Source: an optimization exercise on an open RTL-to-GDS flow (aim: small area). Production flows keep margins and buffers that such runs may drop.
RTL that was checked went through simulation tests only; none was proved equivalent to the original.
Not every run is shown, and edits may drop behaviour that the tests do not exercise.
No functional check of the RTL was part of runs 2, 7 and 8.

[flow/design.v]
module RPM_reader(
    clk,
    rstn,
    enc_a,
    enc_b,
    rpm_valid_o,
    rpm_data_o
);
    parameter DATA_WIDTH = 16;
    parameter CLK_FREQ  = 27_000_000;
    parameter PULSE_PER_REV = 27_000;  
    localparam NUMERATOR = 60 * CLK_FREQ / PULSE_PER_REV;
    localparam MIN_RPM = 0.1;
    localparam COUNTER_MAX = NUMERATOR * 10;
    input wire                      clk;
    input wire                      rstn;
    input wire                      enc_a;
    input wire                      enc_b;
    output reg                      rpm_valid_o;
    output reg  [DATA_WIDTH-1:0]    rpm_data_o;
    reg       [31:0]                counter_a;
    reg       [31:0]                counter_a_reg;
    reg       [31:0]                counter_b;
    reg                             enc_a_reg1;
    reg                             enc_a_reg2;
    reg                             enc_a_reg3;
    reg                             enc_b_reg1;
    reg                             enc_b_reg2;
    reg                             enc_b_reg3;
    reg                             current_enc_a;
    reg                             current_enc_b;
    always @(posedge clk or negedge rstn) begin
        if(!rstn) begin
            enc_a_reg1 <= 1'b0;
            enc_a_reg2 <= 1'b0;
            enc_a_reg3 <= 1'b0;
            enc_b_reg1 <= 1'b0;
            enc_b_reg2 <= 1'b0;
            enc_b_reg3 <= 1'b0;
        end
        else begin
            enc_a_reg1 <= enc_a;
            enc_a_reg2 <= enc_a_reg1;
            enc_a_reg3 <= enc_a_reg2;
            enc_b_reg1 <= enc_b;
            enc_b_reg2 <= enc_b_reg1;
            enc_b_reg3 <= enc_b_reg2;
        end
    end
    always @(posedge clk or negedge rstn) begin
        if (!rstn) begin
            current_enc_a    <= 0;
            current_enc_b    <= 0;
        end
        else begin
            current_enc_a <= enc_a_reg3;
            current_enc_b <= enc_b_reg3;
        end
    end
    always @(posedge clk or negedge rstn) begin
        if (!rstn) begin
            counter_a <= 0;
            counter_b <= 0;
            counter_a_reg <= 0;
            rpm_valid_o <= 0;
            rpm_data_o <= 0;
        end
        else begin
            if (enc_a_reg3 && !current_enc_a) begin
                counter_a <= 0;
                counter_a_reg <= counter_a;
                rpm_valid_o <= 0;
            end
            else if (enc_b_reg3 && !current_enc_b) begin
                counter_b <= 0;
                if (counter_a > COUNTER_MAX || counter_b > COUNTER_MAX) begin
                    rpm_valid_o <= 1;
                    rpm_data_o <= 0;
                end else if ((counter_a_reg + counter_b) == 32'd0) begin
                    rpm_valid_o <= 1;
                    rpm_data_o <= 0;     
                end else begin
                    rpm_valid_o <= 1;
                    if (counter_a < (counter_b >> 1)) begin   
                        rpm_data_o <= (NUMERATOR * 2) / (counter_a_reg +  counter_b);
                    end else begin
                        rpm_data_o <= -((NUMERATOR * 2) / (counter_a_reg +  counter_b));
                    end
                end
            end
            else begin
                counter_a <= counter_a + 1;
                counter_b <= counter_b + 1;
                rpm_valid_o <= 0;
            end
        end
    end
endmodule
module rpm_quad (
    input  wire         clk,
    input  wire         rstn,
    input  wire         enc0_a,
    input  wire         enc0_b,
    input  wire         enc1_a,
    input  wire         enc1_b,
    input  wire         enc2_a,
    input  wire         enc2_b,
    input  wire         enc3_a,
    input  wire         enc3_b,
    output wire         rpm0_valid_o,
    output wire [15:0]  rpm0_data_o,
    output wire         rpm1_valid_o,
    output wire [15:0]  rpm1_data_o,
    output wire         rpm2_valid_o,
    output wire [15:0]  rpm2_data_o,
    output wire         rpm3_valid_o,
    output wire [15:0]  rpm3_data_o
);
    RPM_reader RPM_reader_inst0 (
        .clk(clk), .rstn(rstn), .enc_a(enc0_a), .enc_b(enc0_b),
        .rpm_valid_o(rpm0_valid_o), .rpm_data_o(rpm0_data_o)
    );
    RPM_reader RPM_reader_inst1 (
        .clk(clk), .rstn(rstn), .enc_a(enc1_a), .enc_b(enc1_b),
        .rpm_valid_o(rpm1_valid_o), .rpm_data_o(rpm1_data_o)
    );
    RPM_reader RPM_reader_inst2 (
        .clk(clk), .rstn(rstn), .enc_a(enc2_a), .enc_b(enc2_b),
        .rpm_valid_o(rpm2_valid_o), .rpm_data_o(rpm2_data_o)
    );
    RPM_reader RPM_reader_inst3 (
        .clk(clk), .rstn(rstn), .enc_a(enc3_a), .enc_b(enc3_b),
        .rpm_valid_o(rpm3_valid_o), .rpm_data_o(rpm3_data_o)
    );
endmodule
[flow/run.sh]
#!/bin/bash
# synth_recipe.tcl (not shown) runs the flow's synth.tcl, then flattens the netlist and writes it again
# the make line also repeats each setting of config.mk as NAME=value (left out here)
make -C /OpenROAD-flow-scripts/flow DESIGN_CONFIG=/design/flow/config.mk WORK_HOME=/design/flow/orfs CLKGATE_MAP_FILE= SYNTH_SCRIPT=/design/flow/synth_recipe.tcl finish
[flow/config.mk]
export PLATFORM = sky130hd
export DESIGN_NAME = rpm_quad
export DESIGN_NICKNAME = rpm_quad
export VERILOG_FILES = /design/flow/design.v
export SDC_FILE = /design/flow/constraint.sdc
export NUM_CORES = 4
export LEC_CHECK = 0
export CAP_MARGIN = 20
export CORE_MARGIN = 2
export CORE_UTILIZATION = 30
export SLEW_MARGIN = 20
[flow/constraint.sdc]
create_clock -name core_clock -period 120.0 [get_ports {clk}]
set_input_delay 24.0000 -clock core_clock [delete_from_list [all_inputs] [get_ports {clk}]]
set_output_delay 24.0000 -clock core_clock [all_outputs]
set_load 0.01 [all_outputs]
==> flow_summary.yaml, run 1 <==
status:
  status: "finished clean"
cts:
  cts.sinks: 484
  cts_setup_buffers: 0
  clockBufferDepth: 4
  post_cts_resized: 0
  cts.htree.levels: 3
  ctsHoldBuffers: 0
  cts_tree: "yes"
  numCtsBuffers: 73
  clk_latency_ns: 0.84
sta:
  hold_ws_ns: 0.3464
  fmax_ghz: 0.01002
  finalCritPeriodShare_pct: 83.20
  final-max-slew-violation-count: 0
  worst_slew_pin_slew_ns: 1.232
  finalClockSkew_ns: 0.08873
  hold_violations: 0
  final-setup-viol-count: 0
  period_needed_ns: 99.83
  tns_ns: 0
  finalWorstSetupSlack_ns: 20.17
synthesis:
  synth_area_leaders: "ha_1 18%, dfrtp_1 7.8%, xnor2_1 6.4%, nand2_1 6.2%, nor2_1 5.8%"
  yosysMostFrequentCell: "nand2_1"
  synth-edff-count: 0
  postSynthCellCount: 22370
  postSynthAreaPerCell_sq_um: 6.939
  yosys_register_bits: 484
  synthArstFlopShare_pct: 100.0
  synthesis.area_sq_um: 155200
  synth_compound_area_share_pct: 30.98
  ys_types: 115
  synthTopCellsByCount: "2550 x nand2_1, 2407 x nor2_1, 2268 x ha_1"
  yosysTopAreaCellShare_pct: 18.28
  muxShareOfSynthArea_pct: 2.941
  synth_top_family_by_area: "compound AO/OA/AOI/OAI gates"
  synth_top_area_cell: "ha_1"
layout:
  ff_latch_area_sq_um: 12110
  nets: 24450
  syn_to_final_growth_pct: 8.185
  multi_input_area_share_pct: 82.16
  final_common_cell: "nand2_1"
  num_antenna_cells: 7
  seq_area_share_pct: 7.212
  seq_cells: 484
  drive_gt1_share_pct: 6.077
  final-clk-cell-share_pct: 1.488
  inv_count: 810
  signal_buffers: 454
  largestClassByArea: "multi-input gates"
  bufAreaShareNonClock_pct: 2.164
  multi_input_area_sq_um: 138000
  layout_common_cells: "2545 x nand2_1, 2392 x nor2_1, 2264 x ha_1"
global_route:
  antenna_found_initial: 15
  grt_pass1_wl_um: 957600
  grt_max_degree: 147
critical_path:
  cp_slowest_stage_delay_ns: 0.87
  reg2reg_from: "RPM_reader_inst0.counter_b[0]"
  startpoint: "RPM_reader_inst0.counter_b[0]"
  startpoint_type: "flop"
  crit_path_end_kind: "flop"
  cpMaxStageDelayCell: "o41ai_1"
  cp_max_fo: 37
  worst-path-buf-inv: 22
  worstSetupPathType: "reg -> reg"
  worst_ep_arrival_time_ns: 100.51
drt:
  drtIter0Drc: 16690
  avgViaCountPerCell: 5.907
  antenna_left: 0
  drcViolationCount: 0
  avgRoutedWirePerCell_um: 21.60
  wl_um: 629300
  num_vias: 172100
  firstDrtPassIters: 7
die:
  boundaryPins: 78
  num_rows: 264
  die-area_sq_um: 523200
  well_tap_count: 6916
job:
  cap_viol_max_count: 0
place:
  post-place-ws_ns: 22.30
  post-dp-hpwl_um: 487700
  io_buffers: 77
min_path:
  worstHoldStart: "RPM_reader_inst3.enc_b_reg2"
## run 1: through the flow
step / area (sq um) / std cells
after CTS: 167900 / 29130
after global routing: 167900 / 29130
after global placement: 165400 / 29000
final: 167900 / 29140
after detailed placement: 165400 / 29010
after floorplan: 155200 / 22370
## run 1: worst paths after layout
check / end / slack [ns] / cells past startpoint
hold / removal: RPM_reader_inst3.enc_b_reg3 / 0.35 / 0
max in group asynchronous: RPM_reader_inst2.rpm_data_o[7] / 94.12 / 4
setup reg to reg: RPM_reader_inst0.rpm_data_o[12] / 20.17 / 341
min in group asynchronous: RPM_reader_inst0.rpm_data_o[14] / 23.12 / 1
hold reg to reg: RPM_reader_inst3.enc_b_reg3 / 0.35 / 0
setup / recovery: RPM_reader_inst0.rpm_data_o[12] / 20.17 / 341
## run 1: routing by layer
layer | global-route usage [%] | wire length [um] | share of wire [%]
met1 | 30.28 | 274900 | 44
met2 | 37.19 | 278300 | 44
met3 | 2.483 | 43770 | 7.0
met4 | 10.22 | 32320 | 5.1
met5 | 0 | 30 | 0.0048
### Placement by cell class, run 1

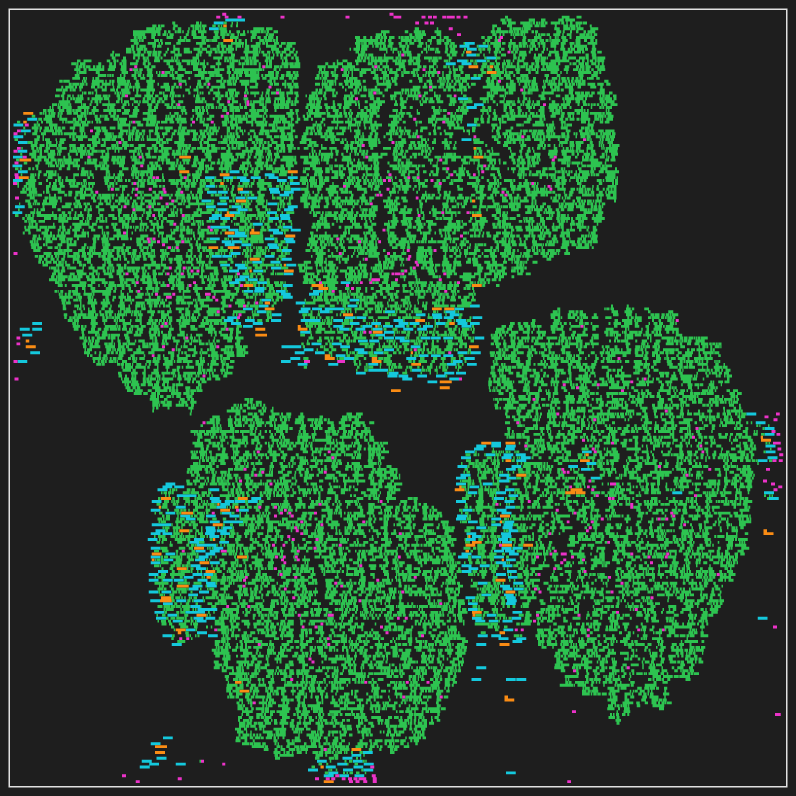
- orange: clock drivers and dummy loads (cells 125)
- green: all other logic (cells 21152)
- magenta: other buffers and delay cells (cells 454)
- cyan: flip-flops (cells 484)
Core Area: 516300 sq um
fin area: 167900 sq um
final core utilization: 32.53%

### Clock wires, drivers and flops, run 1

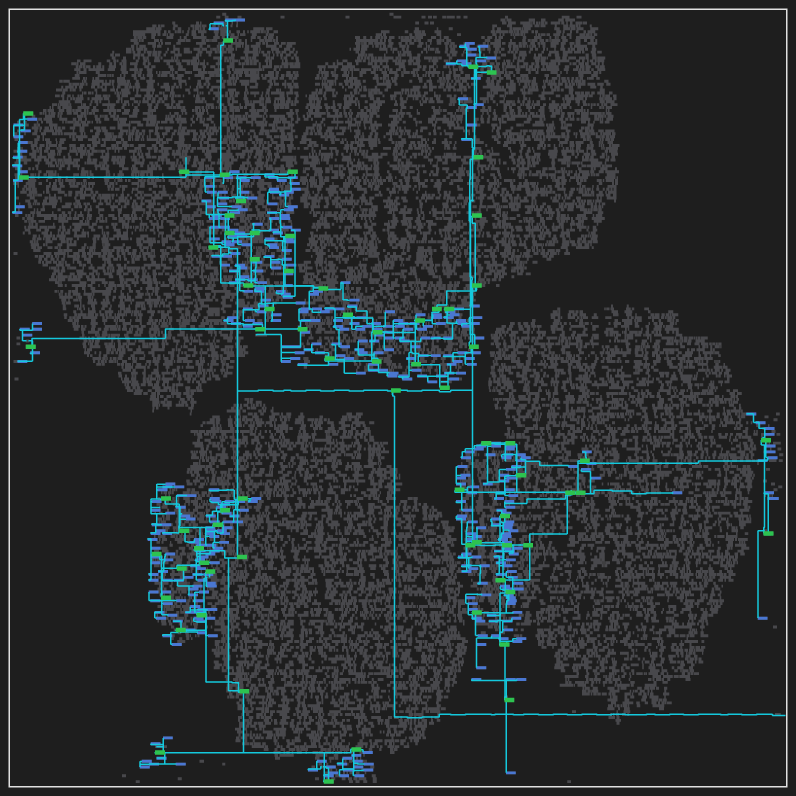
- green: cells driving clock nets (count 73)
- blue: flip-flops (count 484)
- cyan: clock wires (length 10900 um)
- routed clock nets: 74

### Wiring heat map, run 1

36 x 36 tiles, from white (low) to dark blue (high), scaled to the fullest tile. Values are wire area over tile area, all layers added.
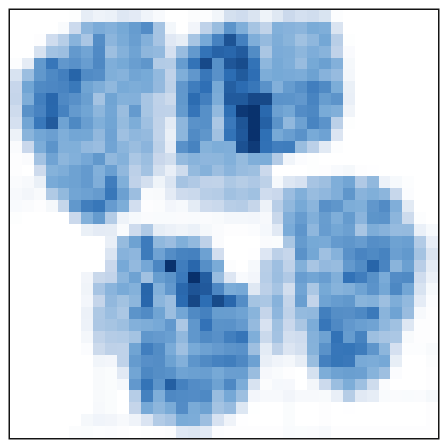
- tiles over half the peak: 28%
- nearly empty tiles: 28%
- fullest tile: 0.66

==> run 2: a larger rewrite; changed files in full <==
==> flow/design.v <==
module RPM_reader(
    input  wire        clk,
    input  wire        rstn,
    input  wire        enc_a,
    input  wire        enc_b,
    output wire        edge_a,        
    output wire        edge_b,        
    output reg  [19:0] counter_a,
    output reg  [16:0] counter_b,
    output reg  [16:0] counter_a_reg,
    output reg         counter_a_reg_big,
    output wire        a_over,        
    output wire        a_full,        
    input  wire [15:0] mag,           
    output reg         rpm_valid_o,
    output reg  [15:0] rpm_data_o
);
    reg enc_a_reg1, enc_a_reg2, enc_a_reg3, current_enc_a;
    reg enc_b_reg1, enc_b_reg2, enc_b_reg3, current_enc_b;
    always @(posedge clk or negedge rstn) begin
        if (!rstn) begin
            enc_a_reg1 <= 1'b0; enc_a_reg2 <= 1'b0; enc_a_reg3 <= 1'b0; current_enc_a <= 1'b0;
            enc_b_reg1 <= 1'b0; enc_b_reg2 <= 1'b0; enc_b_reg3 <= 1'b0; current_enc_b <= 1'b0;
        end else begin
            enc_a_reg1 <= enc_a; enc_a_reg2 <= enc_a_reg1; enc_a_reg3 <= enc_a_reg2; current_enc_a <= enc_a_reg3;
            enc_b_reg1 <= enc_b; enc_b_reg2 <= enc_b_reg1; enc_b_reg3 <= enc_b_reg2; current_enc_b <= enc_b_reg3;
        end
    end
    assign edge_a = enc_a_reg3 & ~current_enc_a;
    assign edge_b = enc_b_reg3 & ~current_enc_b;
    assign a_over = &{counter_a[19], counter_a[16], counter_a[13], counter_a[10:6], counter_a[0]};
    assign a_full = &{counter_a[19], counter_a[16], counter_a[13], counter_a[10:6]};
    wire   b_over = &{counter_b[16:14], counter_b[12], counter_b[10], counter_b[7:6], counter_b[0]};
    wire   fwd    = counter_a < {4'd0, counter_b[16:1]};
    wire [15:0] reading = fwd ? mag : -mag;
    wire read = edge_b & ~edge_a;
    wire [19:0] ca_next = (counter_a + {19'd0, ~edge_b & ~a_over}) & {20{~edge_a}};
    wire [16:0] cb_next = (counter_b + {16'd0, ~edge_a & ~edge_b & ~b_over}) & {17{~read}};
    always @(posedge clk or negedge rstn) begin
        if (!rstn) begin
            counter_a <= 20'd0;
            counter_b <= 17'd0;
            counter_a_reg <= 17'd0;
            counter_a_reg_big <= 1'b0;
            rpm_valid_o <= 1'b0;
            rpm_data_o <= 16'd0;
        end else begin
            counter_a <= ca_next;
            counter_b <= cb_next;
            if (edge_a) begin
                counter_a_reg <= counter_a[16:0];
                counter_a_reg_big <= |counter_a[19:17];
            end
            rpm_valid_o <= read;
            if (read)
                rpm_data_o <= reading;
        end
    end
endmodule
module rpm_div(
    input  wire [17:0] div,
    output wire [15:0] quo
);
    wire [16:0] rem [0:17];
    assign rem[17] = 17'd120000;
    genvar i, j;
    generate
        for (i = 16; i >= 0; i = i - 1) begin : st
            wire          hi_zero = ~|div[17:17-i];
            wire [16-i:0] d;
            wire [17-i:0] bw;
            assign bw[0] = 1'b0;
            for (j = 0; j <= 16-i; j = j + 1) begin : bt
                wire a = rem[i+1][i+j];
                wire b = div[j];
                assign d[j]    = a ^ b ^ bw[j];
                assign bw[j+1] = (~a & b) | (~(a ^ b) & bw[j]);
            end
            wire ok = hi_zero & ~bw[17-i];
            if (i <= 15) begin : qb
                assign quo[i] = ok;
            end
            if (i > 0) begin : up
                assign rem[i] = ok ? {d, rem[i+1][i-1:0]} : rem[i+1];
            end else begin : up
                assign rem[i] = ok ? d : rem[i+1];
            end
        end
    endgenerate
endmodule
module rpm_pair(
    input  wire        clk,
    input  wire        rstn,
    input  wire        enc0_a,
    input  wire        enc0_b,
    input  wire        enc1_a,
    input  wire        enc1_b,
    output wire        rpm0_valid_o,
    output wire [15:0] rpm0_data_o,
    output wire        rpm1_valid_o,
    output wire [15:0] rpm1_data_o
);
    wire        ea0, eb0, ea1, eb1;
    wire [19:0] ca0, ca1;
    wire [16:0] cb0, cb1, car0, car1;
    wire        big0, big1;
    wire        aov0, aov1, afull0, afull1;
    wire [15:0] mag0, mag1;
    RPM_reader ch0 (
        .clk(clk), .rstn(rstn), .enc_a(enc0_a), .enc_b(enc0_b),
        .edge_a(ea0), .edge_b(eb0), .counter_a(ca0), .counter_b(cb0),
        .counter_a_reg(car0), .counter_a_reg_big(big0), .a_over(aov0), .a_full(afull0), .mag(mag0),
        .rpm_valid_o(rpm0_valid_o), .rpm_data_o(rpm0_data_o)
    );
    RPM_reader ch1 (
        .clk(clk), .rstn(rstn), .enc_a(enc1_a), .enc_b(enc1_b),
        .edge_a(ea1), .edge_b(eb1), .counter_a(ca1), .counter_b(cb1),
        .counter_a_reg(car1), .counter_a_reg_big(big1), .a_over(aov1), .a_full(afull1), .mag(mag1),
        .rpm_valid_o(rpm1_valid_o), .rpm_data_o(rpm1_data_o)
    );
    wire        pred0 = ~eb1 & ~eb0;
    wire        use_ca0 = pred0 & ea0;               
    wire [16:0] opa = eb1 ? car1 : (use_ca0 ? ca0[16:0] : car0);
    wire        opa_big = eb1 ? big1 : (use_ca0 ? |ca0[19:17] : big0);
    wire [16:0] opb = eb1 ? cb1 : cb0;
    wire        cin = pred0 & ~ea0;                  
    wire [17:0] div;
    wire [17:0] cy;
    assign cy[0] = cin;
    genvar k;
    generate
        for (k = 0; k < 17; k = k + 1) begin : add
            assign div[k]  = opa[k] ^ opb[k] ^ cy[k];
            assign cy[k+1] = (opa[k] & opb[k]) | ((opa[k] ^ opb[k]) & cy[k]);
        end
    endgenerate
    assign div[17] = cy[17];
    wire [15:0] quo;
    rpm_div u_div (.div(div), .quo(quo));
    wire        aov = eb1 ? aov1 : (pred0 ? ~ea0 & afull0 : aov0);
    wire [15:0] mag = quo & {16{~opa_big & ~aov & (div != 18'd0)}};
    reg [15:0] hold;
    always @(posedge clk)
        hold <= mag;
    assign mag1 = mag;
    assign mag0 = eb1 ? hold : mag;
endmodule
module rpm_quad (
    input  wire         clk,
    input  wire         rstn,
    input  wire         enc0_a,
    input  wire         enc0_b,
    input  wire         enc1_a,
    input  wire         enc1_b,
    input  wire         enc2_a,
    input  wire         enc2_b,
    input  wire         enc3_a,
    input  wire         enc3_b,
    output wire         rpm0_valid_o,
    output wire [15:0]  rpm0_data_o,
    output wire         rpm1_valid_o,
    output wire [15:0]  rpm1_data_o,
    output wire         rpm2_valid_o,
    output wire [15:0]  rpm2_data_o,
    output wire         rpm3_valid_o,
    output wire [15:0]  rpm3_data_o
);
    rpm_pair pair01 (
        .clk(clk), .rstn(rstn),
        .enc0_a(enc0_a), .enc0_b(enc0_b), .enc1_a(enc1_a), .enc1_b(enc1_b),
        .rpm0_valid_o(rpm0_valid_o), .rpm0_data_o(rpm0_data_o),
        .rpm1_valid_o(rpm1_valid_o), .rpm1_data_o(rpm1_data_o)
    );
    rpm_pair pair23 (
        .clk(clk), .rstn(rstn),
        .enc0_a(enc2_a), .enc0_b(enc2_b), .enc1_a(enc3_a), .enc1_b(enc3_b),
        .rpm0_valid_o(rpm2_valid_o), .rpm0_data_o(rpm2_data_o),
        .rpm1_valid_o(rpm3_valid_o), .rpm1_data_o(rpm3_data_o)
    );
endmodule
==> flow/config.mk <==
export PLATFORM = sky130hd
export DESIGN_NAME = rpm_quad
export DESIGN_NICKNAME = rpm_quad
export VERILOG_FILES = /design/flow/design.v
export SDC_FILE = /design/flow/constraint.sdc
export NUM_CORES = 4
export LEC_CHECK = 0
export ABC_AREA = 1
export CAP_MARGIN = 20
export CORE_MARGIN = 2
export CORE_UTILIZATION = 65
export CTS_BUF_LIST = sky130_fd_sc_hd__clkbuf_4
export SLEW_MARGIN = 20
### Logic cells by family, run 2

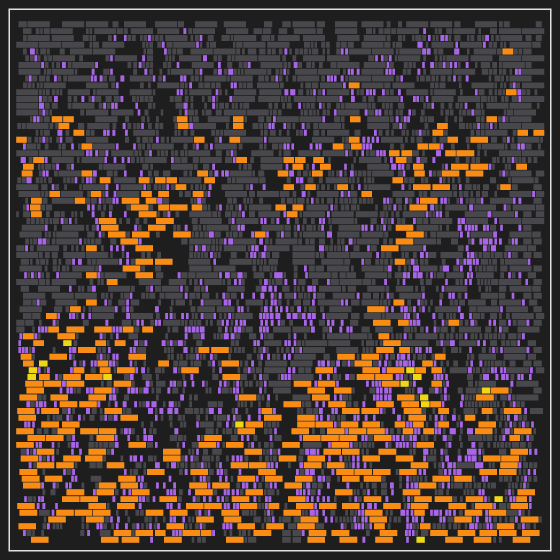
- yellow: multiplexers (cells 14; most used mux2i_1)
- orange: adder and majority cells (cells 386; most used fa_1; where spread over the die)
- purple: NAND gates (cells 1157; most used nand2_1; where spread over the die)
final cell count without fillers: 4595
multi-input combinational area share: 57.69%
commonest non-fill, non-tap cell in the layout: nand2_1

### Placement by cell class, run 2

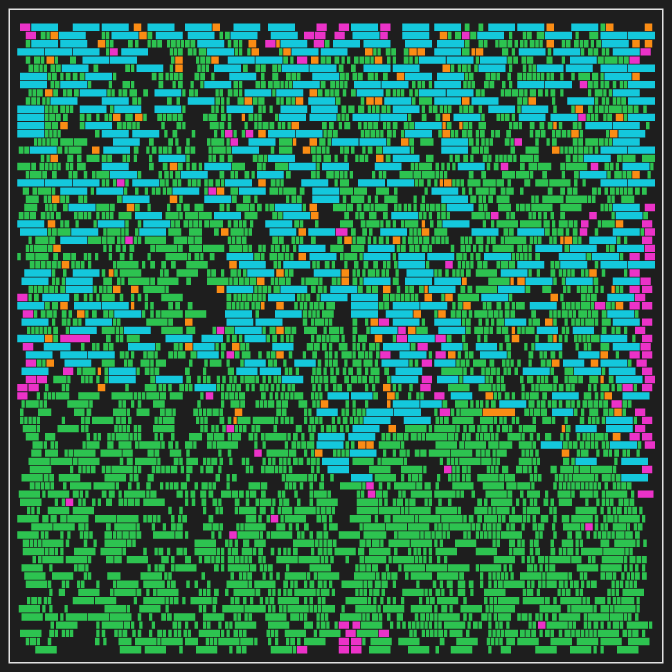
- orange: clock drivers and dummy loads (cells 151)
- cyan: flip-flops (cells 352)
- green: all other logic (cells 3386)
- magenta: other buffers and delay cells (cells 113)
fin area: 31830 sq um
Core Rows: 77

==> run 2 against run 1 <==
Die area shrank 91%; via count shrank 84%; non-clock buffer count shrank 341; worst setup slack gained 32 ns; synthesized cell count shrank 83%; first-iteration DRC count shrank 84%; hold slack gained 0.0028 ns; sequential cell count shrank 132; sequential share of layout area grew 20 points; register-to-register slack gained 32 ns; global-route usage grew 14 points; clock-buffer cell count grew 35; critical endpoint is now pair23.ch1.rpm_data_o[14]; highest routed layer is now met4.
==> flow_summary.yaml, run 2 <==
status:
  status: "finished clean"
global_route:
  grt_max_degree: 106
  grt.met3_usage_pct: 6.007
  antenna_found_initial: 2
  grt_util_met1_pct: 48.99
sta:
  worst_slew_pin_slew_ns: 1.046
  finalCritPeriodShare_pct: 56.51
  final-max-slew-violation-count: 0
  final-setup-viol-count: 0
synthesis:
  synth_area_leaders: "dfrtp_1 27%, fa_1 18%, nand2_1 12%, inv_1 6.1%, o21ai_0 5.9%"
  postSynthAreaPerCell_sq_um: 7.639
  synthTopCellsByCount: "968 x nand2_1, 480 x inv_1, 426 x nor2_1"
  yosysTopAreaCellShare_pct: 27.27
  yosysMostFrequentCell: "nand2_1"
  synth_top_area_cell: "dfrtp_1"
critical_path:
  rr_worst_depth: 270
  cp_slowest_stage_delay_ns: 0.82
  startpoint_type: "flop"
  reg2reg_to: "pair23.ch1.rpm_data_o[14]"
  worstSetupPathType: "reg -> reg"
drt:
  avgRoutedWirePerCell_um: 18.36
  wl_um: 84350
  avgViaCountPerCell: 5.899
min_path:
  min_to: "pair23.ch0.enc_b_reg3"
  whs_path_depth: 0
cts:
  cts.htree.levels: 3
  post_cts_resized: 0
  numCtsBuffers: 87
  cts_setup_buffers: 0
layout:
  syn_to_final_growth_pct: 8.402
  num_antenna_cells: 1
  seq_cells: 352
  inv_count: 515
  final_util_pct: 71.67
  ff_latch_area_sq_um: 8648
  drive_gt1_share_pct: 7.371
die:
  die-area_sq_um: 46890
job:
  cap_viol_max_count: 0
[run 2: cell count changes after synthesis, moves of 599 or more]
| cell | delta |
|---|---|
| ha_1 | -2143 |
| nor2_1 | -1981 |
| a21oi_1 | -1623 |
| nand2_1 | -1582 |
| xnor2_1 | -1127 |
| o21ai_0 | -1029 |
| a21o_1 | -882 |
| xor2_1 | -599 |
[run 2: worst max-delay path by stage]
stage                                     end  slack (ns)  cells past startpoint
finish              pair23.ch1.rpm_data_o[14]       52.19                    270
global route        pair23.ch1.rpm_data_o[14]       48.64                    271
CTS                 pair23.ch1.rpm_data_o[14]       52.53                    270
detailed placement  pair23.ch1.rpm_data_o[14]       52.89                    271
global placement    pair23.ch1.rpm_data_o[14]       53.56                    271
floorplan           pair23.ch1.rpm_data_o[14]       60.51                    280
[run 2: cell families after synthesis]
kind of cell / Yosys count / synth area share [%]
buffers and inverters: 621 / 8.061
adders and majority gates: 386 / 23.12
and+or+nand+nor: 1788 / 25.82
muxes: 14 / 0.4772
AOI/OAI and AO/OA: 655 / 12.23
DFF: 352 / 29.45
xor gates and xnor gates: 28 / 0.8351
## Run 3: what changed since run 2
--- a/flow/design.v
+++ b/flow/design.v
@@ -10,6 +10,4 @@
     output reg  [16:0] counter_a_reg,
     output reg         counter_a_reg_big,
-    output wire        a_over,        
-    output wire        a_full,        
     input  wire [15:0] mag,           
     output reg         rpm_valid_o,
@@ -29,12 +27,8 @@
     assign edge_a = enc_a_reg3 & ~current_enc_a;
     assign edge_b = enc_b_reg3 & ~current_enc_b;
-    assign a_over = &{counter_a[19], counter_a[16], counter_a[13], counter_a[10:6], counter_a[0]};
-    assign a_full = &{counter_a[19], counter_a[16], counter_a[13], counter_a[10:6]};
-    wire   b_over = &{counter_b[16:14], counter_b[12], counter_b[10], counter_b[7:6], counter_b[0]};
-    wire   fwd    = counter_a < {4'd0, counter_b[16:1]};
-    wire [15:0] reading = fwd ? mag : -mag;
-    wire read = edge_b & ~edge_a;
-    wire [19:0] ca_next = (counter_a + {19'd0, ~edge_b & ~a_over}) & {20{~edge_a}};
-    wire [16:0] cb_next = (counter_b + {16'd0, ~edge_a & ~edge_b & ~b_over}) & {17{~read}};
+    wire a_over = counter_a > 20'd600000;    
+    wire b_over = counter_b > 17'd120000;    
+    wire fwd    = counter_a < {4'd0, counter_b[16:1]};
+    wire [15:0] reading = a_over ? 16'd0 : (fwd ? mag : -mag);
     always @(posedge clk or negedge rstn) begin
         if (!rstn) begin
@@ -45,14 +39,17 @@
             rpm_valid_o <= 1'b0;
             rpm_data_o <= 16'd0;
+        end else if (edge_a) begin
+            counter_a <= 20'd0;
+            counter_a_reg <= counter_a[16:0];
+            counter_a_reg_big <= |counter_a[19:17];
+            rpm_valid_o <= 1'b0;
+        end else if (edge_b) begin
+            counter_b <= 17'd0;
+            rpm_valid_o <= 1'b1;
+            rpm_data_o <= reading;
         end else begin
-            counter_a <= ca_next;
-            counter_b <= cb_next;
-            if (edge_a) begin
-                counter_a_reg <= counter_a[16:0];
-                counter_a_reg_big <= |counter_a[19:17];
-            end
-            rpm_valid_o <= read;
-            if (read)
-                rpm_data_o <= reading;
+            counter_a <= counter_a + {19'd0, ~a_over};
+            counter_b <= counter_b + {16'd0, ~b_over};
+            rpm_valid_o <= 1'b0;
         end
     end
@@ -105,10 +102,9 @@
     wire [16:0] cb0, cb1, car0, car1;
     wire        big0, big1;
-    wire        aov0, aov1, afull0, afull1;
     wire [15:0] mag0, mag1;
     RPM_reader ch0 (
         .clk(clk), .rstn(rstn), .enc_a(enc0_a), .enc_b(enc0_b),
         .edge_a(ea0), .edge_b(eb0), .counter_a(ca0), .counter_b(cb0),
-        .counter_a_reg(car0), .counter_a_reg_big(big0), .a_over(aov0), .a_full(afull0), .mag(mag0),
+        .counter_a_reg(car0), .counter_a_reg_big(big0), .mag(mag0),
         .rpm_valid_o(rpm0_valid_o), .rpm_data_o(rpm0_data_o)
     );
@@ -116,5 +112,5 @@
         .clk(clk), .rstn(rstn), .enc_a(enc1_a), .enc_b(enc1_b),
         .edge_a(ea1), .edge_b(eb1), .counter_a(ca1), .counter_b(cb1),
-        .counter_a_reg(car1), .counter_a_reg_big(big1), .a_over(aov1), .a_full(afull1), .mag(mag1),
+        .counter_a_reg(car1), .counter_a_reg_big(big1), .mag(mag1),
         .rpm_valid_o(rpm1_valid_o), .rpm_data_o(rpm1_data_o)
     );
@@ -138,6 +134,5 @@
     wire [15:0] quo;
     rpm_div u_div (.div(div), .quo(quo));
-    wire        aov = eb1 ? aov1 : (pred0 ? ~ea0 & afull0 : aov0);
-    wire [15:0] mag = quo & {16{~opa_big & ~aov & (div != 18'd0)}};
+    wire [15:0] mag = quo & {16{~opa_big & (div != 18'd0)}};
     reg [15:0] hold;
     always @(posedge clk)
--- a/flow/config.mk
+++ b/flow/config.mk
@@ -9,5 +9,4 @@
 export CAP_MARGIN = 20
 export CORE_MARGIN = 2
-export CORE_UTILIZATION = 65
-export CTS_BUF_LIST = sky130_fd_sc_hd__clkbuf_4
+export CORE_UTILIZATION = 30
 export SLEW_MARGIN = 20
### Clock wires, drivers and flops, run 3

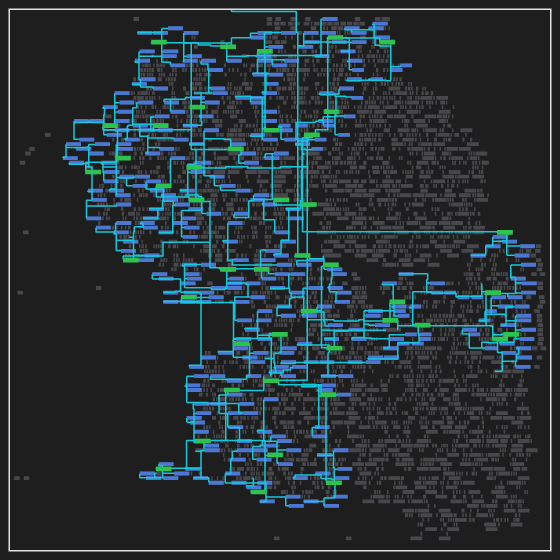
- green: cells driving clock nets (count 44)
- blue: flip-flops (count 352)
- cyan: clock wires (length 5570 um)
- routed clock nets: 45

### Placement by cell class, run 3

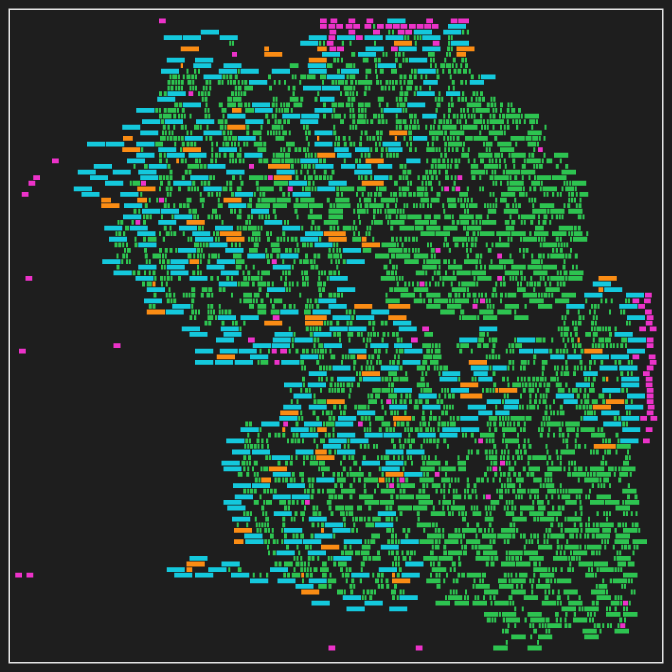
- orange: clock drivers and dummy loads (cells 82)
- cyan: flip-flops (cells 352)
- green: all other logic (cells 3326)
- magenta: other buffers and delay cells (cells 111)

==> run 3 against run 2 <==
Still clean; worst setup slack improved by 1.4 ns; sequential share of layout area is 1.1 points lower; critical path depth is 7 lower; via count fell by 5.6%; clock-buffer cell count is 65 lower; die area grew 110%.
==> flow_summary.yaml, run 3 <==
synthesis:
  synthArstFlopShare_pct: 90.91
  yosysTopAreaCellShare_pct: 27.30
  postSynthCellCount: 3789
  synth-edff-count: 0
  postSynthAreaPerCell_sq_um: 7.742
  synthTopCellsByCount: "966 x nand2_1, 473 x inv_1, 332 x nor2_1"
  yosys_register_bits: 352
  synth_area_leaders: "dfrtp_1 27%, fa_1 18%, nand2_1 12%, inv_1 6.1%, o21ai_0 5.4%"
  synth_top_area_cell: "dfrtp_1"
  ys_types: 62
die:
  die-area_sq_um: 100300
  num_rows: 114
  boundaryPins: 78
  core-area_sq_um: 96850
place:
  post-place-ws_ns: 53.84
  io_buffers: 77
  dp_cells: 5065
  post-dp-hpwl_um: 65960
  dpl_cell_area_sq_um: 31520
critical_path:
  worst-path-buf-inv: 44
  regToRegSetupSlack_ns: 53.63
  worst_ep_arrival_time_ns: 66.80
  rr_worst_depth: 263
  startpoint_type: "flop"
  reg2reg_from: "pair23.ch0.current_enc_a"
  cpMaxStageDelayCell: "nor3_2"
  cp_max_fo: 54
  endpoint: "pair23.ch1.rpm_data_o[14]"
  startpoint: "pair23.ch0.current_enc_a"
  worstSetupPathType: "reg -> reg"
  path_depth: 263
  crit_path_end_kind: "flop"
  cp_slowest_stage_delay_ns: 0.80
cts:
  cts.sinks: 352
  root_buffer: "clkbuf_16"
  numCtsBuffers: 44
  cts_tree: "yes"
  post_cts_resized: 0
  clockBufferDepth: 3
  ctsHoldBuffers: 0
sta:
  finalWorstSetupSlack_ns: 53.63
  period_needed_ns: 66.37
  finalCritPeriodShare_pct: 55.31
  hold_ws_ns: 0.3444
  hold_violations: 0
  finalClockSkew_ns: 0.03684
  final-setup-viol-count: 0
layout:
  num_antenna_cells: 0
  stdcell_count: 5147
  drive_gt1_share_pct: 5.967
  final_common_cell: "nand2_1"
  stdcell_area_sq_um: 33130
  syn_to_final_growth_pct: 12.93
  final_util_pct: 34.21
min_path:
  whs_path_depth: 0
  worstHoldStart: "pair01.ch0.enc_b_reg2"
  min_to: "pair01.ch0.enc_b_reg3"
global_route:
  grt_pass1_wl_um: 138300
  grt_max_degree: 73
drt:
  avgViaCountPerCell: 4.972
  antenna_left: 0
  num_vias: 25590
  firstDrtPassIters: 6
  drcViolationCount: 0
  wl_um: 85610
  avgRoutedWirePerCell_um: 16.63
job:
  cap_viol_max_count: 0
status:
  status: "finished clean"
==> run 3: cell count changes after synthesis, moves of 7 or more <==
cell      before  now
nor2_1       426  332
a21oi_1      153  162
nor4_1        34   27
a31oi_2        3   12
a22o_1         0    8
o211ai_1      11   25
o21ai_0      347  317
nand3_1      126  151
inv_1        480  473
o21ai_1       39   51
==> run 3: area by class of cell <==
| cell class | instances | area, sq um |
|---|---|---|
| sequential | 352 | 8648 |
| clock buffer | 61 | 1275 |
| clock inverter | 21 | 331.6 |
| tap | 1276 | 1597 |
| timing repair buffer | 111 | 1031 |
| fill | 10150 | 63720 |
| inverter | 502 | 1884 |
| multi-input combinational | 2824 | 18360 |
==> run 3: routing by layer <==
| layer | vias to the layer above | track usage, % | routed length, um |
|---|---|---|---|
| met3 | 134 | 2.596 | 5223 |
| met2 | 687 | 27.22 | 38600 |
| met4 | 0 | 4.620 | 2050 |
| li1 | 12400 | - | - |
| met1 | 12370 | 24.56 | 39730 |
| met5 | - | 0 | 0 |
==> run 3: logic make-up after synthesis <==
logic type,count (synthesis),synth area share [%]
compound gates,694,13.50
fa+ha+maj,386,23.14
flops,352,29.48
mux,9,0.3071
buf+inv,613,7.989
xor+xnor,31,0.9255
simple gates,1704,24.66
## Run 4: files that changed since run 3, shown whole
removed: flow/run.sh
==> flow/design.v <==
module RPM_reader(
    input  wire        clk,
    input  wire        rstn,
    input  wire        enc_a,
    input  wire        enc_b,
    output wire        edge_a,        
    output wire        edge_b,        
    output reg  [19:0] counter_a,
    output reg  [16:0] counter_b,
    output reg  [16:0] counter_a_reg,
    output reg         counter_a_reg_big,
    output wire        a_over,        
    output wire        a_full,        
    input  wire [15:0] mag,           
    output reg         rpm_valid_o,
    output reg  [15:0] rpm_data_o
);
    reg enc_a_reg1, enc_a_reg2, enc_a_reg3, current_enc_a;
    reg enc_b_reg1, enc_b_reg2, enc_b_reg3, current_enc_b;
    always @(posedge clk or negedge rstn) begin
        if (!rstn) begin
            enc_a_reg1 <= 1'b0; enc_a_reg2 <= 1'b0; enc_a_reg3 <= 1'b0; current_enc_a <= 1'b0;
            enc_b_reg1 <= 1'b0; enc_b_reg2 <= 1'b0; enc_b_reg3 <= 1'b0; current_enc_b <= 1'b0;
        end else begin
            enc_a_reg1 <= enc_a; enc_a_reg2 <= enc_a_reg1; enc_a_reg3 <= enc_a_reg2; current_enc_a <= enc_a_reg3;
            enc_b_reg1 <= enc_b; enc_b_reg2 <= enc_b_reg1; enc_b_reg3 <= enc_b_reg2; current_enc_b <= enc_b_reg3;
        end
    end
    assign edge_a = enc_a_reg3 & ~current_enc_a;
    assign edge_b = enc_b_reg3 & ~current_enc_b;
    assign a_over = &{counter_a[19], counter_a[16], counter_a[13], counter_a[10:6], counter_a[0]};
    assign a_full = &{counter_a[19], counter_a[16], counter_a[13], counter_a[10:6]};
    wire   b_over = &{counter_b[16:14], counter_b[12], counter_b[10], counter_b[7:6], counter_b[0]};
    wire   fwd    = counter_a < {4'd0, counter_b[16:1]};
    wire [15:0] reading = fwd ? mag : -mag;
    wire read = edge_b & ~edge_a;
    wire [19:0] ca_next = (counter_a + {19'd0, ~edge_b & ~a_over}) & {20{~edge_a}};
    wire [16:0] cb_next = (counter_b + {16'd0, ~edge_a & ~edge_b & ~b_over}) & {17{~read}};
    always @(posedge clk or negedge rstn) begin
        if (!rstn) begin
            counter_a <= 20'd0;
            counter_b <= 17'd0;
            counter_a_reg <= 17'd0;
            counter_a_reg_big <= 1'b0;
            rpm_valid_o <= 1'b0;
            rpm_data_o <= 16'd0;
        end else begin
            counter_a <= ca_next;
            counter_b <= cb_next;
            if (edge_a) begin
                counter_a_reg <= counter_a[16:0];
                counter_a_reg_big <= |counter_a[19:17];
            end
            rpm_valid_o <= read;
            if (read)
                rpm_data_o <= reading;
        end
    end
endmodule
module rpm_div(
    input  wire [17:0] divn,          
    output wire [15:0] quo
);
    wire [16:0] rem [0:17];
    assign rem[17] = 17'd120000;
    genvar i, j;
    generate
        for (i = 16; i >= 0; i = i - 1) begin : st
            wire          hi_zero = &divn[17:17-i];
            wire [16-i:0] d;
            wire [17-i:0] c;                  
            assign c[0] = 1'b1;
            for (j = 0; j <= 16-i; j = j + 1) begin : bt
                wire a = rem[i+1][i+j];
                wire b = divn[j];
                assign d[j]   = a ^ b ^ c[j];
                assign c[j+1] = (a & b) | (a & c[j]) | (b & c[j]);
            end
            wire ok = hi_zero & c[17-i];
            if (i <= 15) begin : qb
                assign quo[i] = ok;
            end
            if (i > 0) begin : up
                assign rem[i] = ok ? {d, rem[i+1][i-1:0]} : rem[i+1];
            end else begin : up
                assign rem[i] = ok ? d : rem[i+1];
            end
        end
    endgenerate
endmodule
module rpm_pair(
    input  wire        clk,
    input  wire        rstn,
    input  wire        enc0_a,
    input  wire        enc0_b,
    input  wire        enc1_a,
    input  wire        enc1_b,
    output wire        rpm0_valid_o,
    output wire [15:0] rpm0_data_o,
    output wire        rpm1_valid_o,
    output wire [15:0] rpm1_data_o
);
    wire        ea0, eb0, ea1, eb1;
    wire [19:0] ca0, ca1;
    wire [16:0] cb0, cb1, car0, car1;
    wire        big0, big1;
    wire        aov0, aov1, afull0, afull1;
    wire [15:0] mag0, mag1;
    RPM_reader ch0 (
        .clk(clk), .rstn(rstn), .enc_a(enc0_a), .enc_b(enc0_b),
        .edge_a(ea0), .edge_b(eb0), .counter_a(ca0), .counter_b(cb0),
        .counter_a_reg(car0), .counter_a_reg_big(big0), .a_over(aov0), .a_full(afull0), .mag(mag0),
        .rpm_valid_o(rpm0_valid_o), .rpm_data_o(rpm0_data_o)
    );
    RPM_reader ch1 (
        .clk(clk), .rstn(rstn), .enc_a(enc1_a), .enc_b(enc1_b),
        .edge_a(ea1), .edge_b(eb1), .counter_a(ca1), .counter_b(cb1),
        .counter_a_reg(car1), .counter_a_reg_big(big1), .a_over(aov1), .a_full(afull1), .mag(mag1),
        .rpm_valid_o(rpm1_valid_o), .rpm_data_o(rpm1_data_o)
    );
    wire        pred0 = ~eb1 & ~eb0;
    wire        use_ca0 = pred0 & ea0;               
    wire [16:0] opa = eb1 ? car1 : (use_ca0 ? ca0[16:0] : car0);
    wire        opa_big = eb1 ? big1 : (use_ca0 ? |ca0[19:17] : big0);
    wire [16:0] opb = eb1 ? cb1 : cb0;
    wire        cin = pred0 & ~ea0;                  
    wire [17:0] div;
    wire [17:0] cy;
    assign cy[0] = cin;
    genvar k;
    generate
        for (k = 0; k < 17; k = k + 1) begin : add
            assign div[k]  = opa[k] ^ opb[k] ^ cy[k];
            assign cy[k+1] = (opa[k] & opb[k]) | ((opa[k] ^ opb[k]) & cy[k]);
        end
    endgenerate
    assign div[17] = cy[17];
    wire [15:0] quo;
    rpm_div u_div (.divn(~div), .quo(quo));
    wire        aov = eb1 ? aov1 : (pred0 ? ~ea0 & afull0 : aov0);
    wire [15:0] mag = quo & {16{~opa_big & ~aov & (div != 18'd0)}};
    reg [15:0] hold;
    always @(posedge clk)
        hold <= mag;
    assign mag1 = mag;
    assign mag0 = eb1 ? hold : mag;
endmodule
module rpm_quad (
    input  wire         clk,
    input  wire         rstn,
    input  wire         enc0_a,
    input  wire         enc0_b,
    input  wire         enc1_a,
    input  wire         enc1_b,
    input  wire         enc2_a,
    input  wire         enc2_b,
    input  wire         enc3_a,
    input  wire         enc3_b,
    output wire         rpm0_valid_o,
    output wire [15:0]  rpm0_data_o,
    output wire         rpm1_valid_o,
    output wire [15:0]  rpm1_data_o,
    output wire         rpm2_valid_o,
    output wire [15:0]  rpm2_data_o,
    output wire         rpm3_valid_o,
    output wire [15:0]  rpm3_data_o
);
    rpm_pair pair01 (
        .clk(clk), .rstn(rstn),
        .enc0_a(enc0_a), .enc0_b(enc0_b), .enc1_a(enc1_a), .enc1_b(enc1_b),
        .rpm0_valid_o(rpm0_valid_o), .rpm0_data_o(rpm0_data_o),
        .rpm1_valid_o(rpm1_valid_o), .rpm1_data_o(rpm1_data_o)
    );
    rpm_pair pair23 (
        .clk(clk), .rstn(rstn),
        .enc0_a(enc2_a), .enc0_b(enc2_b), .enc1_a(enc3_a), .enc1_b(enc3_b),
        .rpm0_valid_o(rpm2_valid_o), .rpm0_data_o(rpm2_data_o),
        .rpm1_valid_o(rpm3_valid_o), .rpm1_data_o(rpm3_data_o)
    );
endmodule
==> flow/flow/run.sh <==
#!/bin/bash
# Own layout flow: the standard flow (standard.sh) with
#  - the area-oriented ABC mapping of flow/synth.tcl,
#  - the smallest buffer (buf_1) on every input and output port,
#  - clock tree synthesis without dummy loads.
# Each make run's full output goes to a log file in this folder.
set -euo pipefail
here=$(pwd)
export OWN_ABC_SCRIPT="$here/flow/area.abc"
export BUFFER_PORTS_ARGS="-buffer_cell sky130_fd_sc_hd__buf_1"
cts="-sink_clustering_enable -repair_clock_nets -dont_use_dummy_load"
for k in CTS_CLUSTER_SIZE:-sink_clustering_size CTS_CLUSTER_DIAMETER:-sink_clustering_max_diameter CTS_BUF_LIST:-buf_list; do
  v=$(sed -n "s/^export ${k%%:*} = //p" config.mk)
  if [[ -n "$v" ]]; then cts="$cts ${k#*:} $v"; fi
done
export CTS_ARGS="$cts"
sed "s|SYNTH_SCRIPT=[^ ]*|SYNTH_SCRIPT=$here/flow/synth.tcl|" standard.sh > own_standard.sh
grep -q "SYNTH_SCRIPT=$here/flow/synth.tcl" own_standard.sh
echo "CTS_ARGS=$CTS_ARGS" > own_flow.log
bash own_standard.sh finish > make_finish.log 2>&1
test -f out/final.def
==> flow/flow/area.abc <==
strash
dc2
dch -f
amap
strash
dc2
dch -f
amap
topo
==> flow/flow/synth.tcl <==
proc synth {args} { yosys synth -nofsm -noshare {*}$args }
proc abc {args} {
  set i [lsearch -exact $args -script]
  if { $i >= 0 } { lset args [expr {$i + 1}] $::env(OWN_ABC_SCRIPT) }
  yosys abc {*}$args
}
source $::env(SCRIPTS_DIR)/synth.tcl
# left out here: clear keep_hierarchy, flatten, clean up, hide names made inside functions, write 1_2_yosys.v
==> flow/standard.sh <==
#!/bin/bash
# synth_recipe.tcl (not shown) runs the flow's synth.tcl, then flattens the netlist and writes it again
# the make line also repeats each setting of config.mk as NAME=value (left out here)
make -C /OpenROAD-flow-scripts/flow DESIGN_CONFIG=/design/flow/config.mk WORK_HOME=/design/flow/orfs CLKGATE_MAP_FILE= SYNTH_SCRIPT=/design/flow/synth_recipe.tcl "${@:-finish}"
==> flow/config.mk <==
export PLATFORM = sky130hd
export DESIGN_NAME = rpm_quad
export DESIGN_NICKNAME = rpm_quad
export VERILOG_FILES = /design/flow/design.v
export SDC_FILE = /design/flow/constraint.sdc
export NUM_CORES = 4
export LEC_CHECK = 0
export ABC_AREA = 1
export CAP_MARGIN = 20
export CORE_MARGIN = 2
export CORE_UTILIZATION = 65
export CTS_BUF_LIST = sky130_fd_sc_hd__clkbuf_8
export CTS_CLUSTER_DIAMETER = 60
export CTS_CLUSTER_SIZE = 12
export SLEW_MARGIN = 20
### Wiring heat map, run 4

20 x 20 tiles, from white (low) to dark blue (high), scaled to the fullest tile. Values are wire area over tile area, all layers added.
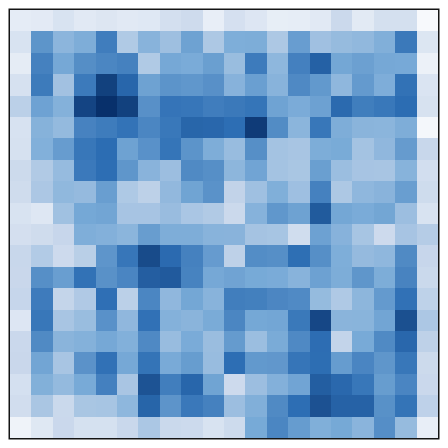
- fullest tile: 0.53
- mean over tiles: 0.26
- tiles over half the peak: 47%
GR Util All Layers: 32.62%
final wirelength: 63450 um

### Clock wires, drivers and flops, run 4

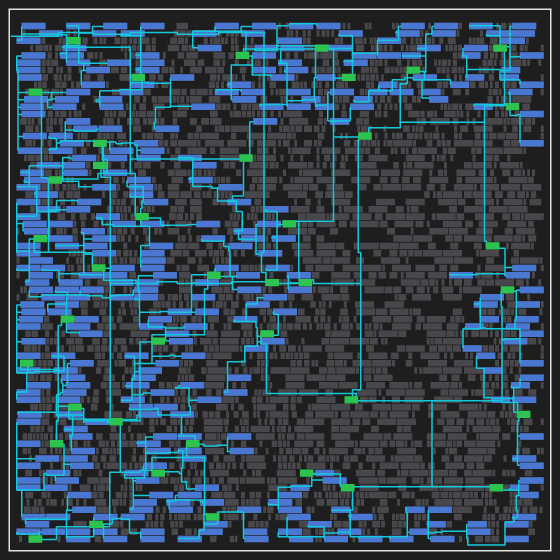
- green: cells driving clock nets (count 40)
- blue: flip-flops (count 352)
- cyan: clock wires (length 4570 um)
- flops lie: spread over the die
clock latency (worst-skew pair): 0.64 ns

==> run 4 against run 3 <==
Still clean; first-iteration DRC count fell by 10%; cell count fell by 38%; register-to-register slack got worse by 4.3 ns; critical endpoint is now pair23.ch0.rpm_data_o[14].
==> flow_summary.yaml, run 4 <==
place:
  post-dp-hpwl_um: 47930
  post-place-ws_ns: 49.86
  io_buffers: 77
cts:
  root_buffer: "clkbuf_8"
  post_cts_resized: 0
drt:
  routed.top_layer: "met4"
  drtIter0Drc: 1973
  avgViaCountPerCell: 6.366
  num_vias: 20460
  wl_met3_um: 4295
synthesis:
  ys_types: 49
  yosys_register_bits: 352
  synth_xor_area_share_pct: 0.1746
  synthTopCellsByCount: "320 x dfrtp_1, 302 x clkinv_1, 270 x nor2_1"
  yosysMostFrequentCell: "dfrtp_1"
  synthAdderAreaFrac_pct: 25.49
  yosysTopAreaCellShare_pct: 31.92
  synth_area_leaders: "dfrtp_1 32%, fa_1 21%, o22a_1 7.3%, ha_1 4.6%, clkinv_1 4.5%"
  synthArstFlopShare_pct: 90.91
  synth_top_family_by_area: "adder cells"
global_route:
  antenna_found_initial: 0
  use_met2_pct: 49.60
die:
  core-area_sq_um: 37840
  boundaryPins: 78
  num_rows: 71
sta:
  finalClockSkew_ns: 0.08025
  period_needed_ns: 70.72
  hold_ws_ns: 0.3268
  finalCritPeriodShare_pct: 58.94
  final-setup-viol-count: 0
layout:
  nets: 3069
  stdcell_count: 3214
  stdcell_area_sq_um: 26930
  final_util_pct: 71.15
status:
  status: "finished clean"
critical_path:
  cpMaxStageDelayCell: "clkinv_1"
  cp_max_fo: 31
  worstSetupPathType: "reg -> reg"
  cp_slowest_stage_delay_ns: 0.73
job:
  cap_viol_max_count: 0
==> run 4: cell count changes after synthesis, moves of 85 or more <==
cell,before,now
clkbuf_1,85,0
clkinv_1,5,302
inv_1,473,0
nand2_1,966,196
nand3_1,151,41
o21ai_0,317,156
o22a_1,0,208
o22ai_1,0,162
==> run 4: worst paths after layout <==
path | cells after the start | to | slack [ns]
max | 249 | pair23.ch0.rpm_data_o[14] | 49.28
min | 0 | pair01.ch1.enc_b_reg3 | 0.33
max reg2reg | 249 | pair23.ch0.rpm_data_o[14] | 49.28
min reg2reg | 0 | pair01.ch1.enc_b_reg3 | 0.33
max in group asynchronous | 3 | pair01.ch0.counter_b[9] | 94.64
min in group asynchronous | 1 | pair01.ch1.counter_b[16] | 23.34
==> run 4: area by class of cell <==
class / instances / area, sq um / share of cell area, %
clock buffer: 40 / 550.5 / 2.045
inverter: 302 / 1134 / 4.210
multi-input combinational: 1894 / 15360 / 57.06
sequential: 352 / 8648 / 32.12
tap: 511 / 639.4 / 2.375
timing repair buffer: 115 / 590.6 / 2.193
## Run 5: what changed since run 4
--- a/flow/design.v
+++ b/flow/design.v
@@ -2,4 +2,5 @@
     input  wire        clk,
     input  wire        rstn,
+    input  wire        started,       
     input  wire        enc_a,
     input  wire        enc_b,
@@ -35,21 +36,19 @@
     wire [15:0] reading = fwd ? mag : -mag;
     wire read = edge_b & ~edge_a;
-    wire [19:0] ca_next = (counter_a + {19'd0, ~edge_b & ~a_over}) & {20{~edge_a}};
-    wire [16:0] cb_next = (counter_b + {16'd0, ~edge_a & ~edge_b & ~b_over}) & {17{~read}};
+    wire [19:0] ca_next = (counter_a + {19'd0, ~edge_b & ~a_over}) & {20{started & ~edge_a}} | {19'd0, ~started};
+    wire [16:0] cb_next = (counter_b + {16'd0, ~edge_a & ~edge_b & ~b_over}) & {17{started & ~read}} | {16'd0, ~started};
+    wire        load_car = started & edge_a;
+    wire        keep_car = started & ~edge_a;
+    always @(posedge clk) begin
+        counter_a <= ca_next;
+        counter_b <= cb_next;
+        counter_a_reg <= (counter_a[16:0] & {17{load_car}}) | (counter_a_reg & {17{keep_car}});
+        counter_a_reg_big <= (|counter_a[19:17] & load_car) | (counter_a_reg_big & keep_car);
+    end
     always @(posedge clk or negedge rstn) begin
         if (!rstn) begin
-            counter_a <= 20'd0;
-            counter_b <= 17'd0;
-            counter_a_reg <= 17'd0;
-            counter_a_reg_big <= 1'b0;
             rpm_valid_o <= 1'b0;
             rpm_data_o <= 16'd0;
         end else begin
-            counter_a <= ca_next;
-            counter_b <= cb_next;
-            if (edge_a) begin
-                counter_a_reg <= counter_a[16:0];
-                counter_a_reg_big <= |counter_a[19:17];
-            end
             rpm_valid_o <= read;
             if (read)
@@ -92,4 +91,5 @@
     input  wire        clk,
     input  wire        rstn,
+    input  wire        started,
     input  wire        enc0_a,
     input  wire        enc0_b,
@@ -108,5 +108,5 @@
     wire [15:0] mag0, mag1;
     RPM_reader ch0 (
-        .clk(clk), .rstn(rstn), .enc_a(enc0_a), .enc_b(enc0_b),
+        .clk(clk), .rstn(rstn), .started(started), .enc_a(enc0_a), .enc_b(enc0_b),
         .edge_a(ea0), .edge_b(eb0), .counter_a(ca0), .counter_b(cb0),
         .counter_a_reg(car0), .counter_a_reg_big(big0), .a_over(aov0), .a_full(afull0), .mag(mag0),
@@ -114,5 +114,5 @@
     );
     RPM_reader ch1 (
-        .clk(clk), .rstn(rstn), .enc_a(enc1_a), .enc_b(enc1_b),
+        .clk(clk), .rstn(rstn), .started(started), .enc_a(enc1_a), .enc_b(enc1_b),
         .edge_a(ea1), .edge_b(eb1), .counter_a(ca1), .counter_b(cb1),
         .counter_a_reg(car1), .counter_a_reg_big(big1), .a_over(aov1), .a_full(afull1), .mag(mag1),
@@ -166,6 +166,10 @@
     output wire [15:0]  rpm3_data_o
 );
+    reg started;
+    always @(posedge clk or negedge rstn)
+        if (!rstn) started <= 1'b0;
+        else       started <= 1'b1;
     rpm_pair pair01 (
-        .clk(clk), .rstn(rstn),
+        .clk(clk), .rstn(rstn), .started(started),
         .enc0_a(enc0_a), .enc0_b(enc0_b), .enc1_a(enc1_a), .enc1_b(enc1_b),
         .rpm0_valid_o(rpm0_valid_o), .rpm0_data_o(rpm0_data_o),
@@ -173,5 +177,5 @@
     );
     rpm_pair pair23 (
-        .clk(clk), .rstn(rstn),
+        .clk(clk), .rstn(rstn), .started(started),
         .enc0_a(enc2_a), .enc0_b(enc2_b), .enc1_a(enc3_a), .enc1_b(enc3_b),
         .rpm0_valid_o(rpm2_valid_o), .rpm0_data_o(rpm2_data_o),
--- a/flow/flow/run.sh
+++ b/flow/flow/run.sh
@@ -1,5 +1,5 @@
 #!/bin/bash
 # Own layout flow: the standard flow (standard.sh) with
-#  - the area-oriented ABC mapping of flow/synth.tcl,
+#  - the area-oriented synthesis of flow/synth.tcl (no adder cells, ABC script flow/area.abc),
 #  - the smallest buffer (buf_1) on every input and output port,
 #  - clock tree synthesis without dummy loads.
==> flow/flow/area.abc (replaced) <==
strash
dc2
dch -f
amap
strash
dch -f
amap
strash
dch -f
amap
topo
--- a/flow/flow/synth.tcl
+++ b/flow/flow/synth.tcl
@@ -5,4 +5,5 @@
   yosys abc {*}$args
 }
+proc extract_fa {args} {}
 source $::env(SCRIPTS_DIR)/synth.tcl
 # left out here: clear keep_hierarchy, flatten, clean up, hide names made inside functions, write 1_2_yosys.v
### Wiring heat map, run 5

39 x 39 tiles, from white (low) to dark blue (high), scaled to the fullest tile. Values are wire area over tile area, all layers added.
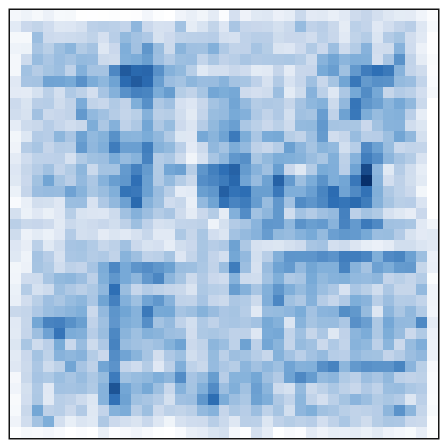
- mean over tiles: 0.32
- nearly empty tiles: 2.2%
- tiles over half the peak: 17%
- fullest tile: 0.94
wire per inst: 16.87 um
final wirelength: 69870 um
GR Util All Layers: 36.90%
vias: 26540

### Placement by cell class, run 5

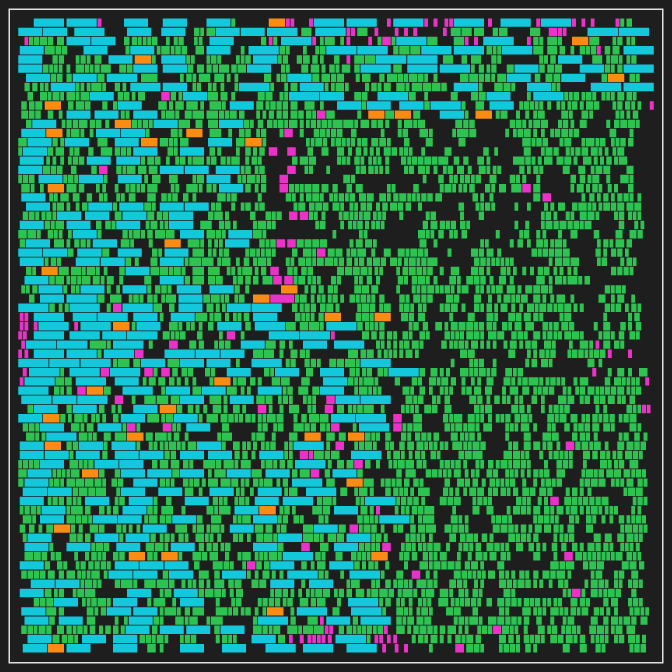
- cyan: flip-flops (cells 353)
- magenta: other buffers and delay cells (cells 130)
- green: all other logic (cells 3159)
- orange: cells driving clock nets (cells 38)

==> run 5 against run 4 <==
Still clean; sequential cell count increased by 1; sequential share of layout area down 1.8 points; first-iteration DRC count is 50% higher; fmax rose by 38%; global-route usage up 4.3 points; hold slack improved by 0.016 ns; critical path type unchanged.
==> flow_summary.yaml, run 5 <==
synthesis:
  muxShareOfSynthArea_pct: 0
  ys_types: 43
  synth_top_area_cell: "dfxtp_1"
  synthArstFlopShare_pct: 28.61
  yosysTopAreaCellShare_pct: 21.78
  yosysMostFrequentCell: "nor2_1"
  synthesis.area_sq_um: 23160
  synth_area_leaders: "dfxtp_1 22%, nor2_1 13%, dfrtp_1 11%, a21oi_1 10%, o22ai_1 9.5%"
  synth-simple-area-share_pct: 22.29
  synth-edff-count: 0
  postSynthAreaPerCell_sq_um: 6.596
  synthAdderAreaFrac_pct: 0
  postSynthCellCount: 3512
  yosys_register_bits: 353
  synthTopCellsByCount: "790 x nor2_1, 471 x a21oi_1, 363 x o21ai_0"
place:
  dpl_cell_area_sq_um: 24460
  io_buffers: 77
  dp_cells: 4102
  post-dp-hpwl_um: 51700
sta:
  finalWorstSetupSlack_ns: 68.76
  period_needed_ns: 51.24
  finalClockSkew_ns: 0.1163
  hold_ws_ns: 0.3425
  hold_violations: 0
  tns_ns: 0
  final-setup-viol-count: 0
die:
  num_rows: 69
  core-area_sq_um: 35310
  die-area_sq_um: 37160
  boundaryPins: 78
layout:
  inv_count: 348
  final-clk-cell-share_pct: 2.092
  seq_area_share_pct: 30.28
  syn_to_final_growth_pct: 7.946
  drive_gt1_share_pct: 2.717
  nFillCells: 3046
  nets: 3692
  largestClassByArea: "multi-input gates"
  comb.multi_input.count: 2811
  multi_input_area_sq_um: 14320
  stdcell_count: 4141
  num-clock-buffers: 38
  final_util_pct: 70.81
  layout_common_cells: "790 x nor2_1, 470 x a21oi_1, 351 x o22ai_1"
  multi_input_area_share_pct: 57.28
  bufAreaShareNonClock_pct: 2.812
  num_antenna_cells: 0
  seq_cells: 353
  ff_latch_area_sq_um: 7572
cts:
  cts_tree: "yes"
  root_buffer: "clkbuf_8"
  cts.htree.levels: 2
  post_cts_resized: 0
  cts.sinks: 353
  ctsHoldBuffers: 0
critical_path:
  startpoint_type: "flop"
  regToRegSetupSlack_ns: 68.76
  cp_max_fo: 26
  reg2reg_from: "pair01.ch1.current_enc_b"
  crit_path_end_kind: "flop"
  rr_worst_depth: 284
  worst_ep_arrival_time_ns: 51.69
  cpMaxStageDelayCell: "nor2_1"
drt:
  wl_met1_um: 30300
  drtIter0Drc: 2967
  avgViaCountPerCell: 6.410
  routed.top_layer: "met4"
  antenna_left: 0
job:
  cap_viol_max_count: 0
global_route:
  antenna_found_initial: 0
  use_met2_pct: 57.71
  grt_pass1_wl_um: 112100
  grt_busiest_layer: "met2"
min_path:
  whs_path_depth: 0
  worstHoldStart: "pair23.ch0.enc_a_reg1"
status:
  status: "finished clean"
run 5: cell types whose count changed after synthesis, sizes merged, moves of 31 or more:
cell,change
clkinv,+46
dfxtp,+220
ha,-92
dfrtp,-219
o22ai,+189
nand2,+142
o21a,+49
nand3,-31
o21ai,+207
a21oi,+365
nor2,+520
o22a,-160
fa,-262
run 5: worst max path at each step:
stage | startpoint | to | slack, ns | cells after the start
floorplan | pair23.ch1.current_enc_b | pair23.ch0.rpm_data_o[15] | 72.64 | 278
global placement | pair01.ch1.current_enc_b | pair01.ch0.rpm_data_o[15] | 72.87 | 285
detailed placement | pair01.ch1.current_enc_b | pair01.ch0.rpm_data_o[15] | 70.24 | 284
CTS | pair01.ch1.current_enc_b | pair01.ch0.rpm_data_o[15] | 70.08 | 284
global route | pair01.ch1.current_enc_b | pair01.ch0.rpm_data_o[15] | 62.44 | 284
finish | pair01.ch1.current_enc_b | pair01.ch0.rpm_data_o[15] | 68.76 | 284
## Run 6: what changed since run 5
--- a/flow/flow/run.sh
+++ b/flow/flow/run.sh
@@ -1,5 +1,5 @@
 #!/bin/bash
 # Own layout flow: the standard flow (standard.sh) with
-#  - the area-oriented synthesis of flow/synth.tcl (no adder cells, ABC script flow/area.abc),
+#  - the area-oriented ABC mapping of flow/synth.tcl,
 #  - the smallest buffer (buf_1) on every input and output port,
 #  - clock tree synthesis without dummy loads.
==> flow/flow/area.abc (replaced) <==
strash
dc2
dch -f
amap
strash
dc2
dch -f
amap
topo
--- a/flow/flow/synth.tcl
+++ b/flow/flow/synth.tcl
@@ -5,5 +5,4 @@
   yosys abc {*}$args
 }
-proc extract_fa {args} {}
 source $::env(SCRIPTS_DIR)/synth.tcl
 # left out here: clear keep_hierarchy, flatten, clean up, hide names made inside functions, write 1_2_yosys.v
### Clock wires, drivers and flops, run 6

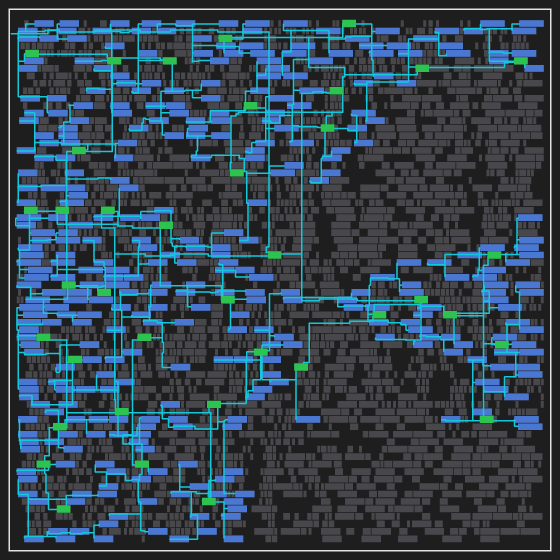
- blue: flip-flops (count 353)
- green: cells driving clock nets (count 38)
- cyan: clock wires (length 4330 um)
- flops lie: spread over the die

### Wiring heat map, run 6

39 x 39 tiles, from white (low) to dark blue (high), scaled to the fullest tile. Values are wire area over tile area, all layers added.
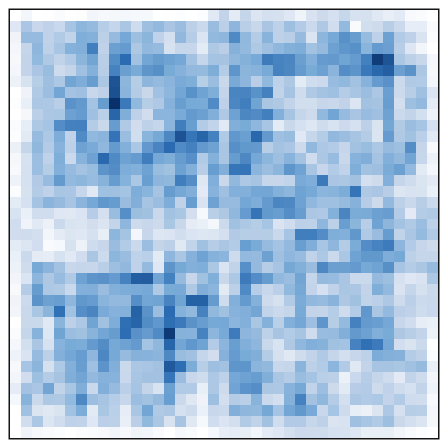
- mean over tiles: 0.27
- fullest tile: 0.76
- nearly empty tiles: 1.8%
- tiles over half the peak: 21%

==> run 6 against run 5 <==
Highest routed layer unchanged; synthesized cell count down 27%; critical endpoint is now pair23.ch1.rpm_data_o[15]; clock-buffer cell count stayed put; global-route usage is 2.1 points lower; synthesized area rose by 4.2%.
==> flow_summary.yaml, run 6 <==
synthesis:
  ys_seq_area_share_pct: 31.38
  synth-edff-count: 0
  synth_top_area_cell: "fa_1"
  synthesis.area_sq_um: 24130
  postSynthAreaPerCell_sq_um: 9.402
  yosysMostFrequentCell: "clkinv_1"
  synthTopCellsByCount: "312 x clkinv_1, 268 x nor2_1, 262 x fa_1"
  synthArstFlopShare_pct: 28.61
  ys_types: 51
  yosysTopAreaCellShare_pct: 21.73
  yosys_register_bits: 353
  synth_area_leaders: "fa_1 22%, dfxtp_1 21%, dfrtp_1 10%, o22a_1 7.7%, clkinv_1 4.9%"
  postSynthCellCount: 2567
die:
  num_rows: 70
  die_w_um: 196.7
  die-area_sq_um: 38690
  die_h_um: 196.7
  core-area_sq_um: 36610
  well_tap_count: 468
  start_util_pct: 65.92
  boundaryPins: 78
global_route:
  grt_util_met1_pct: 50.59
  overflow: 0
  grt_pass1_vias: 20560
  antenna_found_initial: 0
  grt_pass1_wl_um: 107200
  use_met2_pct: 54.68
  grt.met3_usage_pct: 5.938
  track_usage_pct: 34.85
  grt_max_degree: 62
  grt_busiest_layer: "met2"
sta:
  period_needed_ns: 71.23
  finalClockSkew_ns: 0.09421
  final-max-slew-violation-count: 0
  fmax_ghz: 0.01404
  finalWorstSetupSlack_ns: 48.77
  tns_ns: 0
  finalCritPeriodShare_pct: 59.36
  final-setup-viol-count: 0
  worst_slew_pin_slew_ns: 1.089
  rsz0062_at_grt: "false"
  hold_violations: 0
  hold_ws_ns: 0.3455
critical_path:
  startpoint_type: "flop"
  cpMaxStageDelayCell: "clkinv_1"
  cp_max_fo: 51
  worstSetupPathType: "reg -> reg"
  worst_ep_arrival_time_ns: 71.68
  worst-path-buf-inv: 32
  crit_path_end_kind: "flop"
  cp_slowest_stage_delay_ns: 0.78
layout:
  num_antenna_cells: 0
  drive_gt1_share_pct: 2.940
  nFillCells: 2926
  stdcell_count: 3189
  largestClassByArea: "multi-input gates"
  final-clk-cell-share_pct: 2.024
  layout_common_cells: "312 x clkinv_1, 268 x nor2_1, 262 x fa_1"
  seq_cells: 353
  multi_input_area_share_pct: 59.61
  syn_to_final_growth_pct: 7.082
  nets: 3087
  seq_area_share_pct: 29.30
  num-clock-buffers: 38
  stdcell_area_sq_um: 25840
  bufAreaShareNonClock_pct: 2.266
  signal_buffers: 116
  multi_input_area_sq_um: 15410
  inv_count: 312
  ff_latch_area_sq_um: 7572
  final_common_cell: "clkinv_1"
  final_util_pct: 70.59
  comb.multi_input.count: 1902
cts:
  cts_tree: "yes"
  cts_setup_buffers: 0
  clockBufferDepth: 3
  ctsHoldBuffers: 0
  post_cts_resized: 0
  root_buffer: "clkbuf_8"
  cts.htree.levels: 2
  numCtsBuffers: 38
  clk_latency_ns: 0.62
  cts.sinks: 353
drt:
  num_vias: 20670
  drcViolationCount: 0
  drtIter0Drc: 1734
  avgRoutedWirePerCell_um: 20.36
  wl_met1_um: 29180
  wl_met3_um: 5098
  avgViaCountPerCell: 6.481
  firstDrtPassIters: 6
  wl_met2_um: 29130
  antenna_left: 0
  routed.top_layer: "met4"
  wl_um: 64930
status:
  status: "finished clean"
place:
  post-dp-hpwl_um: 50120
  io_buffers: 77
  post-place-ws_ns: 49.31
  place_congestion: 0.9441
  dpl_cell_area_sq_um: 25310
  dp_cells: 3150
min_path:
  hp-class: "reg -> reg"
job:
  cap_viol_max_count: 0
==> run 6: kinds of logic after synthesis <==
group | synth area share (%)
AOI/OAI and AO/OA | 24.23
xor gates and xnor gates | 0.3266
adders and majority gates | 26.50
buffers and inverters | 4.852
DFF | 31.38
other | 0.01554
and+or+nand+nor | 12.70
==> run 6: final timing paths <==
check,from,endpoint,slack (ns),depth (start not counted)
setup / recovery,pair23.ch1.current_enc_b,pair23.ch1.rpm_data_o[15],48.77,248
hold / removal,pair23.ch0.enc_b_reg1,pair23.ch0.enc_b_reg2,0.35,0
setup reg to reg,pair23.ch1.current_enc_b,pair23.ch1.rpm_data_o[15],48.77,248
hold reg to reg,pair23.ch0.enc_b_reg1,pair23.ch0.enc_b_reg2,0.35,0
max in group asynchronous,rstn,pair01.ch0.rpm_data_o[0],95.29,2
min in group asynchronous,rstn,started,23.45,1
## Run 7: files that changed since run 6, shown whole
==> flow/design.v <==
module RPM_reader(
    input  wire        clk,
    input  wire        rstn,
    input  wire        started,       
    input  wire        enc_a,
    input  wire        enc_b,
    output wire        edge_a,        
    output wire        edge_b,        
    output reg  [19:0] counter_a,
    output reg  [16:0] counter_b,
    output reg  [16:0] counter_a_reg,
    output reg         counter_a_reg_big,
    output wire [16:0] counter_a_reg_d,       
    output wire        counter_a_reg_big_d,   
    output reg         fwd,           
    output wire        fwd_d,
    output wire        a_over,        
    output wire        a_full,        
    input  wire [15:0] reading,       
    output reg         rpm_valid_o,
    output reg  [15:0] rpm_data_o
);
    reg enc_a_reg1, enc_a_reg2, enc_a_reg3, current_enc_a;
    reg enc_b_reg1, enc_b_reg2, enc_b_reg3, current_enc_b;
    always @(posedge clk or negedge rstn) begin
        if (!rstn) begin
            enc_a_reg1 <= 1'b0; enc_a_reg2 <= 1'b0; enc_a_reg3 <= 1'b0; current_enc_a <= 1'b0;
            enc_b_reg1 <= 1'b0; enc_b_reg2 <= 1'b0; enc_b_reg3 <= 1'b0; current_enc_b <= 1'b0;
        end else begin
            enc_a_reg1 <= enc_a; enc_a_reg2 <= enc_a_reg1; enc_a_reg3 <= enc_a_reg2; current_enc_a <= enc_a_reg3;
            enc_b_reg1 <= enc_b; enc_b_reg2 <= enc_b_reg1; enc_b_reg3 <= enc_b_reg2; current_enc_b <= enc_b_reg3;
        end
    end
    assign edge_a = enc_a_reg3 & ~current_enc_a;
    assign edge_b = enc_b_reg3 & ~current_enc_b;
    assign a_over = &{counter_a[19], counter_a[16], counter_a[13], counter_a[10:6], counter_a[0]};
    assign a_full = &{counter_a[19], counter_a[16], counter_a[13], counter_a[10:6]};
    wire   b_over = &{counter_b[16:14], counter_b[12], counter_b[10], counter_b[7:6], counter_b[0]};
    genvar k;
    wire read = edge_b & ~edge_a;
    wire [20:0] ca_c;                   
    wire [17:0] cb_c;
    assign ca_c[0] = ~edge_b & ~a_over;
    assign cb_c[0] = ~edge_a & ~edge_b & ~b_over;
    generate
        for (k = 0; k < 20; k = k + 1) begin : inca
            assign ca_c[k+1] = ca_c[k] & counter_a[k];
        end
        for (k = 0; k < 17; k = k + 1) begin : incb
            assign cb_c[k+1] = cb_c[k] & counter_b[k];
        end
    endgenerate
    wire [19:0] ca_next = (counter_a ^ ca_c[19:0]) & {20{started & ~edge_a}} | {19'd0, ~started};
    wire [16:0] cb_next = (counter_b ^ cb_c[16:0]) & {17{started & ~read}} | {16'd0, ~started};
    wire        load_car = started & edge_a;
    wire        keep_car = started & ~edge_a;
    assign counter_a_reg_d     = (counter_a[16:0] & {17{load_car}}) | (counter_a_reg & {17{keep_car}});
    assign counter_a_reg_big_d = (|counter_a[19:17] & load_car) | (counter_a_reg_big & keep_car);
    wire [16:0] lt;
    assign lt[0] = 1'b0;
    generate
        for (k = 0; k < 16; k = k + 1) begin : cmp
            assign lt[k+1] = ca_next[k] ? (cb_next[k+1] & lt[k]) : (cb_next[k+1] | lt[k]);
        end
    endgenerate
    assign fwd_d = lt[16] & ~|ca_next[19:16];
    always @(posedge clk) begin
        counter_a <= ca_next;
        counter_b <= cb_next;
        counter_a_reg <= counter_a_reg_d;
        counter_a_reg_big <= counter_a_reg_big_d;
        fwd <= fwd_d;
    end
    always @(posedge clk or negedge rstn) begin
        if (!rstn) begin
            rpm_valid_o <= 1'b0;
            rpm_data_o <= 16'd0;
        end else begin
            rpm_valid_o <= read;
            if (read)
                rpm_data_o <= reading;
        end
    end
endmodule
module rpm_div(
    input  wire [17:0] div,
    output wire [15:0] quo
);
    wire [16:0] rem [0:17];
    assign rem[17] = 17'd120000;
    genvar i, j;
    generate
        for (i = 16; i >= 0; i = i - 1) begin : st
            wire          hi_zero = ~|div[17:17-i];
            wire [16-i:0] flip;
            wire [17-i:0] bw;
            assign bw[0] = 1'b0;
            for (j = 0; j <= 16-i; j = j + 1) begin : bt
                wire a = rem[i+1][i+j];
                wire b = div[j];
                assign flip[j] = b ^ bw[j];
                assign bw[j+1] = a ? (b & bw[j]) : (b | bw[j]);
            end
            wire ok = hi_zero & ~bw[17-i];
            if (i <= 15) begin : qb
                assign quo[i] = ok;
            end
            if (i > 0) begin : up
                assign rem[i] = {rem[i+1][16:i] ^ (flip & {(17-i){ok}}), rem[i+1][i-1:0]};
            end else begin : up
                assign rem[i] = rem[i+1] ^ (flip & {17{ok}});
            end
        end
    endgenerate
endmodule
module rpm_pair(
    input  wire        clk,
    input  wire        rstn,
    input  wire        started,
    input  wire        enc0_a,
    input  wire        enc0_b,
    input  wire        enc1_a,
    input  wire        enc1_b,
    output wire        rpm0_valid_o,
    output wire [15:0] rpm0_data_o,
    output wire        rpm1_valid_o,
    output wire [15:0] rpm1_data_o
);
    wire        ea0, eb0, ea1, eb1;
    wire [19:0] ca0, ca1;
    wire [16:0] cb0, cb1, car0, car1, car0_d, car1_d;
    wire        big0, big1, big0_d, big1_d;
    wire        fwd0, fwd1, fwd0_d, fwd1_d;
    wire        aov0, aov1, afull0, afull1;
    wire [15:0] reading0, reading1;
    RPM_reader ch0 (
        .clk(clk), .rstn(rstn), .started(started), .enc_a(enc0_a), .enc_b(enc0_b),
        .edge_a(ea0), .edge_b(eb0), .counter_a(ca0), .counter_b(cb0),
        .counter_a_reg(car0), .counter_a_reg_big(big0),
        .counter_a_reg_d(car0_d), .counter_a_reg_big_d(big0_d), .fwd(fwd0), .fwd_d(fwd0_d),
        .a_over(aov0), .a_full(afull0), .reading(reading0),
        .rpm_valid_o(rpm0_valid_o), .rpm_data_o(rpm0_data_o)
    );
    RPM_reader ch1 (
        .clk(clk), .rstn(rstn), .started(started), .enc_a(enc1_a), .enc_b(enc1_b),
        .edge_a(ea1), .edge_b(eb1), .counter_a(ca1), .counter_b(cb1),
        .counter_a_reg(car1), .counter_a_reg_big(big1),
        .counter_a_reg_d(car1_d), .counter_a_reg_big_d(big1_d), .fwd(fwd1), .fwd_d(fwd1_d),
        .a_over(aov1), .a_full(afull1), .reading(reading1),
        .rpm_valid_o(rpm1_valid_o), .rpm_data_o(rpm1_data_o)
    );
    wire        pred0 = ~eb1 & ~eb0;
    wire [16:0] opa = eb1 ? car1 : car0_d;
    wire        opa_big = eb1 ? big1 : big0_d;
    wire [16:0] opb = eb1 ? cb1 : cb0;
    wire        cin = pred0 & ~ea0;                  
    wire [17:0] div;
    wire [17:0] cy;
    assign cy[0] = cin;
    genvar k;
    generate
        for (k = 0; k < 17; k = k + 1) begin : add
            assign div[k]  = opa[k] ^ opb[k] ^ cy[k];
            assign cy[k+1] = (opa[k] & opb[k]) | ((opa[k] ^ opb[k]) & cy[k]);
        end
    endgenerate
    assign div[17] = cy[17];
    wire [15:0] quo;
    rpm_div u_div (.div(div), .quo(quo));
    wire        aov = eb1 ? aov1 : (pred0 ? ~ea0 & afull0 : aov0);
    wire        fwd = eb1 ? fwd1 : (pred0 ? fwd0_d : fwd0);
    wire [15:0] mag = quo & {16{~opa_big & ~aov & (div != 18'd0)}};
    wire [15:0] below;
    assign below[0] = 1'b0;
    generate
        for (k = 1; k < 16; k = k + 1) begin : ng
            assign below[k] = below[k-1] | mag[k-1];
        end
    endgenerate
    wire [15:0] reading = mag ^ (below & {16{~fwd}});
    reg [15:0] hold;
    always @(posedge clk)
        hold <= reading;
    assign reading1 = reading;
    assign reading0 = eb1 ? hold : reading;
endmodule
module rpm_quad (
    input  wire         clk,
    input  wire         rstn,
    input  wire         enc0_a,
    input  wire         enc0_b,
    input  wire         enc1_a,
    input  wire         enc1_b,
    input  wire         enc2_a,
    input  wire         enc2_b,
    input  wire         enc3_a,
    input  wire         enc3_b,
    output wire         rpm0_valid_o,
    output wire [15:0]  rpm0_data_o,
    output wire         rpm1_valid_o,
    output wire [15:0]  rpm1_data_o,
    output wire         rpm2_valid_o,
    output wire [15:0]  rpm2_data_o,
    output wire         rpm3_valid_o,
    output wire [15:0]  rpm3_data_o
);
    reg started;
    always @(posedge clk or negedge rstn)
        if (!rstn) started <= 1'b0;
        else       started <= 1'b1;
    rpm_pair pair01 (
        .clk(clk), .rstn(rstn), .started(started),
        .enc0_a(enc0_a), .enc0_b(enc0_b), .enc1_a(enc1_a), .enc1_b(enc1_b),
        .rpm0_valid_o(rpm0_valid_o), .rpm0_data_o(rpm0_data_o),
        .rpm1_valid_o(rpm1_valid_o), .rpm1_data_o(rpm1_data_o)
    );
    rpm_pair pair23 (
        .clk(clk), .rstn(rstn), .started(started),
        .enc0_a(enc2_a), .enc0_b(enc2_b), .enc1_a(enc3_a), .enc1_b(enc3_b),
        .rpm0_valid_o(rpm2_valid_o), .rpm0_data_o(rpm2_data_o),
        .rpm1_valid_o(rpm3_valid_o), .rpm1_data_o(rpm3_data_o)
    );
endmodule
==> flow/flow/run.sh <==
#!/bin/bash
# Own layout flow: the standard flow (standard.sh) with
#  - the area-oriented synthesis of flow/synth.tcl (no adder cells, ABC script flow/area.abc),
#  - the smallest buffer (buf_1) on every input and output port,
#  - clock tree synthesis without dummy loads.
# Each make run's full output goes to a log file in this folder.
set -euo pipefail
here=$(pwd)
export OWN_ABC_SCRIPT="$here/flow/area.abc"
export BUFFER_PORTS_ARGS="-buffer_cell sky130_fd_sc_hd__buf_1"
cts="-sink_clustering_enable -repair_clock_nets -dont_use_dummy_load"
for k in CTS_CLUSTER_SIZE:-sink_clustering_size CTS_CLUSTER_DIAMETER:-sink_clustering_max_diameter CTS_BUF_LIST:-buf_list; do
  v=$(sed -n "s/^export ${k%%:*} = //p" config.mk)
  if [[ -n "$v" ]]; then cts="$cts ${k#*:} $v"; fi
done
export CTS_ARGS="$cts"
sed "s|SYNTH_SCRIPT=[^ ]*|SYNTH_SCRIPT=$here/flow/synth.tcl|" standard.sh > own_standard.sh
grep -q "SYNTH_SCRIPT=$here/flow/synth.tcl" own_standard.sh
echo "CTS_ARGS=$CTS_ARGS" > own_flow.log
bash own_standard.sh finish > make_finish.log 2>&1
test -f out/final.def
==> flow/flow/area.abc <==
strash
dc2
dch -f
amap
strash
dch -f
amap
strash
dch -f
amap
topo
==> flow/flow/synth.tcl <==
proc synth {args} { yosys synth -nofsm -noshare {*}$args }
proc abc {args} {
  set i [lsearch -exact $args -script]
  if { $i >= 0 } { lset args [expr {$i + 1}] $::env(OWN_ABC_SCRIPT) }
  yosys abc {*}$args
}
proc extract_fa {args} {}
source $::env(SCRIPTS_DIR)/synth.tcl
# left out here: clear keep_hierarchy, flatten, clean up, hide names made inside functions, write 1_2_yosys.v
==> flow/config.mk <==
export PLATFORM = sky130hd
export DESIGN_NAME = rpm_quad
export DESIGN_NICKNAME = rpm_quad
export VERILOG_FILES = /design/flow/design.v
export SDC_FILE = /design/flow/constraint.sdc
export NUM_CORES = 4
export LEC_CHECK = 0
export ABC_AREA = 1
export CAP_MARGIN = 20
export CORE_MARGIN = 2
export CORE_UTILIZATION = 65
export CTS_BUF_LIST = sky130_fd_sc_hd__clkbuf_8
export CTS_CLUSTER_DIAMETER = 60
export CTS_CLUSTER_SIZE = 16
export SLEW_MARGIN = 20
### Logic cells by family, run 7

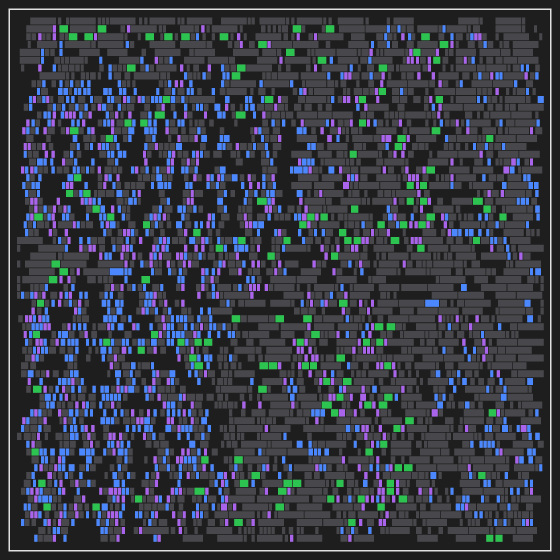
- green: AND-OR and OR-AND gates (cells 147; most used o21a_1; where spread over the die)
- blue: NOR gates (cells 822; most used nor2_1; where spread over the die)
- purple: NAND gates (cells 534; most used nand2_1; where spread over the die)
commonest non-fill, non-tap cell in the layout: nor2_1
multi-input combinational area share: 54.54%

### Wiring heat map, run 7

37 x 37 tiles, from white (low) to dark blue (high), scaled to the fullest tile. Values are wire area over tile area, all layers added.
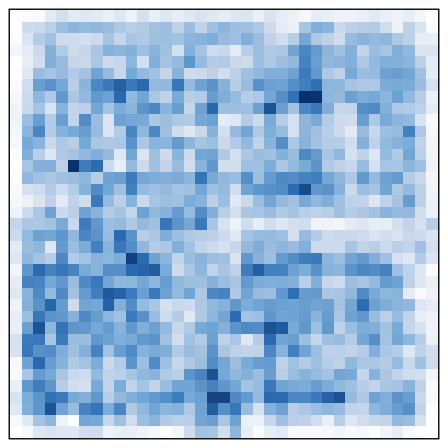
- nearly empty tiles: 1.4%
- tiles over half the peak: 26%
- fullest tile: 0.76
final wirelength: 62040 um
vias: 23550

==> run 7 against run 6 <==
Still clean; highest routed layer is now met5; global-route usage fell by 0.24 points; utilization down 0.28 points; non-clock buffer count grew 6; via count is 14% higher; sequential cell count rose by 4; fmax increased by 23%; critical path depth up 82; largest cell class unchanged; worst setup slack gained 13 ns.
==> flow_summary.yaml, run 7 <==
status:
  status: "finished clean"
place:
  io_buffers: 77
  dpl_cell_area_sq_um: 23070
  dp_cells: 3853
  place_congestion: 0.9711
  post-dp-hpwl_um: 46900
cts:
  numCtsBuffers: 28
  cts.sinks: 357
  clockBufferDepth: 3
  clk_latency_ns: 0.63
  root_buffer: "clkbuf_8"
  cts.htree.levels: 1
  cts_tree: "yes"
  post_cts_resized: 0
  cts_setup_buffers: 0
  ctsHoldBuffers: 0
die:
  core-area_sq_um: 33360
  num_rows: 67
  die_h_um: 187.4
  die-area_sq_um: 35130
  die_w_um: 187.4
  start_util_pct: 65.55
synthesis:
  synth_compound_area_share_pct: 31.93
  synthesis.area_sq_um: 21870
  yosysMostFrequentCell: "nor2_1"
  synth_top_area_cell: "dfxtp_1"
  synth_xor_area_share_pct: 0.6808
  synthAdderAreaFrac_pct: 0
  synth_area_leaders: "dfxtp_1 23%, nor2_1 12%, dfrtp_1 12%, nand2_1 8.9%, o21ai_0 7.6%"
  ys_types: 45
  ys_seq_area_share_pct: 34.99
  yosysTopAreaCellShare_pct: 23.43
  muxShareOfSynthArea_pct: 0
  yosys_register_bits: 357
  synthTopCellsByCount: "691 x nor2_1, 520 x nand2_1, 383 x clkinv_1"
  synth_top_family_by_area: "compound AO/OA/AOI/OAI gates"
  synth-simple-area-share_pct: 25.81
  synth-edff-count: 0
  postSynthCellCount: 3283
global_route:
  grt_max_degree: 57
  grt_pass1_vias: 21090
  grt_busiest_layer: "met2"
  overflow: 0
  grt.met3_usage_pct: 4.371
  track_usage_pct: 34.61
  grt_pass1_wl_um: 102400
  use_met2_pct: 54.33
  antenna_found_initial: 1
layout:
  stdcell_area_sq_um: 23460
  final_util_pct: 70.31
  layout_common_cells: "691 x nor2_1, 520 x nand2_1, 383 x clkinv_1"
  nets: 3445
  num_antenna_cells: 0
  stdcell_count: 3881
  drive_gt1_share_pct: 2.214
  syn_to_final_growth_pct: 7.265
sta:
  final-setup-viol-count: 0
  fmax_ghz: 0.01729
  hold_ws_ns: 0.3324
  period_needed_ns: 57.84
  rsz0062_at_grt: "false"
  hold_violations: 0
  tns_ns: 0
  worst_slew_pin_slew_ns: 1.238
  finalClockSkew_ns: 0.04823
  final-max-slew-violation-count: 0
min_path:
  worstHoldStart: "pair23.ch1.enc_a_reg2"
  whs_path_depth: 0
  hp-class: "reg -> reg"
critical_path:
  endpoint: "pair23.ch0.rpm_data_o[10]"
  startpoint_type: "flop"
  startpoint: "pair23.ch1.current_enc_b"
  rr_worst_depth: 330
  cp_slowest_stage_delay_ns: 0.74
  regToRegSetupSlack_ns: 62.16
  reg2reg_from: "pair23.ch1.current_enc_b"
  path_depth: 330
  reg2reg_to: "pair23.ch0.rpm_data_o[10]"
  cp_max_fo: 48
  crit_path_end_kind: "flop"
drt:
  wl_met2_um: 27070
  drtIter0Drc: 2036
  avgViaCountPerCell: 6.067
  firstDrtPassIters: 5
  antenna_left: 0
  routed.top_layer: "met5"
  wl_met3_um: 5341
  wl_met1_um: 28240
job:
  cap_viol_max_count: 0
[run 7: changes by cell type after synthesis, moves of 57 or more]
cell | previous run | this run
a21oi_1 | 122 | 210
clkinv_1 | 312 | 383
fa_1 | 262 | 0
ha_1 | 92 | 0
nand2_1 | 193 | 520
nor2_1 | 268 | 691
o211ai_1 | 2 | 72
o21a_1 | 23 | 80
o21ai_0 | 155 | 333
o22a_1 | 212 | 20
[run 7: logic make-up (layout without fill, tap and decap cells)]
kind of cell	Yosys count	in the layout
DFF	357	357
other	1	1
xor gates and xnor gates	17	17
buffers and inverters	383	533
and+or+nand+nor	1402	1402
AOI/OAI and AO/OA	1123	1123
[run 7: area by class of cell]
class                      count  area (sq um)
tap                          448         560.5
multi-input combinational   2543         12800
inverter                     383          1438
timing repair buffer         122         628.1
sequential                   357          7652
clock buffer                  28         385.4
fill                        2880          9905
[run 7: stage by stage]
| step | worst slack [ns] |
|---|---|
| final | 62.16 |
| after global routing | 54.11 |
| after CTS | 62.87 |
| after detailed placement | 63.18 |
| after global placement | 65.08 |
| after floorplan | 68.82 |
## Run 8: what changed since run 7
--- a/flow/config.mk
+++ b/flow/config.mk
@@ -7,5 +7,5 @@
 export LEC_CHECK = 0
 export ABC_AREA = 1
-export CAP_MARGIN = 20
+export CAP_MARGIN = 10
 export CORE_MARGIN = 2
 export CORE_UTILIZATION = 65
@@ -13,3 +13,4 @@
 export CTS_CLUSTER_DIAMETER = 60
 export CTS_CLUSTER_SIZE = 16
-export SLEW_MARGIN = 20
+export GPL_TIMING_DRIVEN = 0
+export SLEW_MARGIN = 10
### Placement by cell class, run 8

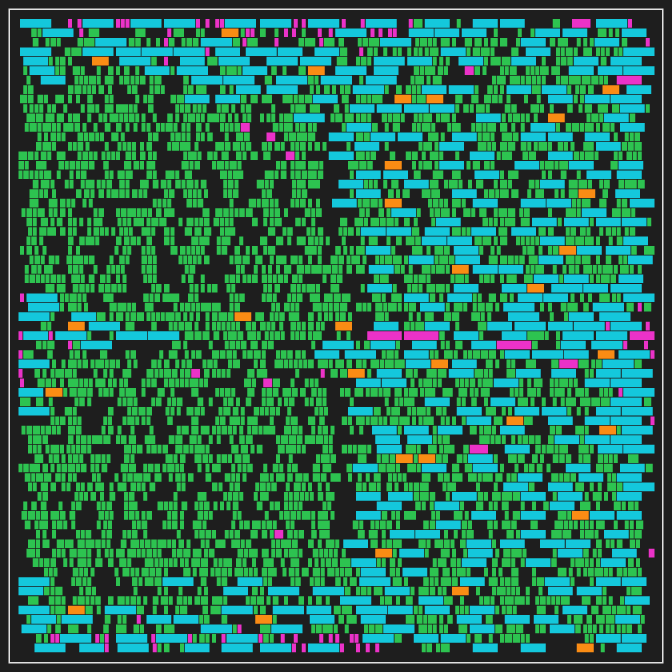
- green: all other logic (cells 2926)
- cyan: flip-flops (cells 357)
- orange: cells driving clock nets (cells 30)
- magenta: other buffers and delay cells (cells 92)

### Clock wires, drivers and flops, run 8

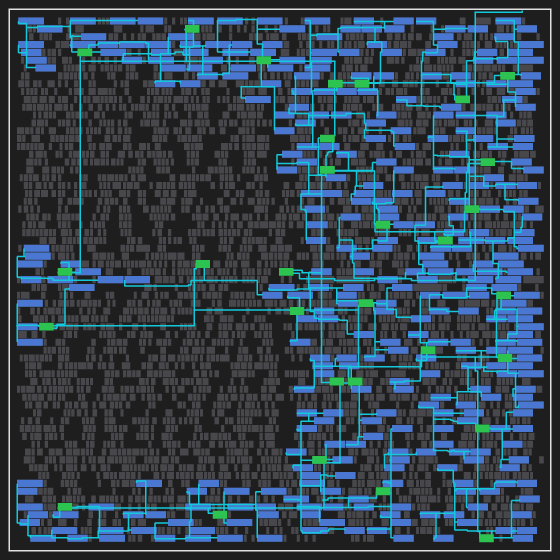
- blue: flip-flops (count 357)
- cyan: clock wires (length 3960 um)
- green: cells driving clock nets (count 30)
- routed clock nets: 31
clock latency (worst-skew pair): 0.65 ns
Clock Skew: 0.06977 ns

==> run 8 against run 7 <==
Die area unchanged; synthesized cell count unchanged; sequential cell count unchanged; utilization fell by 0.22 points; fmax is 5.9% lower; clock-buffer cell count increased by 2; synthesized area did not move; non-clock buffer count shrank 30.
==> flow_summary.yaml, run 8 <==
synthesis:
  yosysTopAreaCellShare_pct: 23.43
  yosysMostFrequentCell: "nor2_1"
  ys_seq_area_share_pct: 34.99
  postSynthCellCount: 3283
  synth-edff-count: 0
global_route:
  use_met2_pct: 53.23
  grt_max_degree: 63
  grt_busiest_layer: "met2"
  grt_pass1_wl_um: 98120
  grt.met3_usage_pct: 3.471
drt:
  wl_met1_um: 28070
  num_vias: 23100
  avgRoutedWirePerCell_um: 15.51
  avgViaCountPerCell: 5.994
  drcViolationCount: 0
  routed.top_layer: "met4"
  wl_um: 59760
  wl_met3_um: 3923
sta:
  worst_slew_pin_slew_ns: 1.300
  hold_violations: 0
  period_needed_ns: 61.45
  fmax_ghz: 0.01627
die:
  well_tap_count: 448
  core-area_sq_um: 33360
  start_util_pct: 65.55
  die_h_um: 187.4
cts:
  cts_setup_buffers: 0
  post_cts_resized: 0
  clockBufferDepth: 3
  cts.htree.levels: 1
  cts.sinks: 357
place:
  dp_cells: 3822
  dpl_cell_area_sq_um: 22960
layout:
  bufAreaShareNonClock_pct: 2.183
  stdcell_count: 3853
  layout_common_cells: "687 x nor2_1, 520 x nand2_1, 381 x clkinv_1"
  comb.multi_input.count: 2543
  num-clock-buffers: 30
  final_common_cell: "nor2_1"
  inv_count: 383
  largestClassByArea: "multi-input gates"
  syn_to_final_growth_pct: 6.928
  seq_cells: 357
status:
  status: "finished clean"
critical_path:
  startpoint_type: "flop"
  cp_max_fo: 27
job:
  cap_viol_max_count: 0
min_path:
  hp-class: "reg -> reg"
[run 8: path summary, 6_finish.rpt]
kind	start	to	slack (ns)	depth (start not counted)
min in group asynchronous	rstn	pair01.ch0.current_enc_b	23.46	1
setup / recovery	started	pair01.ch0.rpm_data_o[14]	58.55	332
hold reg to reg	pair23.ch1.enc_a_reg1	pair23.ch1.enc_a_reg2	0.31	0
setup reg to reg	started	pair01.ch0.rpm_data_o[14]	58.55	332
hold / removal	pair23.ch1.enc_a_reg1	pair23.ch1.enc_a_reg2	0.31	0
max in group asynchronous	rstn	pair23.ch0.rpm_data_o[15]	95.53	3
[run 8: worst max-delay path: cells and delay by family, from the launching register on]
family | cells | cell delay [ns]
AOI/OAI and AO/OA | 132 | 29.56
DFF | 1 | 1.18
and+or+nand+nor | 177 | 25.21
buffers and inverters | 23 | 5.30
[run 8: cell families (layout without fill, tap and decap cells)]
kind of cell / after synthesis / in the layout / share of synthesized area (%)
XOR/XNOR: 17 / 17 / 0.6808
buffers and inverters: 383 / 505 / 6.573
AND/OR/NAND/NOR: 1402 / 1402 / 25.81
AO/OA/AOI/OAI: 1123 / 1123 / 31.93
flip-flops: 357 / 357 / 34.99
other: 1 / 1 / 0.01715
## Run 9: what changed since run 8
--- a/flow/design.v
+++ b/flow/design.v
@@ -100,5 +100,5 @@
                 wire b = div[j];
                 assign flip[j] = b ^ bw[j];
-                assign bw[j+1] = a ? (b & bw[j]) : (b | bw[j]);
+                assign bw[j+1] = (~a & b) | (~(a ^ b) & bw[j]);
             end
             wire ok = hi_zero & ~bw[17-i];
--- a/flow/config.mk
+++ b/flow/config.mk
@@ -7,10 +7,9 @@
 export LEC_CHECK = 0
 export ABC_AREA = 1
-export CAP_MARGIN = 10
+export CAP_MARGIN = 20
 export CORE_MARGIN = 2
 export CORE_UTILIZATION = 65
 export CTS_BUF_LIST = sky130_fd_sc_hd__clkbuf_8
 export CTS_CLUSTER_DIAMETER = 60
-export CTS_CLUSTER_SIZE = 16
-export GPL_TIMING_DRIVEN = 0
-export SLEW_MARGIN = 10
+export CTS_CLUSTER_SIZE = 12
+export SLEW_MARGIN = 20
### Placement by cell class, run 9

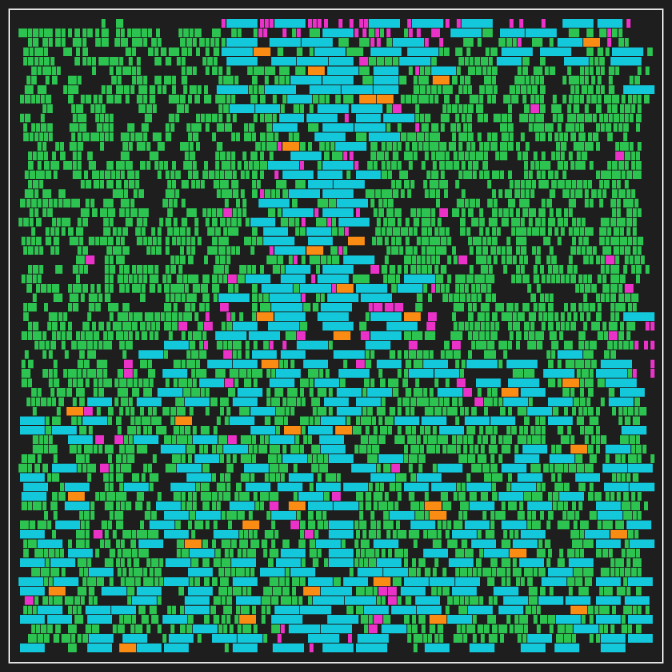
- green: all other logic (cells 2911)
- magenta: other buffers and delay cells (cells 127)
- orange: cells driving clock nets (cells 36)
- cyan: flip-flops (cells 357)
Core Rows: 67
fin area: 23620 sq um

### Wiring heat map, run 9

37 x 37 tiles, from white (low) to dark blue (high), scaled to the fullest tile. Values are wire area over tile area, all layers added.
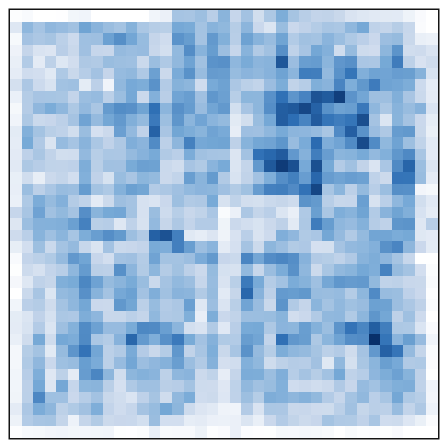
- mean over tiles: 0.31
- fullest tile: 0.86
- tiles over half the peak: 21%
wire per inst: 16.66 um
vias: 23890
GR Util All Layers: 36.59%
final wirelength: 64630 um

==> run 9 against run 8 <==
First-iteration DRC count rose by 21%; non-clock buffer count rose by 35; hold slack improved by 0.039 ns.
==> flow_summary.yaml, run 9 <==
status:
  status: "finished clean"
layout:
  num-clock-buffers: 36
  nFillCells: 2916
  final-clk-cell-share_pct: 2.098
  seq_area_share_pct: 32.40
  inv_count: 378
  ff_latch_area_sq_um: 7652
  seq_cells: 357
  syn_to_final_growth_pct: 7.950
  largestClassByArea: "multi-input gates"
  bufAreaShareNonClock_pct: 2.829
  stdcell_count: 3879
  comb.multi_input.count: 2533
  nets: 3443
  drive_gt1_share_pct: 2.594
  final_util_pct: 70.78
  multi_input_area_share_pct: 54.29
  num_antenna_cells: 0
  multi_input_area_sq_um: 12820
  final_common_cell: "nor2_1"
  layout_common_cells: "677 x nor2_1, 508 x nand2_1, 378 x clkinv_1"
critical_path:
  crit_path_end_kind: "flop"
  reg2reg_from: "pair01.ch1.enc_b_reg3"
  startpoint: "pair01.ch1.enc_b_reg3"
  cpLargestDelayFamily: "compound AO/OA/AOI/OAI gates"
  cp_slowest_stage_delay_ns: 1.07
  worst-path-buf-inv: 26
  startpoint_type: "flop"
  worst_ep_arrival_time_ns: 60.27
  cp_max_fo: 47
  cpMaxStageDelayCell: "clkinv_1"
  worstSetupPathType: "reg -> reg"
sta:
  final-max-slew-violation-count: 0
  hold_ws_ns: 0.3489
  rsz0062_at_grt: "false"
  hold_violations: 0
  period_needed_ns: 59.83
  tns_ns: 0
  fmax_ghz: 0.01671
  finalWorstSetupSlack_ns: 60.17
  final-setup-viol-count: 0
  finalCritPeriodShare_pct: 49.86
cts:
  clockBufferDepth: 3
  ctsHoldBuffers: 0
  root_buffer: "clkbuf_8"
  cts.htree.levels: 2
  cts.sinks: 357
  cts_tree: "yes"
  post_cts_resized: 0
  numCtsBuffers: 36
  clk_latency_ns: 0.60
  cts_setup_buffers: 0
die:
  die_h_um: 187.5
  well_tap_count: 448
  die_w_um: 187.5
  core-area_sq_um: 33360
  boundaryPins: 78
  start_util_pct: 65.57
synthesis:
  postSynthCellCount: 3268
  synth_xor_area_share_pct: 1.041
  yosysTopAreaCellShare_pct: 23.43
  muxShareOfSynthArea_pct: 0
  synth_compound_area_share_pct: 32.05
  yosysMostFrequentCell: "nor2_1"
  synth-simple-area-share_pct: 25.42
  synthAdderAreaFrac_pct: 0
  ys_types: 48
  postSynthAreaPerCell_sq_um: 6.694
  synthesis.area_sq_um: 21880
  synth_top_family_by_area: "compound AO/OA/AOI/OAI gates"
  yosys_register_bits: 357
  synthTopCellsByCount: "677 x nor2_1, 508 x nand2_1, 378 x clkinv_1"
  synthArstFlopShare_pct: 28.29
  synth_top_area_cell: "dfxtp_1"
  synth-edff-count: 0
min_path:
  worstHoldStart: "pair01.ch1.enc_a_reg1"
  hp-class: "reg -> reg"
place:
  post-dp-hpwl_um: 48400
  post-place-ws_ns: 61.73
  dpl_cell_area_sq_um: 23120
  io_buffers: 77
  dp_cells: 3843
drt:
  avgViaCountPerCell: 6.158
  drcViolationCount: 0
  drtIter0Drc: 1977
global_route:
  antenna_found_initial: 2
  overflow: 0
  grt_pass1_wl_um: 106500
  grt_pass1_vias: 22310
job:
  cap_viol_max_count: 0
## run 9: routing by layer
metal / wire [um] / GRT usage (%) / vias up
li1: - / - / 11790
met1: 25850 / 43.90 / 10860
met2: 30310 / 62.95 / 996
met3: 4839 / 5.197 / 237
met4: 3613 / 21.02 / 4
met5: 23 / 0 / -
## run 9: final timing paths
check                                       endpoint  slack [ns]  cells past startpoint
min                            pair01.ch1.enc_a_reg2        0.35                      0
max                        pair01.ch0.rpm_data_o[10]       60.17                    339
max in group asynchronous   pair01.ch1.current_enc_a       95.31                      2
min in group asynchronous   pair23.ch0.rpm_data_o[0]       23.38                      1
max reg2reg                pair01.ch0.rpm_data_o[10]       60.17                    339
min reg2reg                    pair01.ch1.enc_a_reg2        0.35                      0
## run 9: cell families (layout without fill, tap and decap cells)
group,count (synthesis),after routing
other cells,1,1
xor+xnor,26,26
simple gates,1377,1377
buf+inv,378,541
flops,357,357
compound gates,1129,1129
## run 9: worst reg2reg max path: cells and delay by family (launching register included)
kind / cells / cell delay (ns)
AOI/OAI and AO/OA: 137 / 28.65
buffers and inverters: 26 / 5.85
and+or+nand+nor: 175 / 24.73
xor gates and xnor gates: 1 / 0.16
DFF: 1 / 0.36
## Run 10: what changed since run 9
--- a/flow/design.v
+++ b/flow/design.v
@@ -100,5 +100,5 @@
                 wire b = div[j];
                 assign flip[j] = b ^ bw[j];
-                assign bw[j+1] = (~a & b) | (~(a ^ b) & bw[j]);
+                assign bw[j+1] = a ? (b & bw[j]) : (b | bw[j]);
             end
             wire ok = hi_zero & ~bw[17-i];
@@ -166,9 +166,9 @@
     endgenerate
     assign div[17] = cy[17];
-    wire [15:0] quo;
-    rpm_div u_div (.div(div), .quo(quo));
     wire        aov = eb1 ? aov1 : (pred0 ? ~ea0 & afull0 : aov0);
     wire        fwd = eb1 ? fwd1 : (pred0 ? fwd0_d : fwd0);
-    wire [15:0] mag = quo & {16{~opa_big & ~aov & (div != 18'd0)}};
+    wire        zero = opa_big | aov | (div[16:0] == 17'd0);
+    wire [15:0] mag;
+    rpm_div u_div (.div({div[17] | zero, div[16:0]}), .quo(mag));
     wire [15:0] below;
     assign below[0] = 1'b0;
--- a/flow/config.mk
+++ b/flow/config.mk
@@ -7,9 +7,10 @@
 export LEC_CHECK = 0
 export ABC_AREA = 1
-export CAP_MARGIN = 20
+export CAP_MARGIN = 10
 export CORE_MARGIN = 2
 export CORE_UTILIZATION = 65
 export CTS_BUF_LIST = sky130_fd_sc_hd__clkbuf_8
 export CTS_CLUSTER_DIAMETER = 60
-export CTS_CLUSTER_SIZE = 12
-export SLEW_MARGIN = 20
+export CTS_CLUSTER_SIZE = 16
+export GPL_TIMING_DRIVEN = 0
+export SLEW_MARGIN = 10
### Clock wires, drivers and flops, run 10

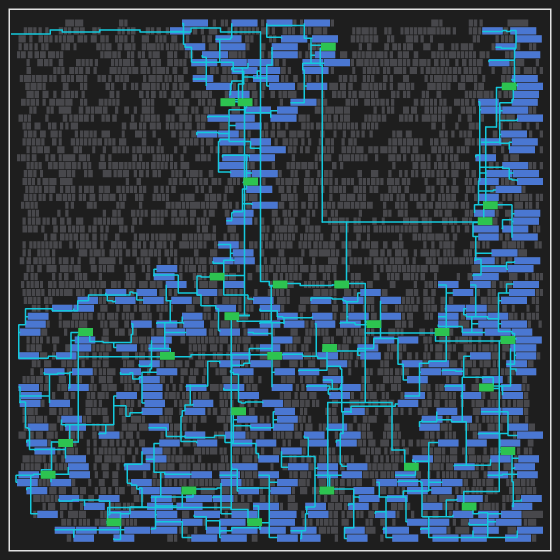
- blue: flip-flops (count 357)
- cyan: clock wires (length 3760 um)
- green: cells driving clock nets (count 29)
- flops lie: spread over the die
Clock Skew: 0.04798 ns
clock latency (worst-skew pair): 0.60 ns

### Placement by cell class, run 10

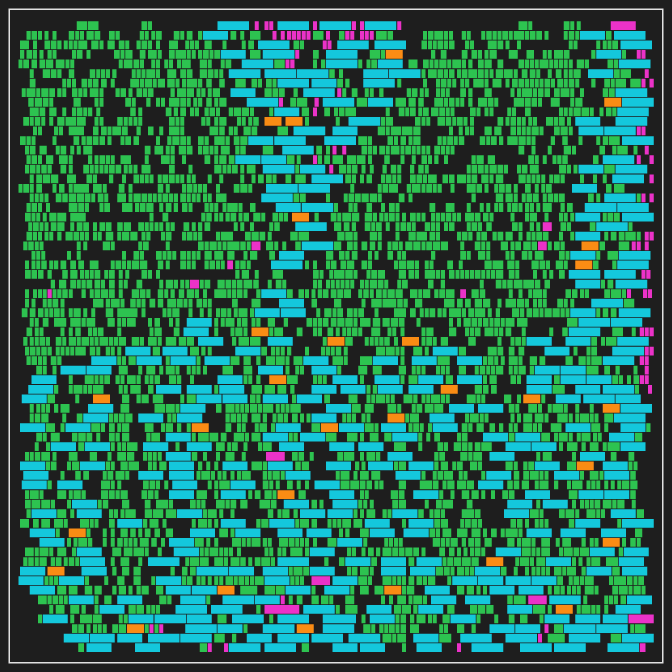
- magenta: other buffers and delay cells (cells 89)
- cyan: flip-flops (cells 357)
- green: all other logic (cells 2823)
- orange: cells driving clock nets (cells 29)
final core utilization: 70.36%
fin area: 22830 sq um

==> run 10 against run 9 <==
Cell count fell by 3.6%; still clean; fmax fell by 2.7%; synthesized area fell by 2.3%; clock-buffer cell count fell by 7; highest routed layer is now met4; critical path type unchanged; synthesized cell count fell by 2.7%; via count fell by 6.0%; clock skew fell by 0.054 ns; non-clock buffer count fell by 38; sequential share of layout area rose by 1.1 points; first-iteration DRC count fell by 6.6%; sequential cell count did not move.
==> flow_summary.yaml, run 10 <==
job:
  cap_viol_max_count: 0
global_route:
  grt_max_degree: 72
  track_usage_pct: 32.84
  antenna_found_initial: 0
  grt_busiest_layer: "met2"
die:
  core-area_sq_um: 32450
  die_h_um: 185.3
  start_util_pct: 65.86
cts:
  clockBufferDepth: 3
  cts.sinks: 357
  cts_setup_buffers: 0
  root_buffer: "clkbuf_8"
  cts.htree.levels: 1
sta:
  hold_violations: 0
  final-max-slew-violation-count: 0
  period_needed_ns: 61.51
status:
  status: "finished clean"
synthesis:
  ys_seq_area_share_pct: 35.80
  postSynthAreaPerCell_sq_um: 6.722
  synth_xor_area_share_pct: 0.6966
  yosys_register_bits: 357
  synthAdderAreaFrac_pct: 0
  synth-edff-count: 0
  synth-simple-area-share_pct: 25.97
  muxShareOfSynthArea_pct: 0
drt:
  num_vias: 22450
  avgViaCountPerCell: 6.003
  wl_met3_um: 3442
  wl_met1_um: 24800
  wl_um: 58080
place:
  io_buffers: 77
  dpl_cell_area_sq_um: 22400
critical_path:
  crit_path_end_kind: "flop"
  worst_ep_arrival_time_ns: 62.00
  cp_max_fo: 32
  cp_slowest_stage_delay_ns: 0.99
  worst-path-buf-inv: 26
  startpoint_type: "flop"
  reg2reg_from: "started"
layout:
  layout_common_cells: "667 x nor2_1, 497 x nand2_1, 357 x clkinv_1"
min_path:
  worstHoldStart: "pair23.ch1.enc_a_reg3"
==> run 10: changes by cell type after synthesis, moves of 17 or more <==
cell	change
clkinv_1	-19
nor3_1	+20
o22a_1	-25
o21ai_0	-25
a22o_1	+17
o21a_1	-36
==> run 10: worst max path at each step <==
| stage | end | start | slack, ns | depth (start not counted) |
|---|---|---|---|---|
| 3_3_place_gp | pair01.ch0.rpm_data_o[11] | pair01.ch1.enc_b_reg3 | 57.02 | 325 |
| 6_report | pair01.ch0.rpm_data_o[12] | started | 58.49 | 325 |
| 2_1_floorplan | pair01.ch0.rpm_data_o[15] | pair01.ch1.current_enc_b | 69.82 | 325 |
| 3_5_place_dp | pair01.ch0.rpm_data_o[12] | started | 59.86 | 325 |
| 5_1_grt | pair23.ch0.rpm_data_o[11] | started | 51.19 | 317 |
| 4_1_cts | pair01.ch0.rpm_data_o[12] | started | 59.42 | 325 |
==> run 10: final cells by class <==
cell class / count / area [sq um]
multi-input cells: 2464 / 12440
fillers: 2806 / 9619
flip-flops and latches: 357 / 7654
inverters: 359 / 1350
well taps: 442 / 553.0
repair buffers: 89 / 442.9
clock buffers: 29 / 399.1
## Run 11: what changed since run 10
--- a/flow/config.mk
+++ b/flow/config.mk
@@ -7,10 +7,10 @@
 export LEC_CHECK = 0
 export ABC_AREA = 1
-export CAP_MARGIN = 10
+export CAP_MARGIN = 0
 export CORE_MARGIN = 2
 export CORE_UTILIZATION = 65
 export CTS_BUF_LIST = sky130_fd_sc_hd__clkbuf_8
 export CTS_CLUSTER_DIAMETER = 60
-export CTS_CLUSTER_SIZE = 16
+export CTS_CLUSTER_SIZE = 18
 export GPL_TIMING_DRIVEN = 0
-export SLEW_MARGIN = 10
+export SLEW_MARGIN = 0
### Clock wires, drivers and flops, run 11

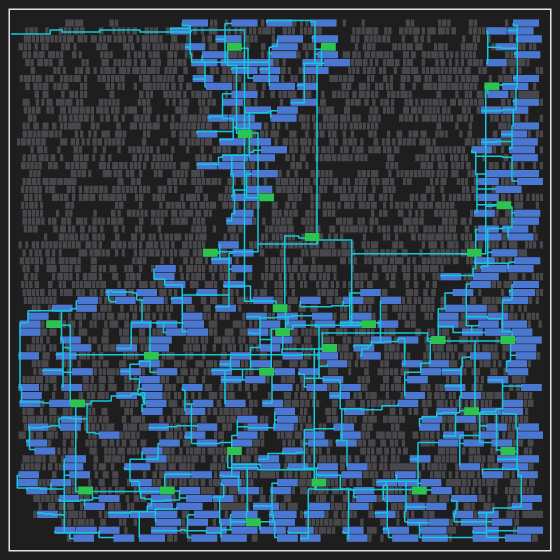
- blue: flip-flops (count 357)
- green: cells driving clock nets (count 27)
- cyan: clock wires (length 3680 um)
- routed clock nets: 28

### Placement by cell class, run 11

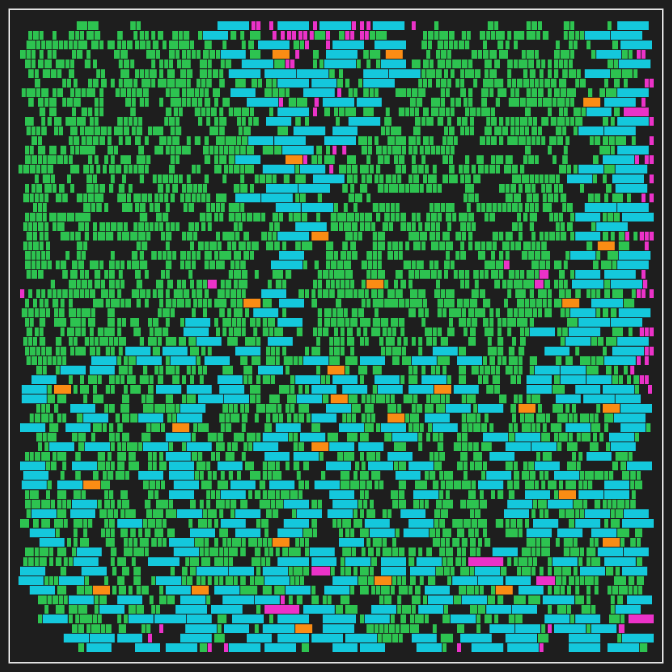
- magenta: other buffers and delay cells (cells 87)
- orange: cells driving clock nets (cells 27)
- cyan: flip-flops (cells 357)
- green: all other logic (cells 2823)
Core Area: 32450 sq um
fin area: 22780 sq um
Core Rows: 66
final core utilization: 70.19%
fraction of area in registers: 33.60%

==> run 11 against run 10 <==
Critical path depth unchanged; synthesized area unchanged; die area unchanged; via count rose by 0.37%; clock skew up 0.056 ns; first-iteration DRC count increased by 4.2%; critical path type unchanged; critical endpoint unchanged; largest cell class unchanged.
==> flow_summary.yaml, run 11 <==
place:
  dpl_cell_area_sq_um: 22390
  dp_cells: 3709
  io_buffers: 77
critical_path:
  cpMaxStageDelayCell: "nor4_1"
  cp_max_fo: 32
  crit_path_end_kind: "flop"
  worstSetupPathType: "reg -> reg"
  cpLargestDelayFamily: "compound AO/OA/AOI/OAI gates"
layout:
  final-clk-cell-share_pct: 1.631
  layout_common_cells: "670 x nor2_1, 497 x nand2_1, 357 x clkinv_1"
  num_antenna_cells: 0
  ff_latch_area_sq_um: 7654
  comb.multi_input.count: 2464
  seq_cells: 357
  nFillCells: 2827
  drive_gt1_share_pct: 1.457
sta:
  finalWorstSetupSlack_ns: 57.75
  final-setup-viol-count: 0
  tns_ns: 0
  worst_slew_pin_slew_ns: 1.415
  finalClockSkew_ns: 0.1043
drt:
  antenna_left: 0
  avgViaCountPerCell: 6.031
  avgRoutedWirePerCell_um: 15.57
  drcViolationCount: 0
synthesis:
  yosys_register_bits: 357
  postSynthAreaPerCell_sq_um: 6.722
  yosysTopAreaCellShare_pct: 23.98
  synth-edff-count: 0
  synth_top_area_cell: "dfxtp_1"
  ys_seq_area_share_pct: 35.80
  synth-simple-area-share_pct: 25.97
status:
  status: "finished clean"
global_route:
  track_usage_pct: 33.10
  grt_pass1_wl_um: 94350
  grt_max_degree: 72
cts:
  clk_latency_ns: 0.63
  cts.htree.levels: 1
die:
  die_w_um: 185.3
  start_util_pct: 65.86
run 11: cell count changes in the layout (fill, tap and decap cells not counted), sizes merged:
cell	change
clkbuf	-2
buf	-2
run 11: path summary, 6_finish.rpt:
kind,depth (start not counted),slack (ns),startpoint,endpoint
worst min-delay path,0,0.36,pair01.ch0.enc_a_reg1,pair01.ch0.enc_a_reg2
worst min register to register,0,0.36,pair01.ch0.enc_a_reg1,pair01.ch0.enc_a_reg2
max in group asynchronous,3,95.54,rstn,pair01.ch0.rpm_data_o[0]
min in group asynchronous,1,23.42,rstn,pair23.ch0.enc_b_reg3
worst max-delay path,325,57.75,started,pair01.ch0.rpm_data_o[12]
worst max register to register,325,57.75,started,pair01.ch0.rpm_data_o[12]
run 11: worst register-to-register path: cells and delay by family (launching register included):
family | cells | cell delay [ns]
AO/OA/AOI/OAI | 142 | 32.10
buffers and inverters | 26 | 7.05
flip-flops | 1 | 0.91
AND/OR/NAND/NOR | 157 | 22.03
run 11: metal layers:
metal / vias up / track usage, % / wire length (um)
met4: 0 / 13.11 / 2146
met1: 10170 / 41.80 / 24870
met2: 760 / 58.00 / 27710
li1: 11430 / - / -
met5: - / 0 / 0
met3: 168 / 3.323 / 3435
## Run 12: what changed since run 11
==> flow/flow/area.abc (replaced) <==
strash
dc2
dch -f
amap
strash
dch -f
amap
strash
dch -f
amap
strash
dch -f -p
amap
topo
--- a/flow/config.mk
+++ b/flow/config.mk
@@ -7,5 +7,5 @@
 export LEC_CHECK = 0
 export ABC_AREA = 1
-export CAP_MARGIN = 0
+export CAP_MARGIN = 5
 export CORE_MARGIN = 2
 export CORE_UTILIZATION = 65
@@ -14,3 +14,3 @@
 export CTS_CLUSTER_SIZE = 18
 export GPL_TIMING_DRIVEN = 0
-export SLEW_MARGIN = 0
+export SLEW_MARGIN = 5
### Placement by cell class, run 12

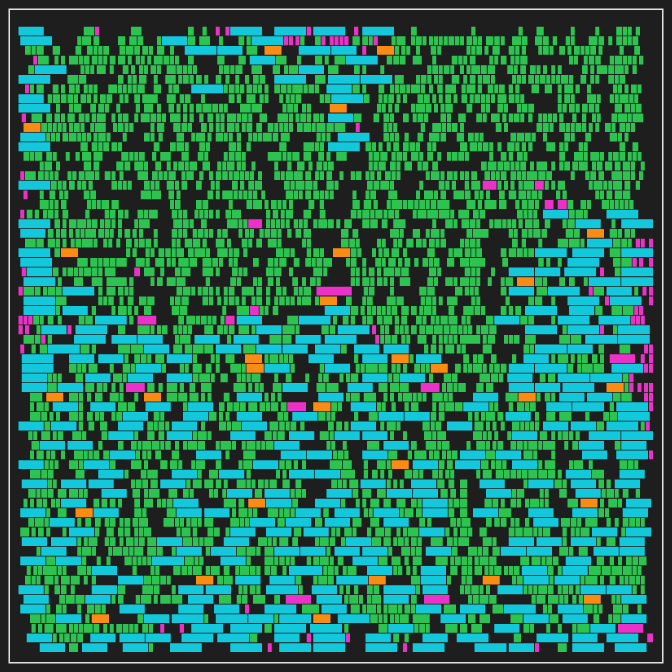
- magenta: other buffers and delay cells (cells 94)
- green: all other logic (cells 2714)
- orange: cells driving clock nets (cells 28)
- cyan: flip-flops (cells 357)
fin area: 22570 sq um
final core utilization: 71.15%
Core Area: 31720 sq um
Core Rows: 65
fraction of area in registers: 33.91%

### Logic cells by family, run 12

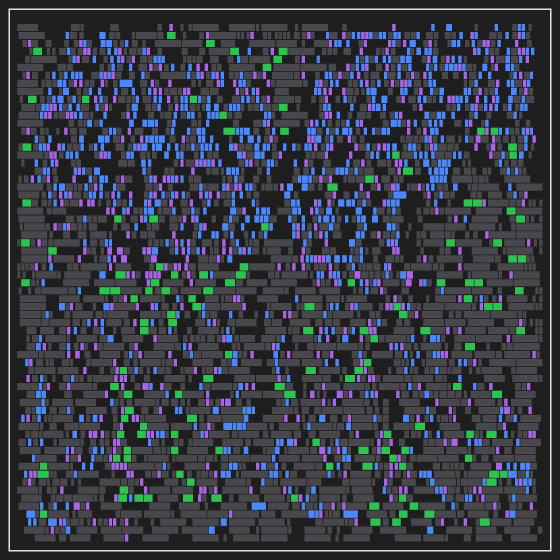
- purple: NAND gates (cells 507; most used nand2_1; where spread over the die)
- green: AND-OR and OR-AND gates (cells 137; most used a22o_1; where spread over the die)
- blue: NOR gates (cells 773; most used nor2_1; where spread over the die)
final cell count without fillers: 3595
multi-input combinational area share: 55.03%

==> run 12 against run 11 <==
Still clean; non-clock buffer count up 7; register-to-register slack improved by 0.50 ns; sequential share of layout area increased by 0.31 points; highest routed layer is now met5.
==> flow_summary.yaml, run 12 <==
die:
  die-area_sq_um: 33910
  boundaryPins: 78
drt:
  wl_met2_um: 28040
  num_vias: 22610
  avgViaCountPerCell: 6.288
  wl_met3_um: 3977
  antenna_left: 0
  avgRoutedWirePerCell_um: 16.66
  routed.top_layer: "met5"
status:
  status: "finished clean"
layout:
  comb.multi_input.count: 2426
  largestClassByArea: "multi-input gates"
  signal_buffers: 94
  nFillCells: 2736
  layout_common_cells: "615 x nor2_1, 485 x nand2_1, 351 x o21ai_0"
  num-clock-buffers: 28
  bufAreaShareNonClock_pct: 2.317
  seq_cells: 357
  final-clk-cell-share_pct: 1.708
cts:
  cts_setup_buffers: 0
  post_cts_resized: 0
  clk_latency_ns: 0.62
  cts_tree: "yes"
global_route:
  grt_pass1_wl_um: 96170
  grt_max_degree: 56
place:
  dp_cells: 3567
  place_congestion: 0.9107
  post-dp-hpwl_um: 45030
  io_buffers: 77
min_path:
  hp-class: "reg -> reg"
critical_path:
  worst_ep_arrival_time_ns: 62.27
  cp_max_fo: 40
  startpoint_type: "flop"
  worstSetupPathType: "reg -> reg"
sta:
  hold_ws_ns: 0.3564
  finalWorstSetupSlack_ns: 58.25
  rsz0062_at_grt: "false"
  period_needed_ns: 61.75
  final-setup-viol-count: 0
synthesis:
  synthTopCellsByCount: "620 x nor2_1, 485 x nand2_1, 361 x o21ai_0"
  postSynthAreaPerCell_sq_um: 6.868
  synthesis.area_sq_um: 21090
==> run 12: changes by cell type after synthesis, moves of 12 or more <==
cell,before,now
a21oi_1,222,181
nand2_1,497,485
clkinv_1,359,288
a32o_1,13,26
o22ai_1,165,152
o21ai_0,311,361
nor2_1,672,620
==> run 12: worst paths after layout <==
path / slack [ns] / to / cells after the start / from
max: 58.25 / pair23.ch0.rpm_data_o[14] / 306 / started
min: 0.36 / pair01.ch1.enc_a_reg3 / 0 / pair01.ch1.enc_a_reg2
max reg2reg: 58.25 / pair23.ch0.rpm_data_o[14] / 306 / started
min reg2reg: 0.36 / pair01.ch1.enc_a_reg3 / 0 / pair01.ch1.enc_a_reg2
max in group asynchronous: 95.75 / pair01.ch0.rpm_data_o[5] / 3 / rstn
min in group asynchronous: 23.39 / pair23.ch0.current_enc_a / 1 / rstn
==> run 12: kinds of logic (layout without fill, tap and decap cells) <==
logic type | count (synthesis) | count (layout) | synth area share [%]
xor gates and xnor gates | 28 | 28 | 1.163
AOI/OAI and AO/OA | 1080 | 1080 | 31.96
other | 1 | 1 | 0.01778
buffers and inverters | 288 | 410 | 5.125
DFF | 357 | 357 | 36.28
and+or+nand+nor | 1317 | 1317 | 25.45

-- separate check: timing with driven ports --
How much do the figures lean on ideal ports? The routed layouts below were timed once more, with nothing changed but the port constraints. Step 1, drivers: a clkbuf_16 drives clk and a buf_2 each remaining input, both assumed. Step 2 also shifts input and output timing later by t, the mid clock arrival at the registers, as if the neighbouring blocks saw the same clock. Three values: ideal, step 1, step 2; two values: the first two.
run	t (ns)	setup slack, ns	worst setup path at the end	slew at the worst register clock pin (ns)	cell pins on the clock port's net
run 1	0.919	20.165 / 20.165 / 20.165	register to register	0.08 / 0.08	1
run 2	0.801	52.190 / 52.190 / 52.190	register to register	0.09 / 0.09	1
run 3	0.635	53.626 / 53.626 / 53.626	register to register	0.06 / 0.06	1
run 4	0.648	49.277 / 49.277 / 49.277	register to register	0.09 / 0.09	1
run 5	0.621	68.764 / 68.764 / 68.764	register to register	0.09 / 0.09	1
run 6	0.621	48.768 / 48.768 / 48.768	register to register	0.09 / 0.09	1
run 7	0.660	62.158 / 62.158 / 62.158	register to register	0.11 / 0.11	1
run 8	0.666	58.546 / 58.546 / 58.546	register to register	0.10 / 0.10	1
run 9	0.604	60.167 / 60.167 / 60.167	register to register	0.09 / 0.09	1
run 10	0.641	58.486 / 58.486 / 58.486	register to register	0.11 / 0.11	1
run 11	0.635	57.753 / 57.753 / 57.753	register to register	0.11 / 0.11	1
run 12	0.619	58.250 / 58.250 / 58.250	register to register	0.11 / 0.11	1
After both steps setup and hold are still met in every run listed.
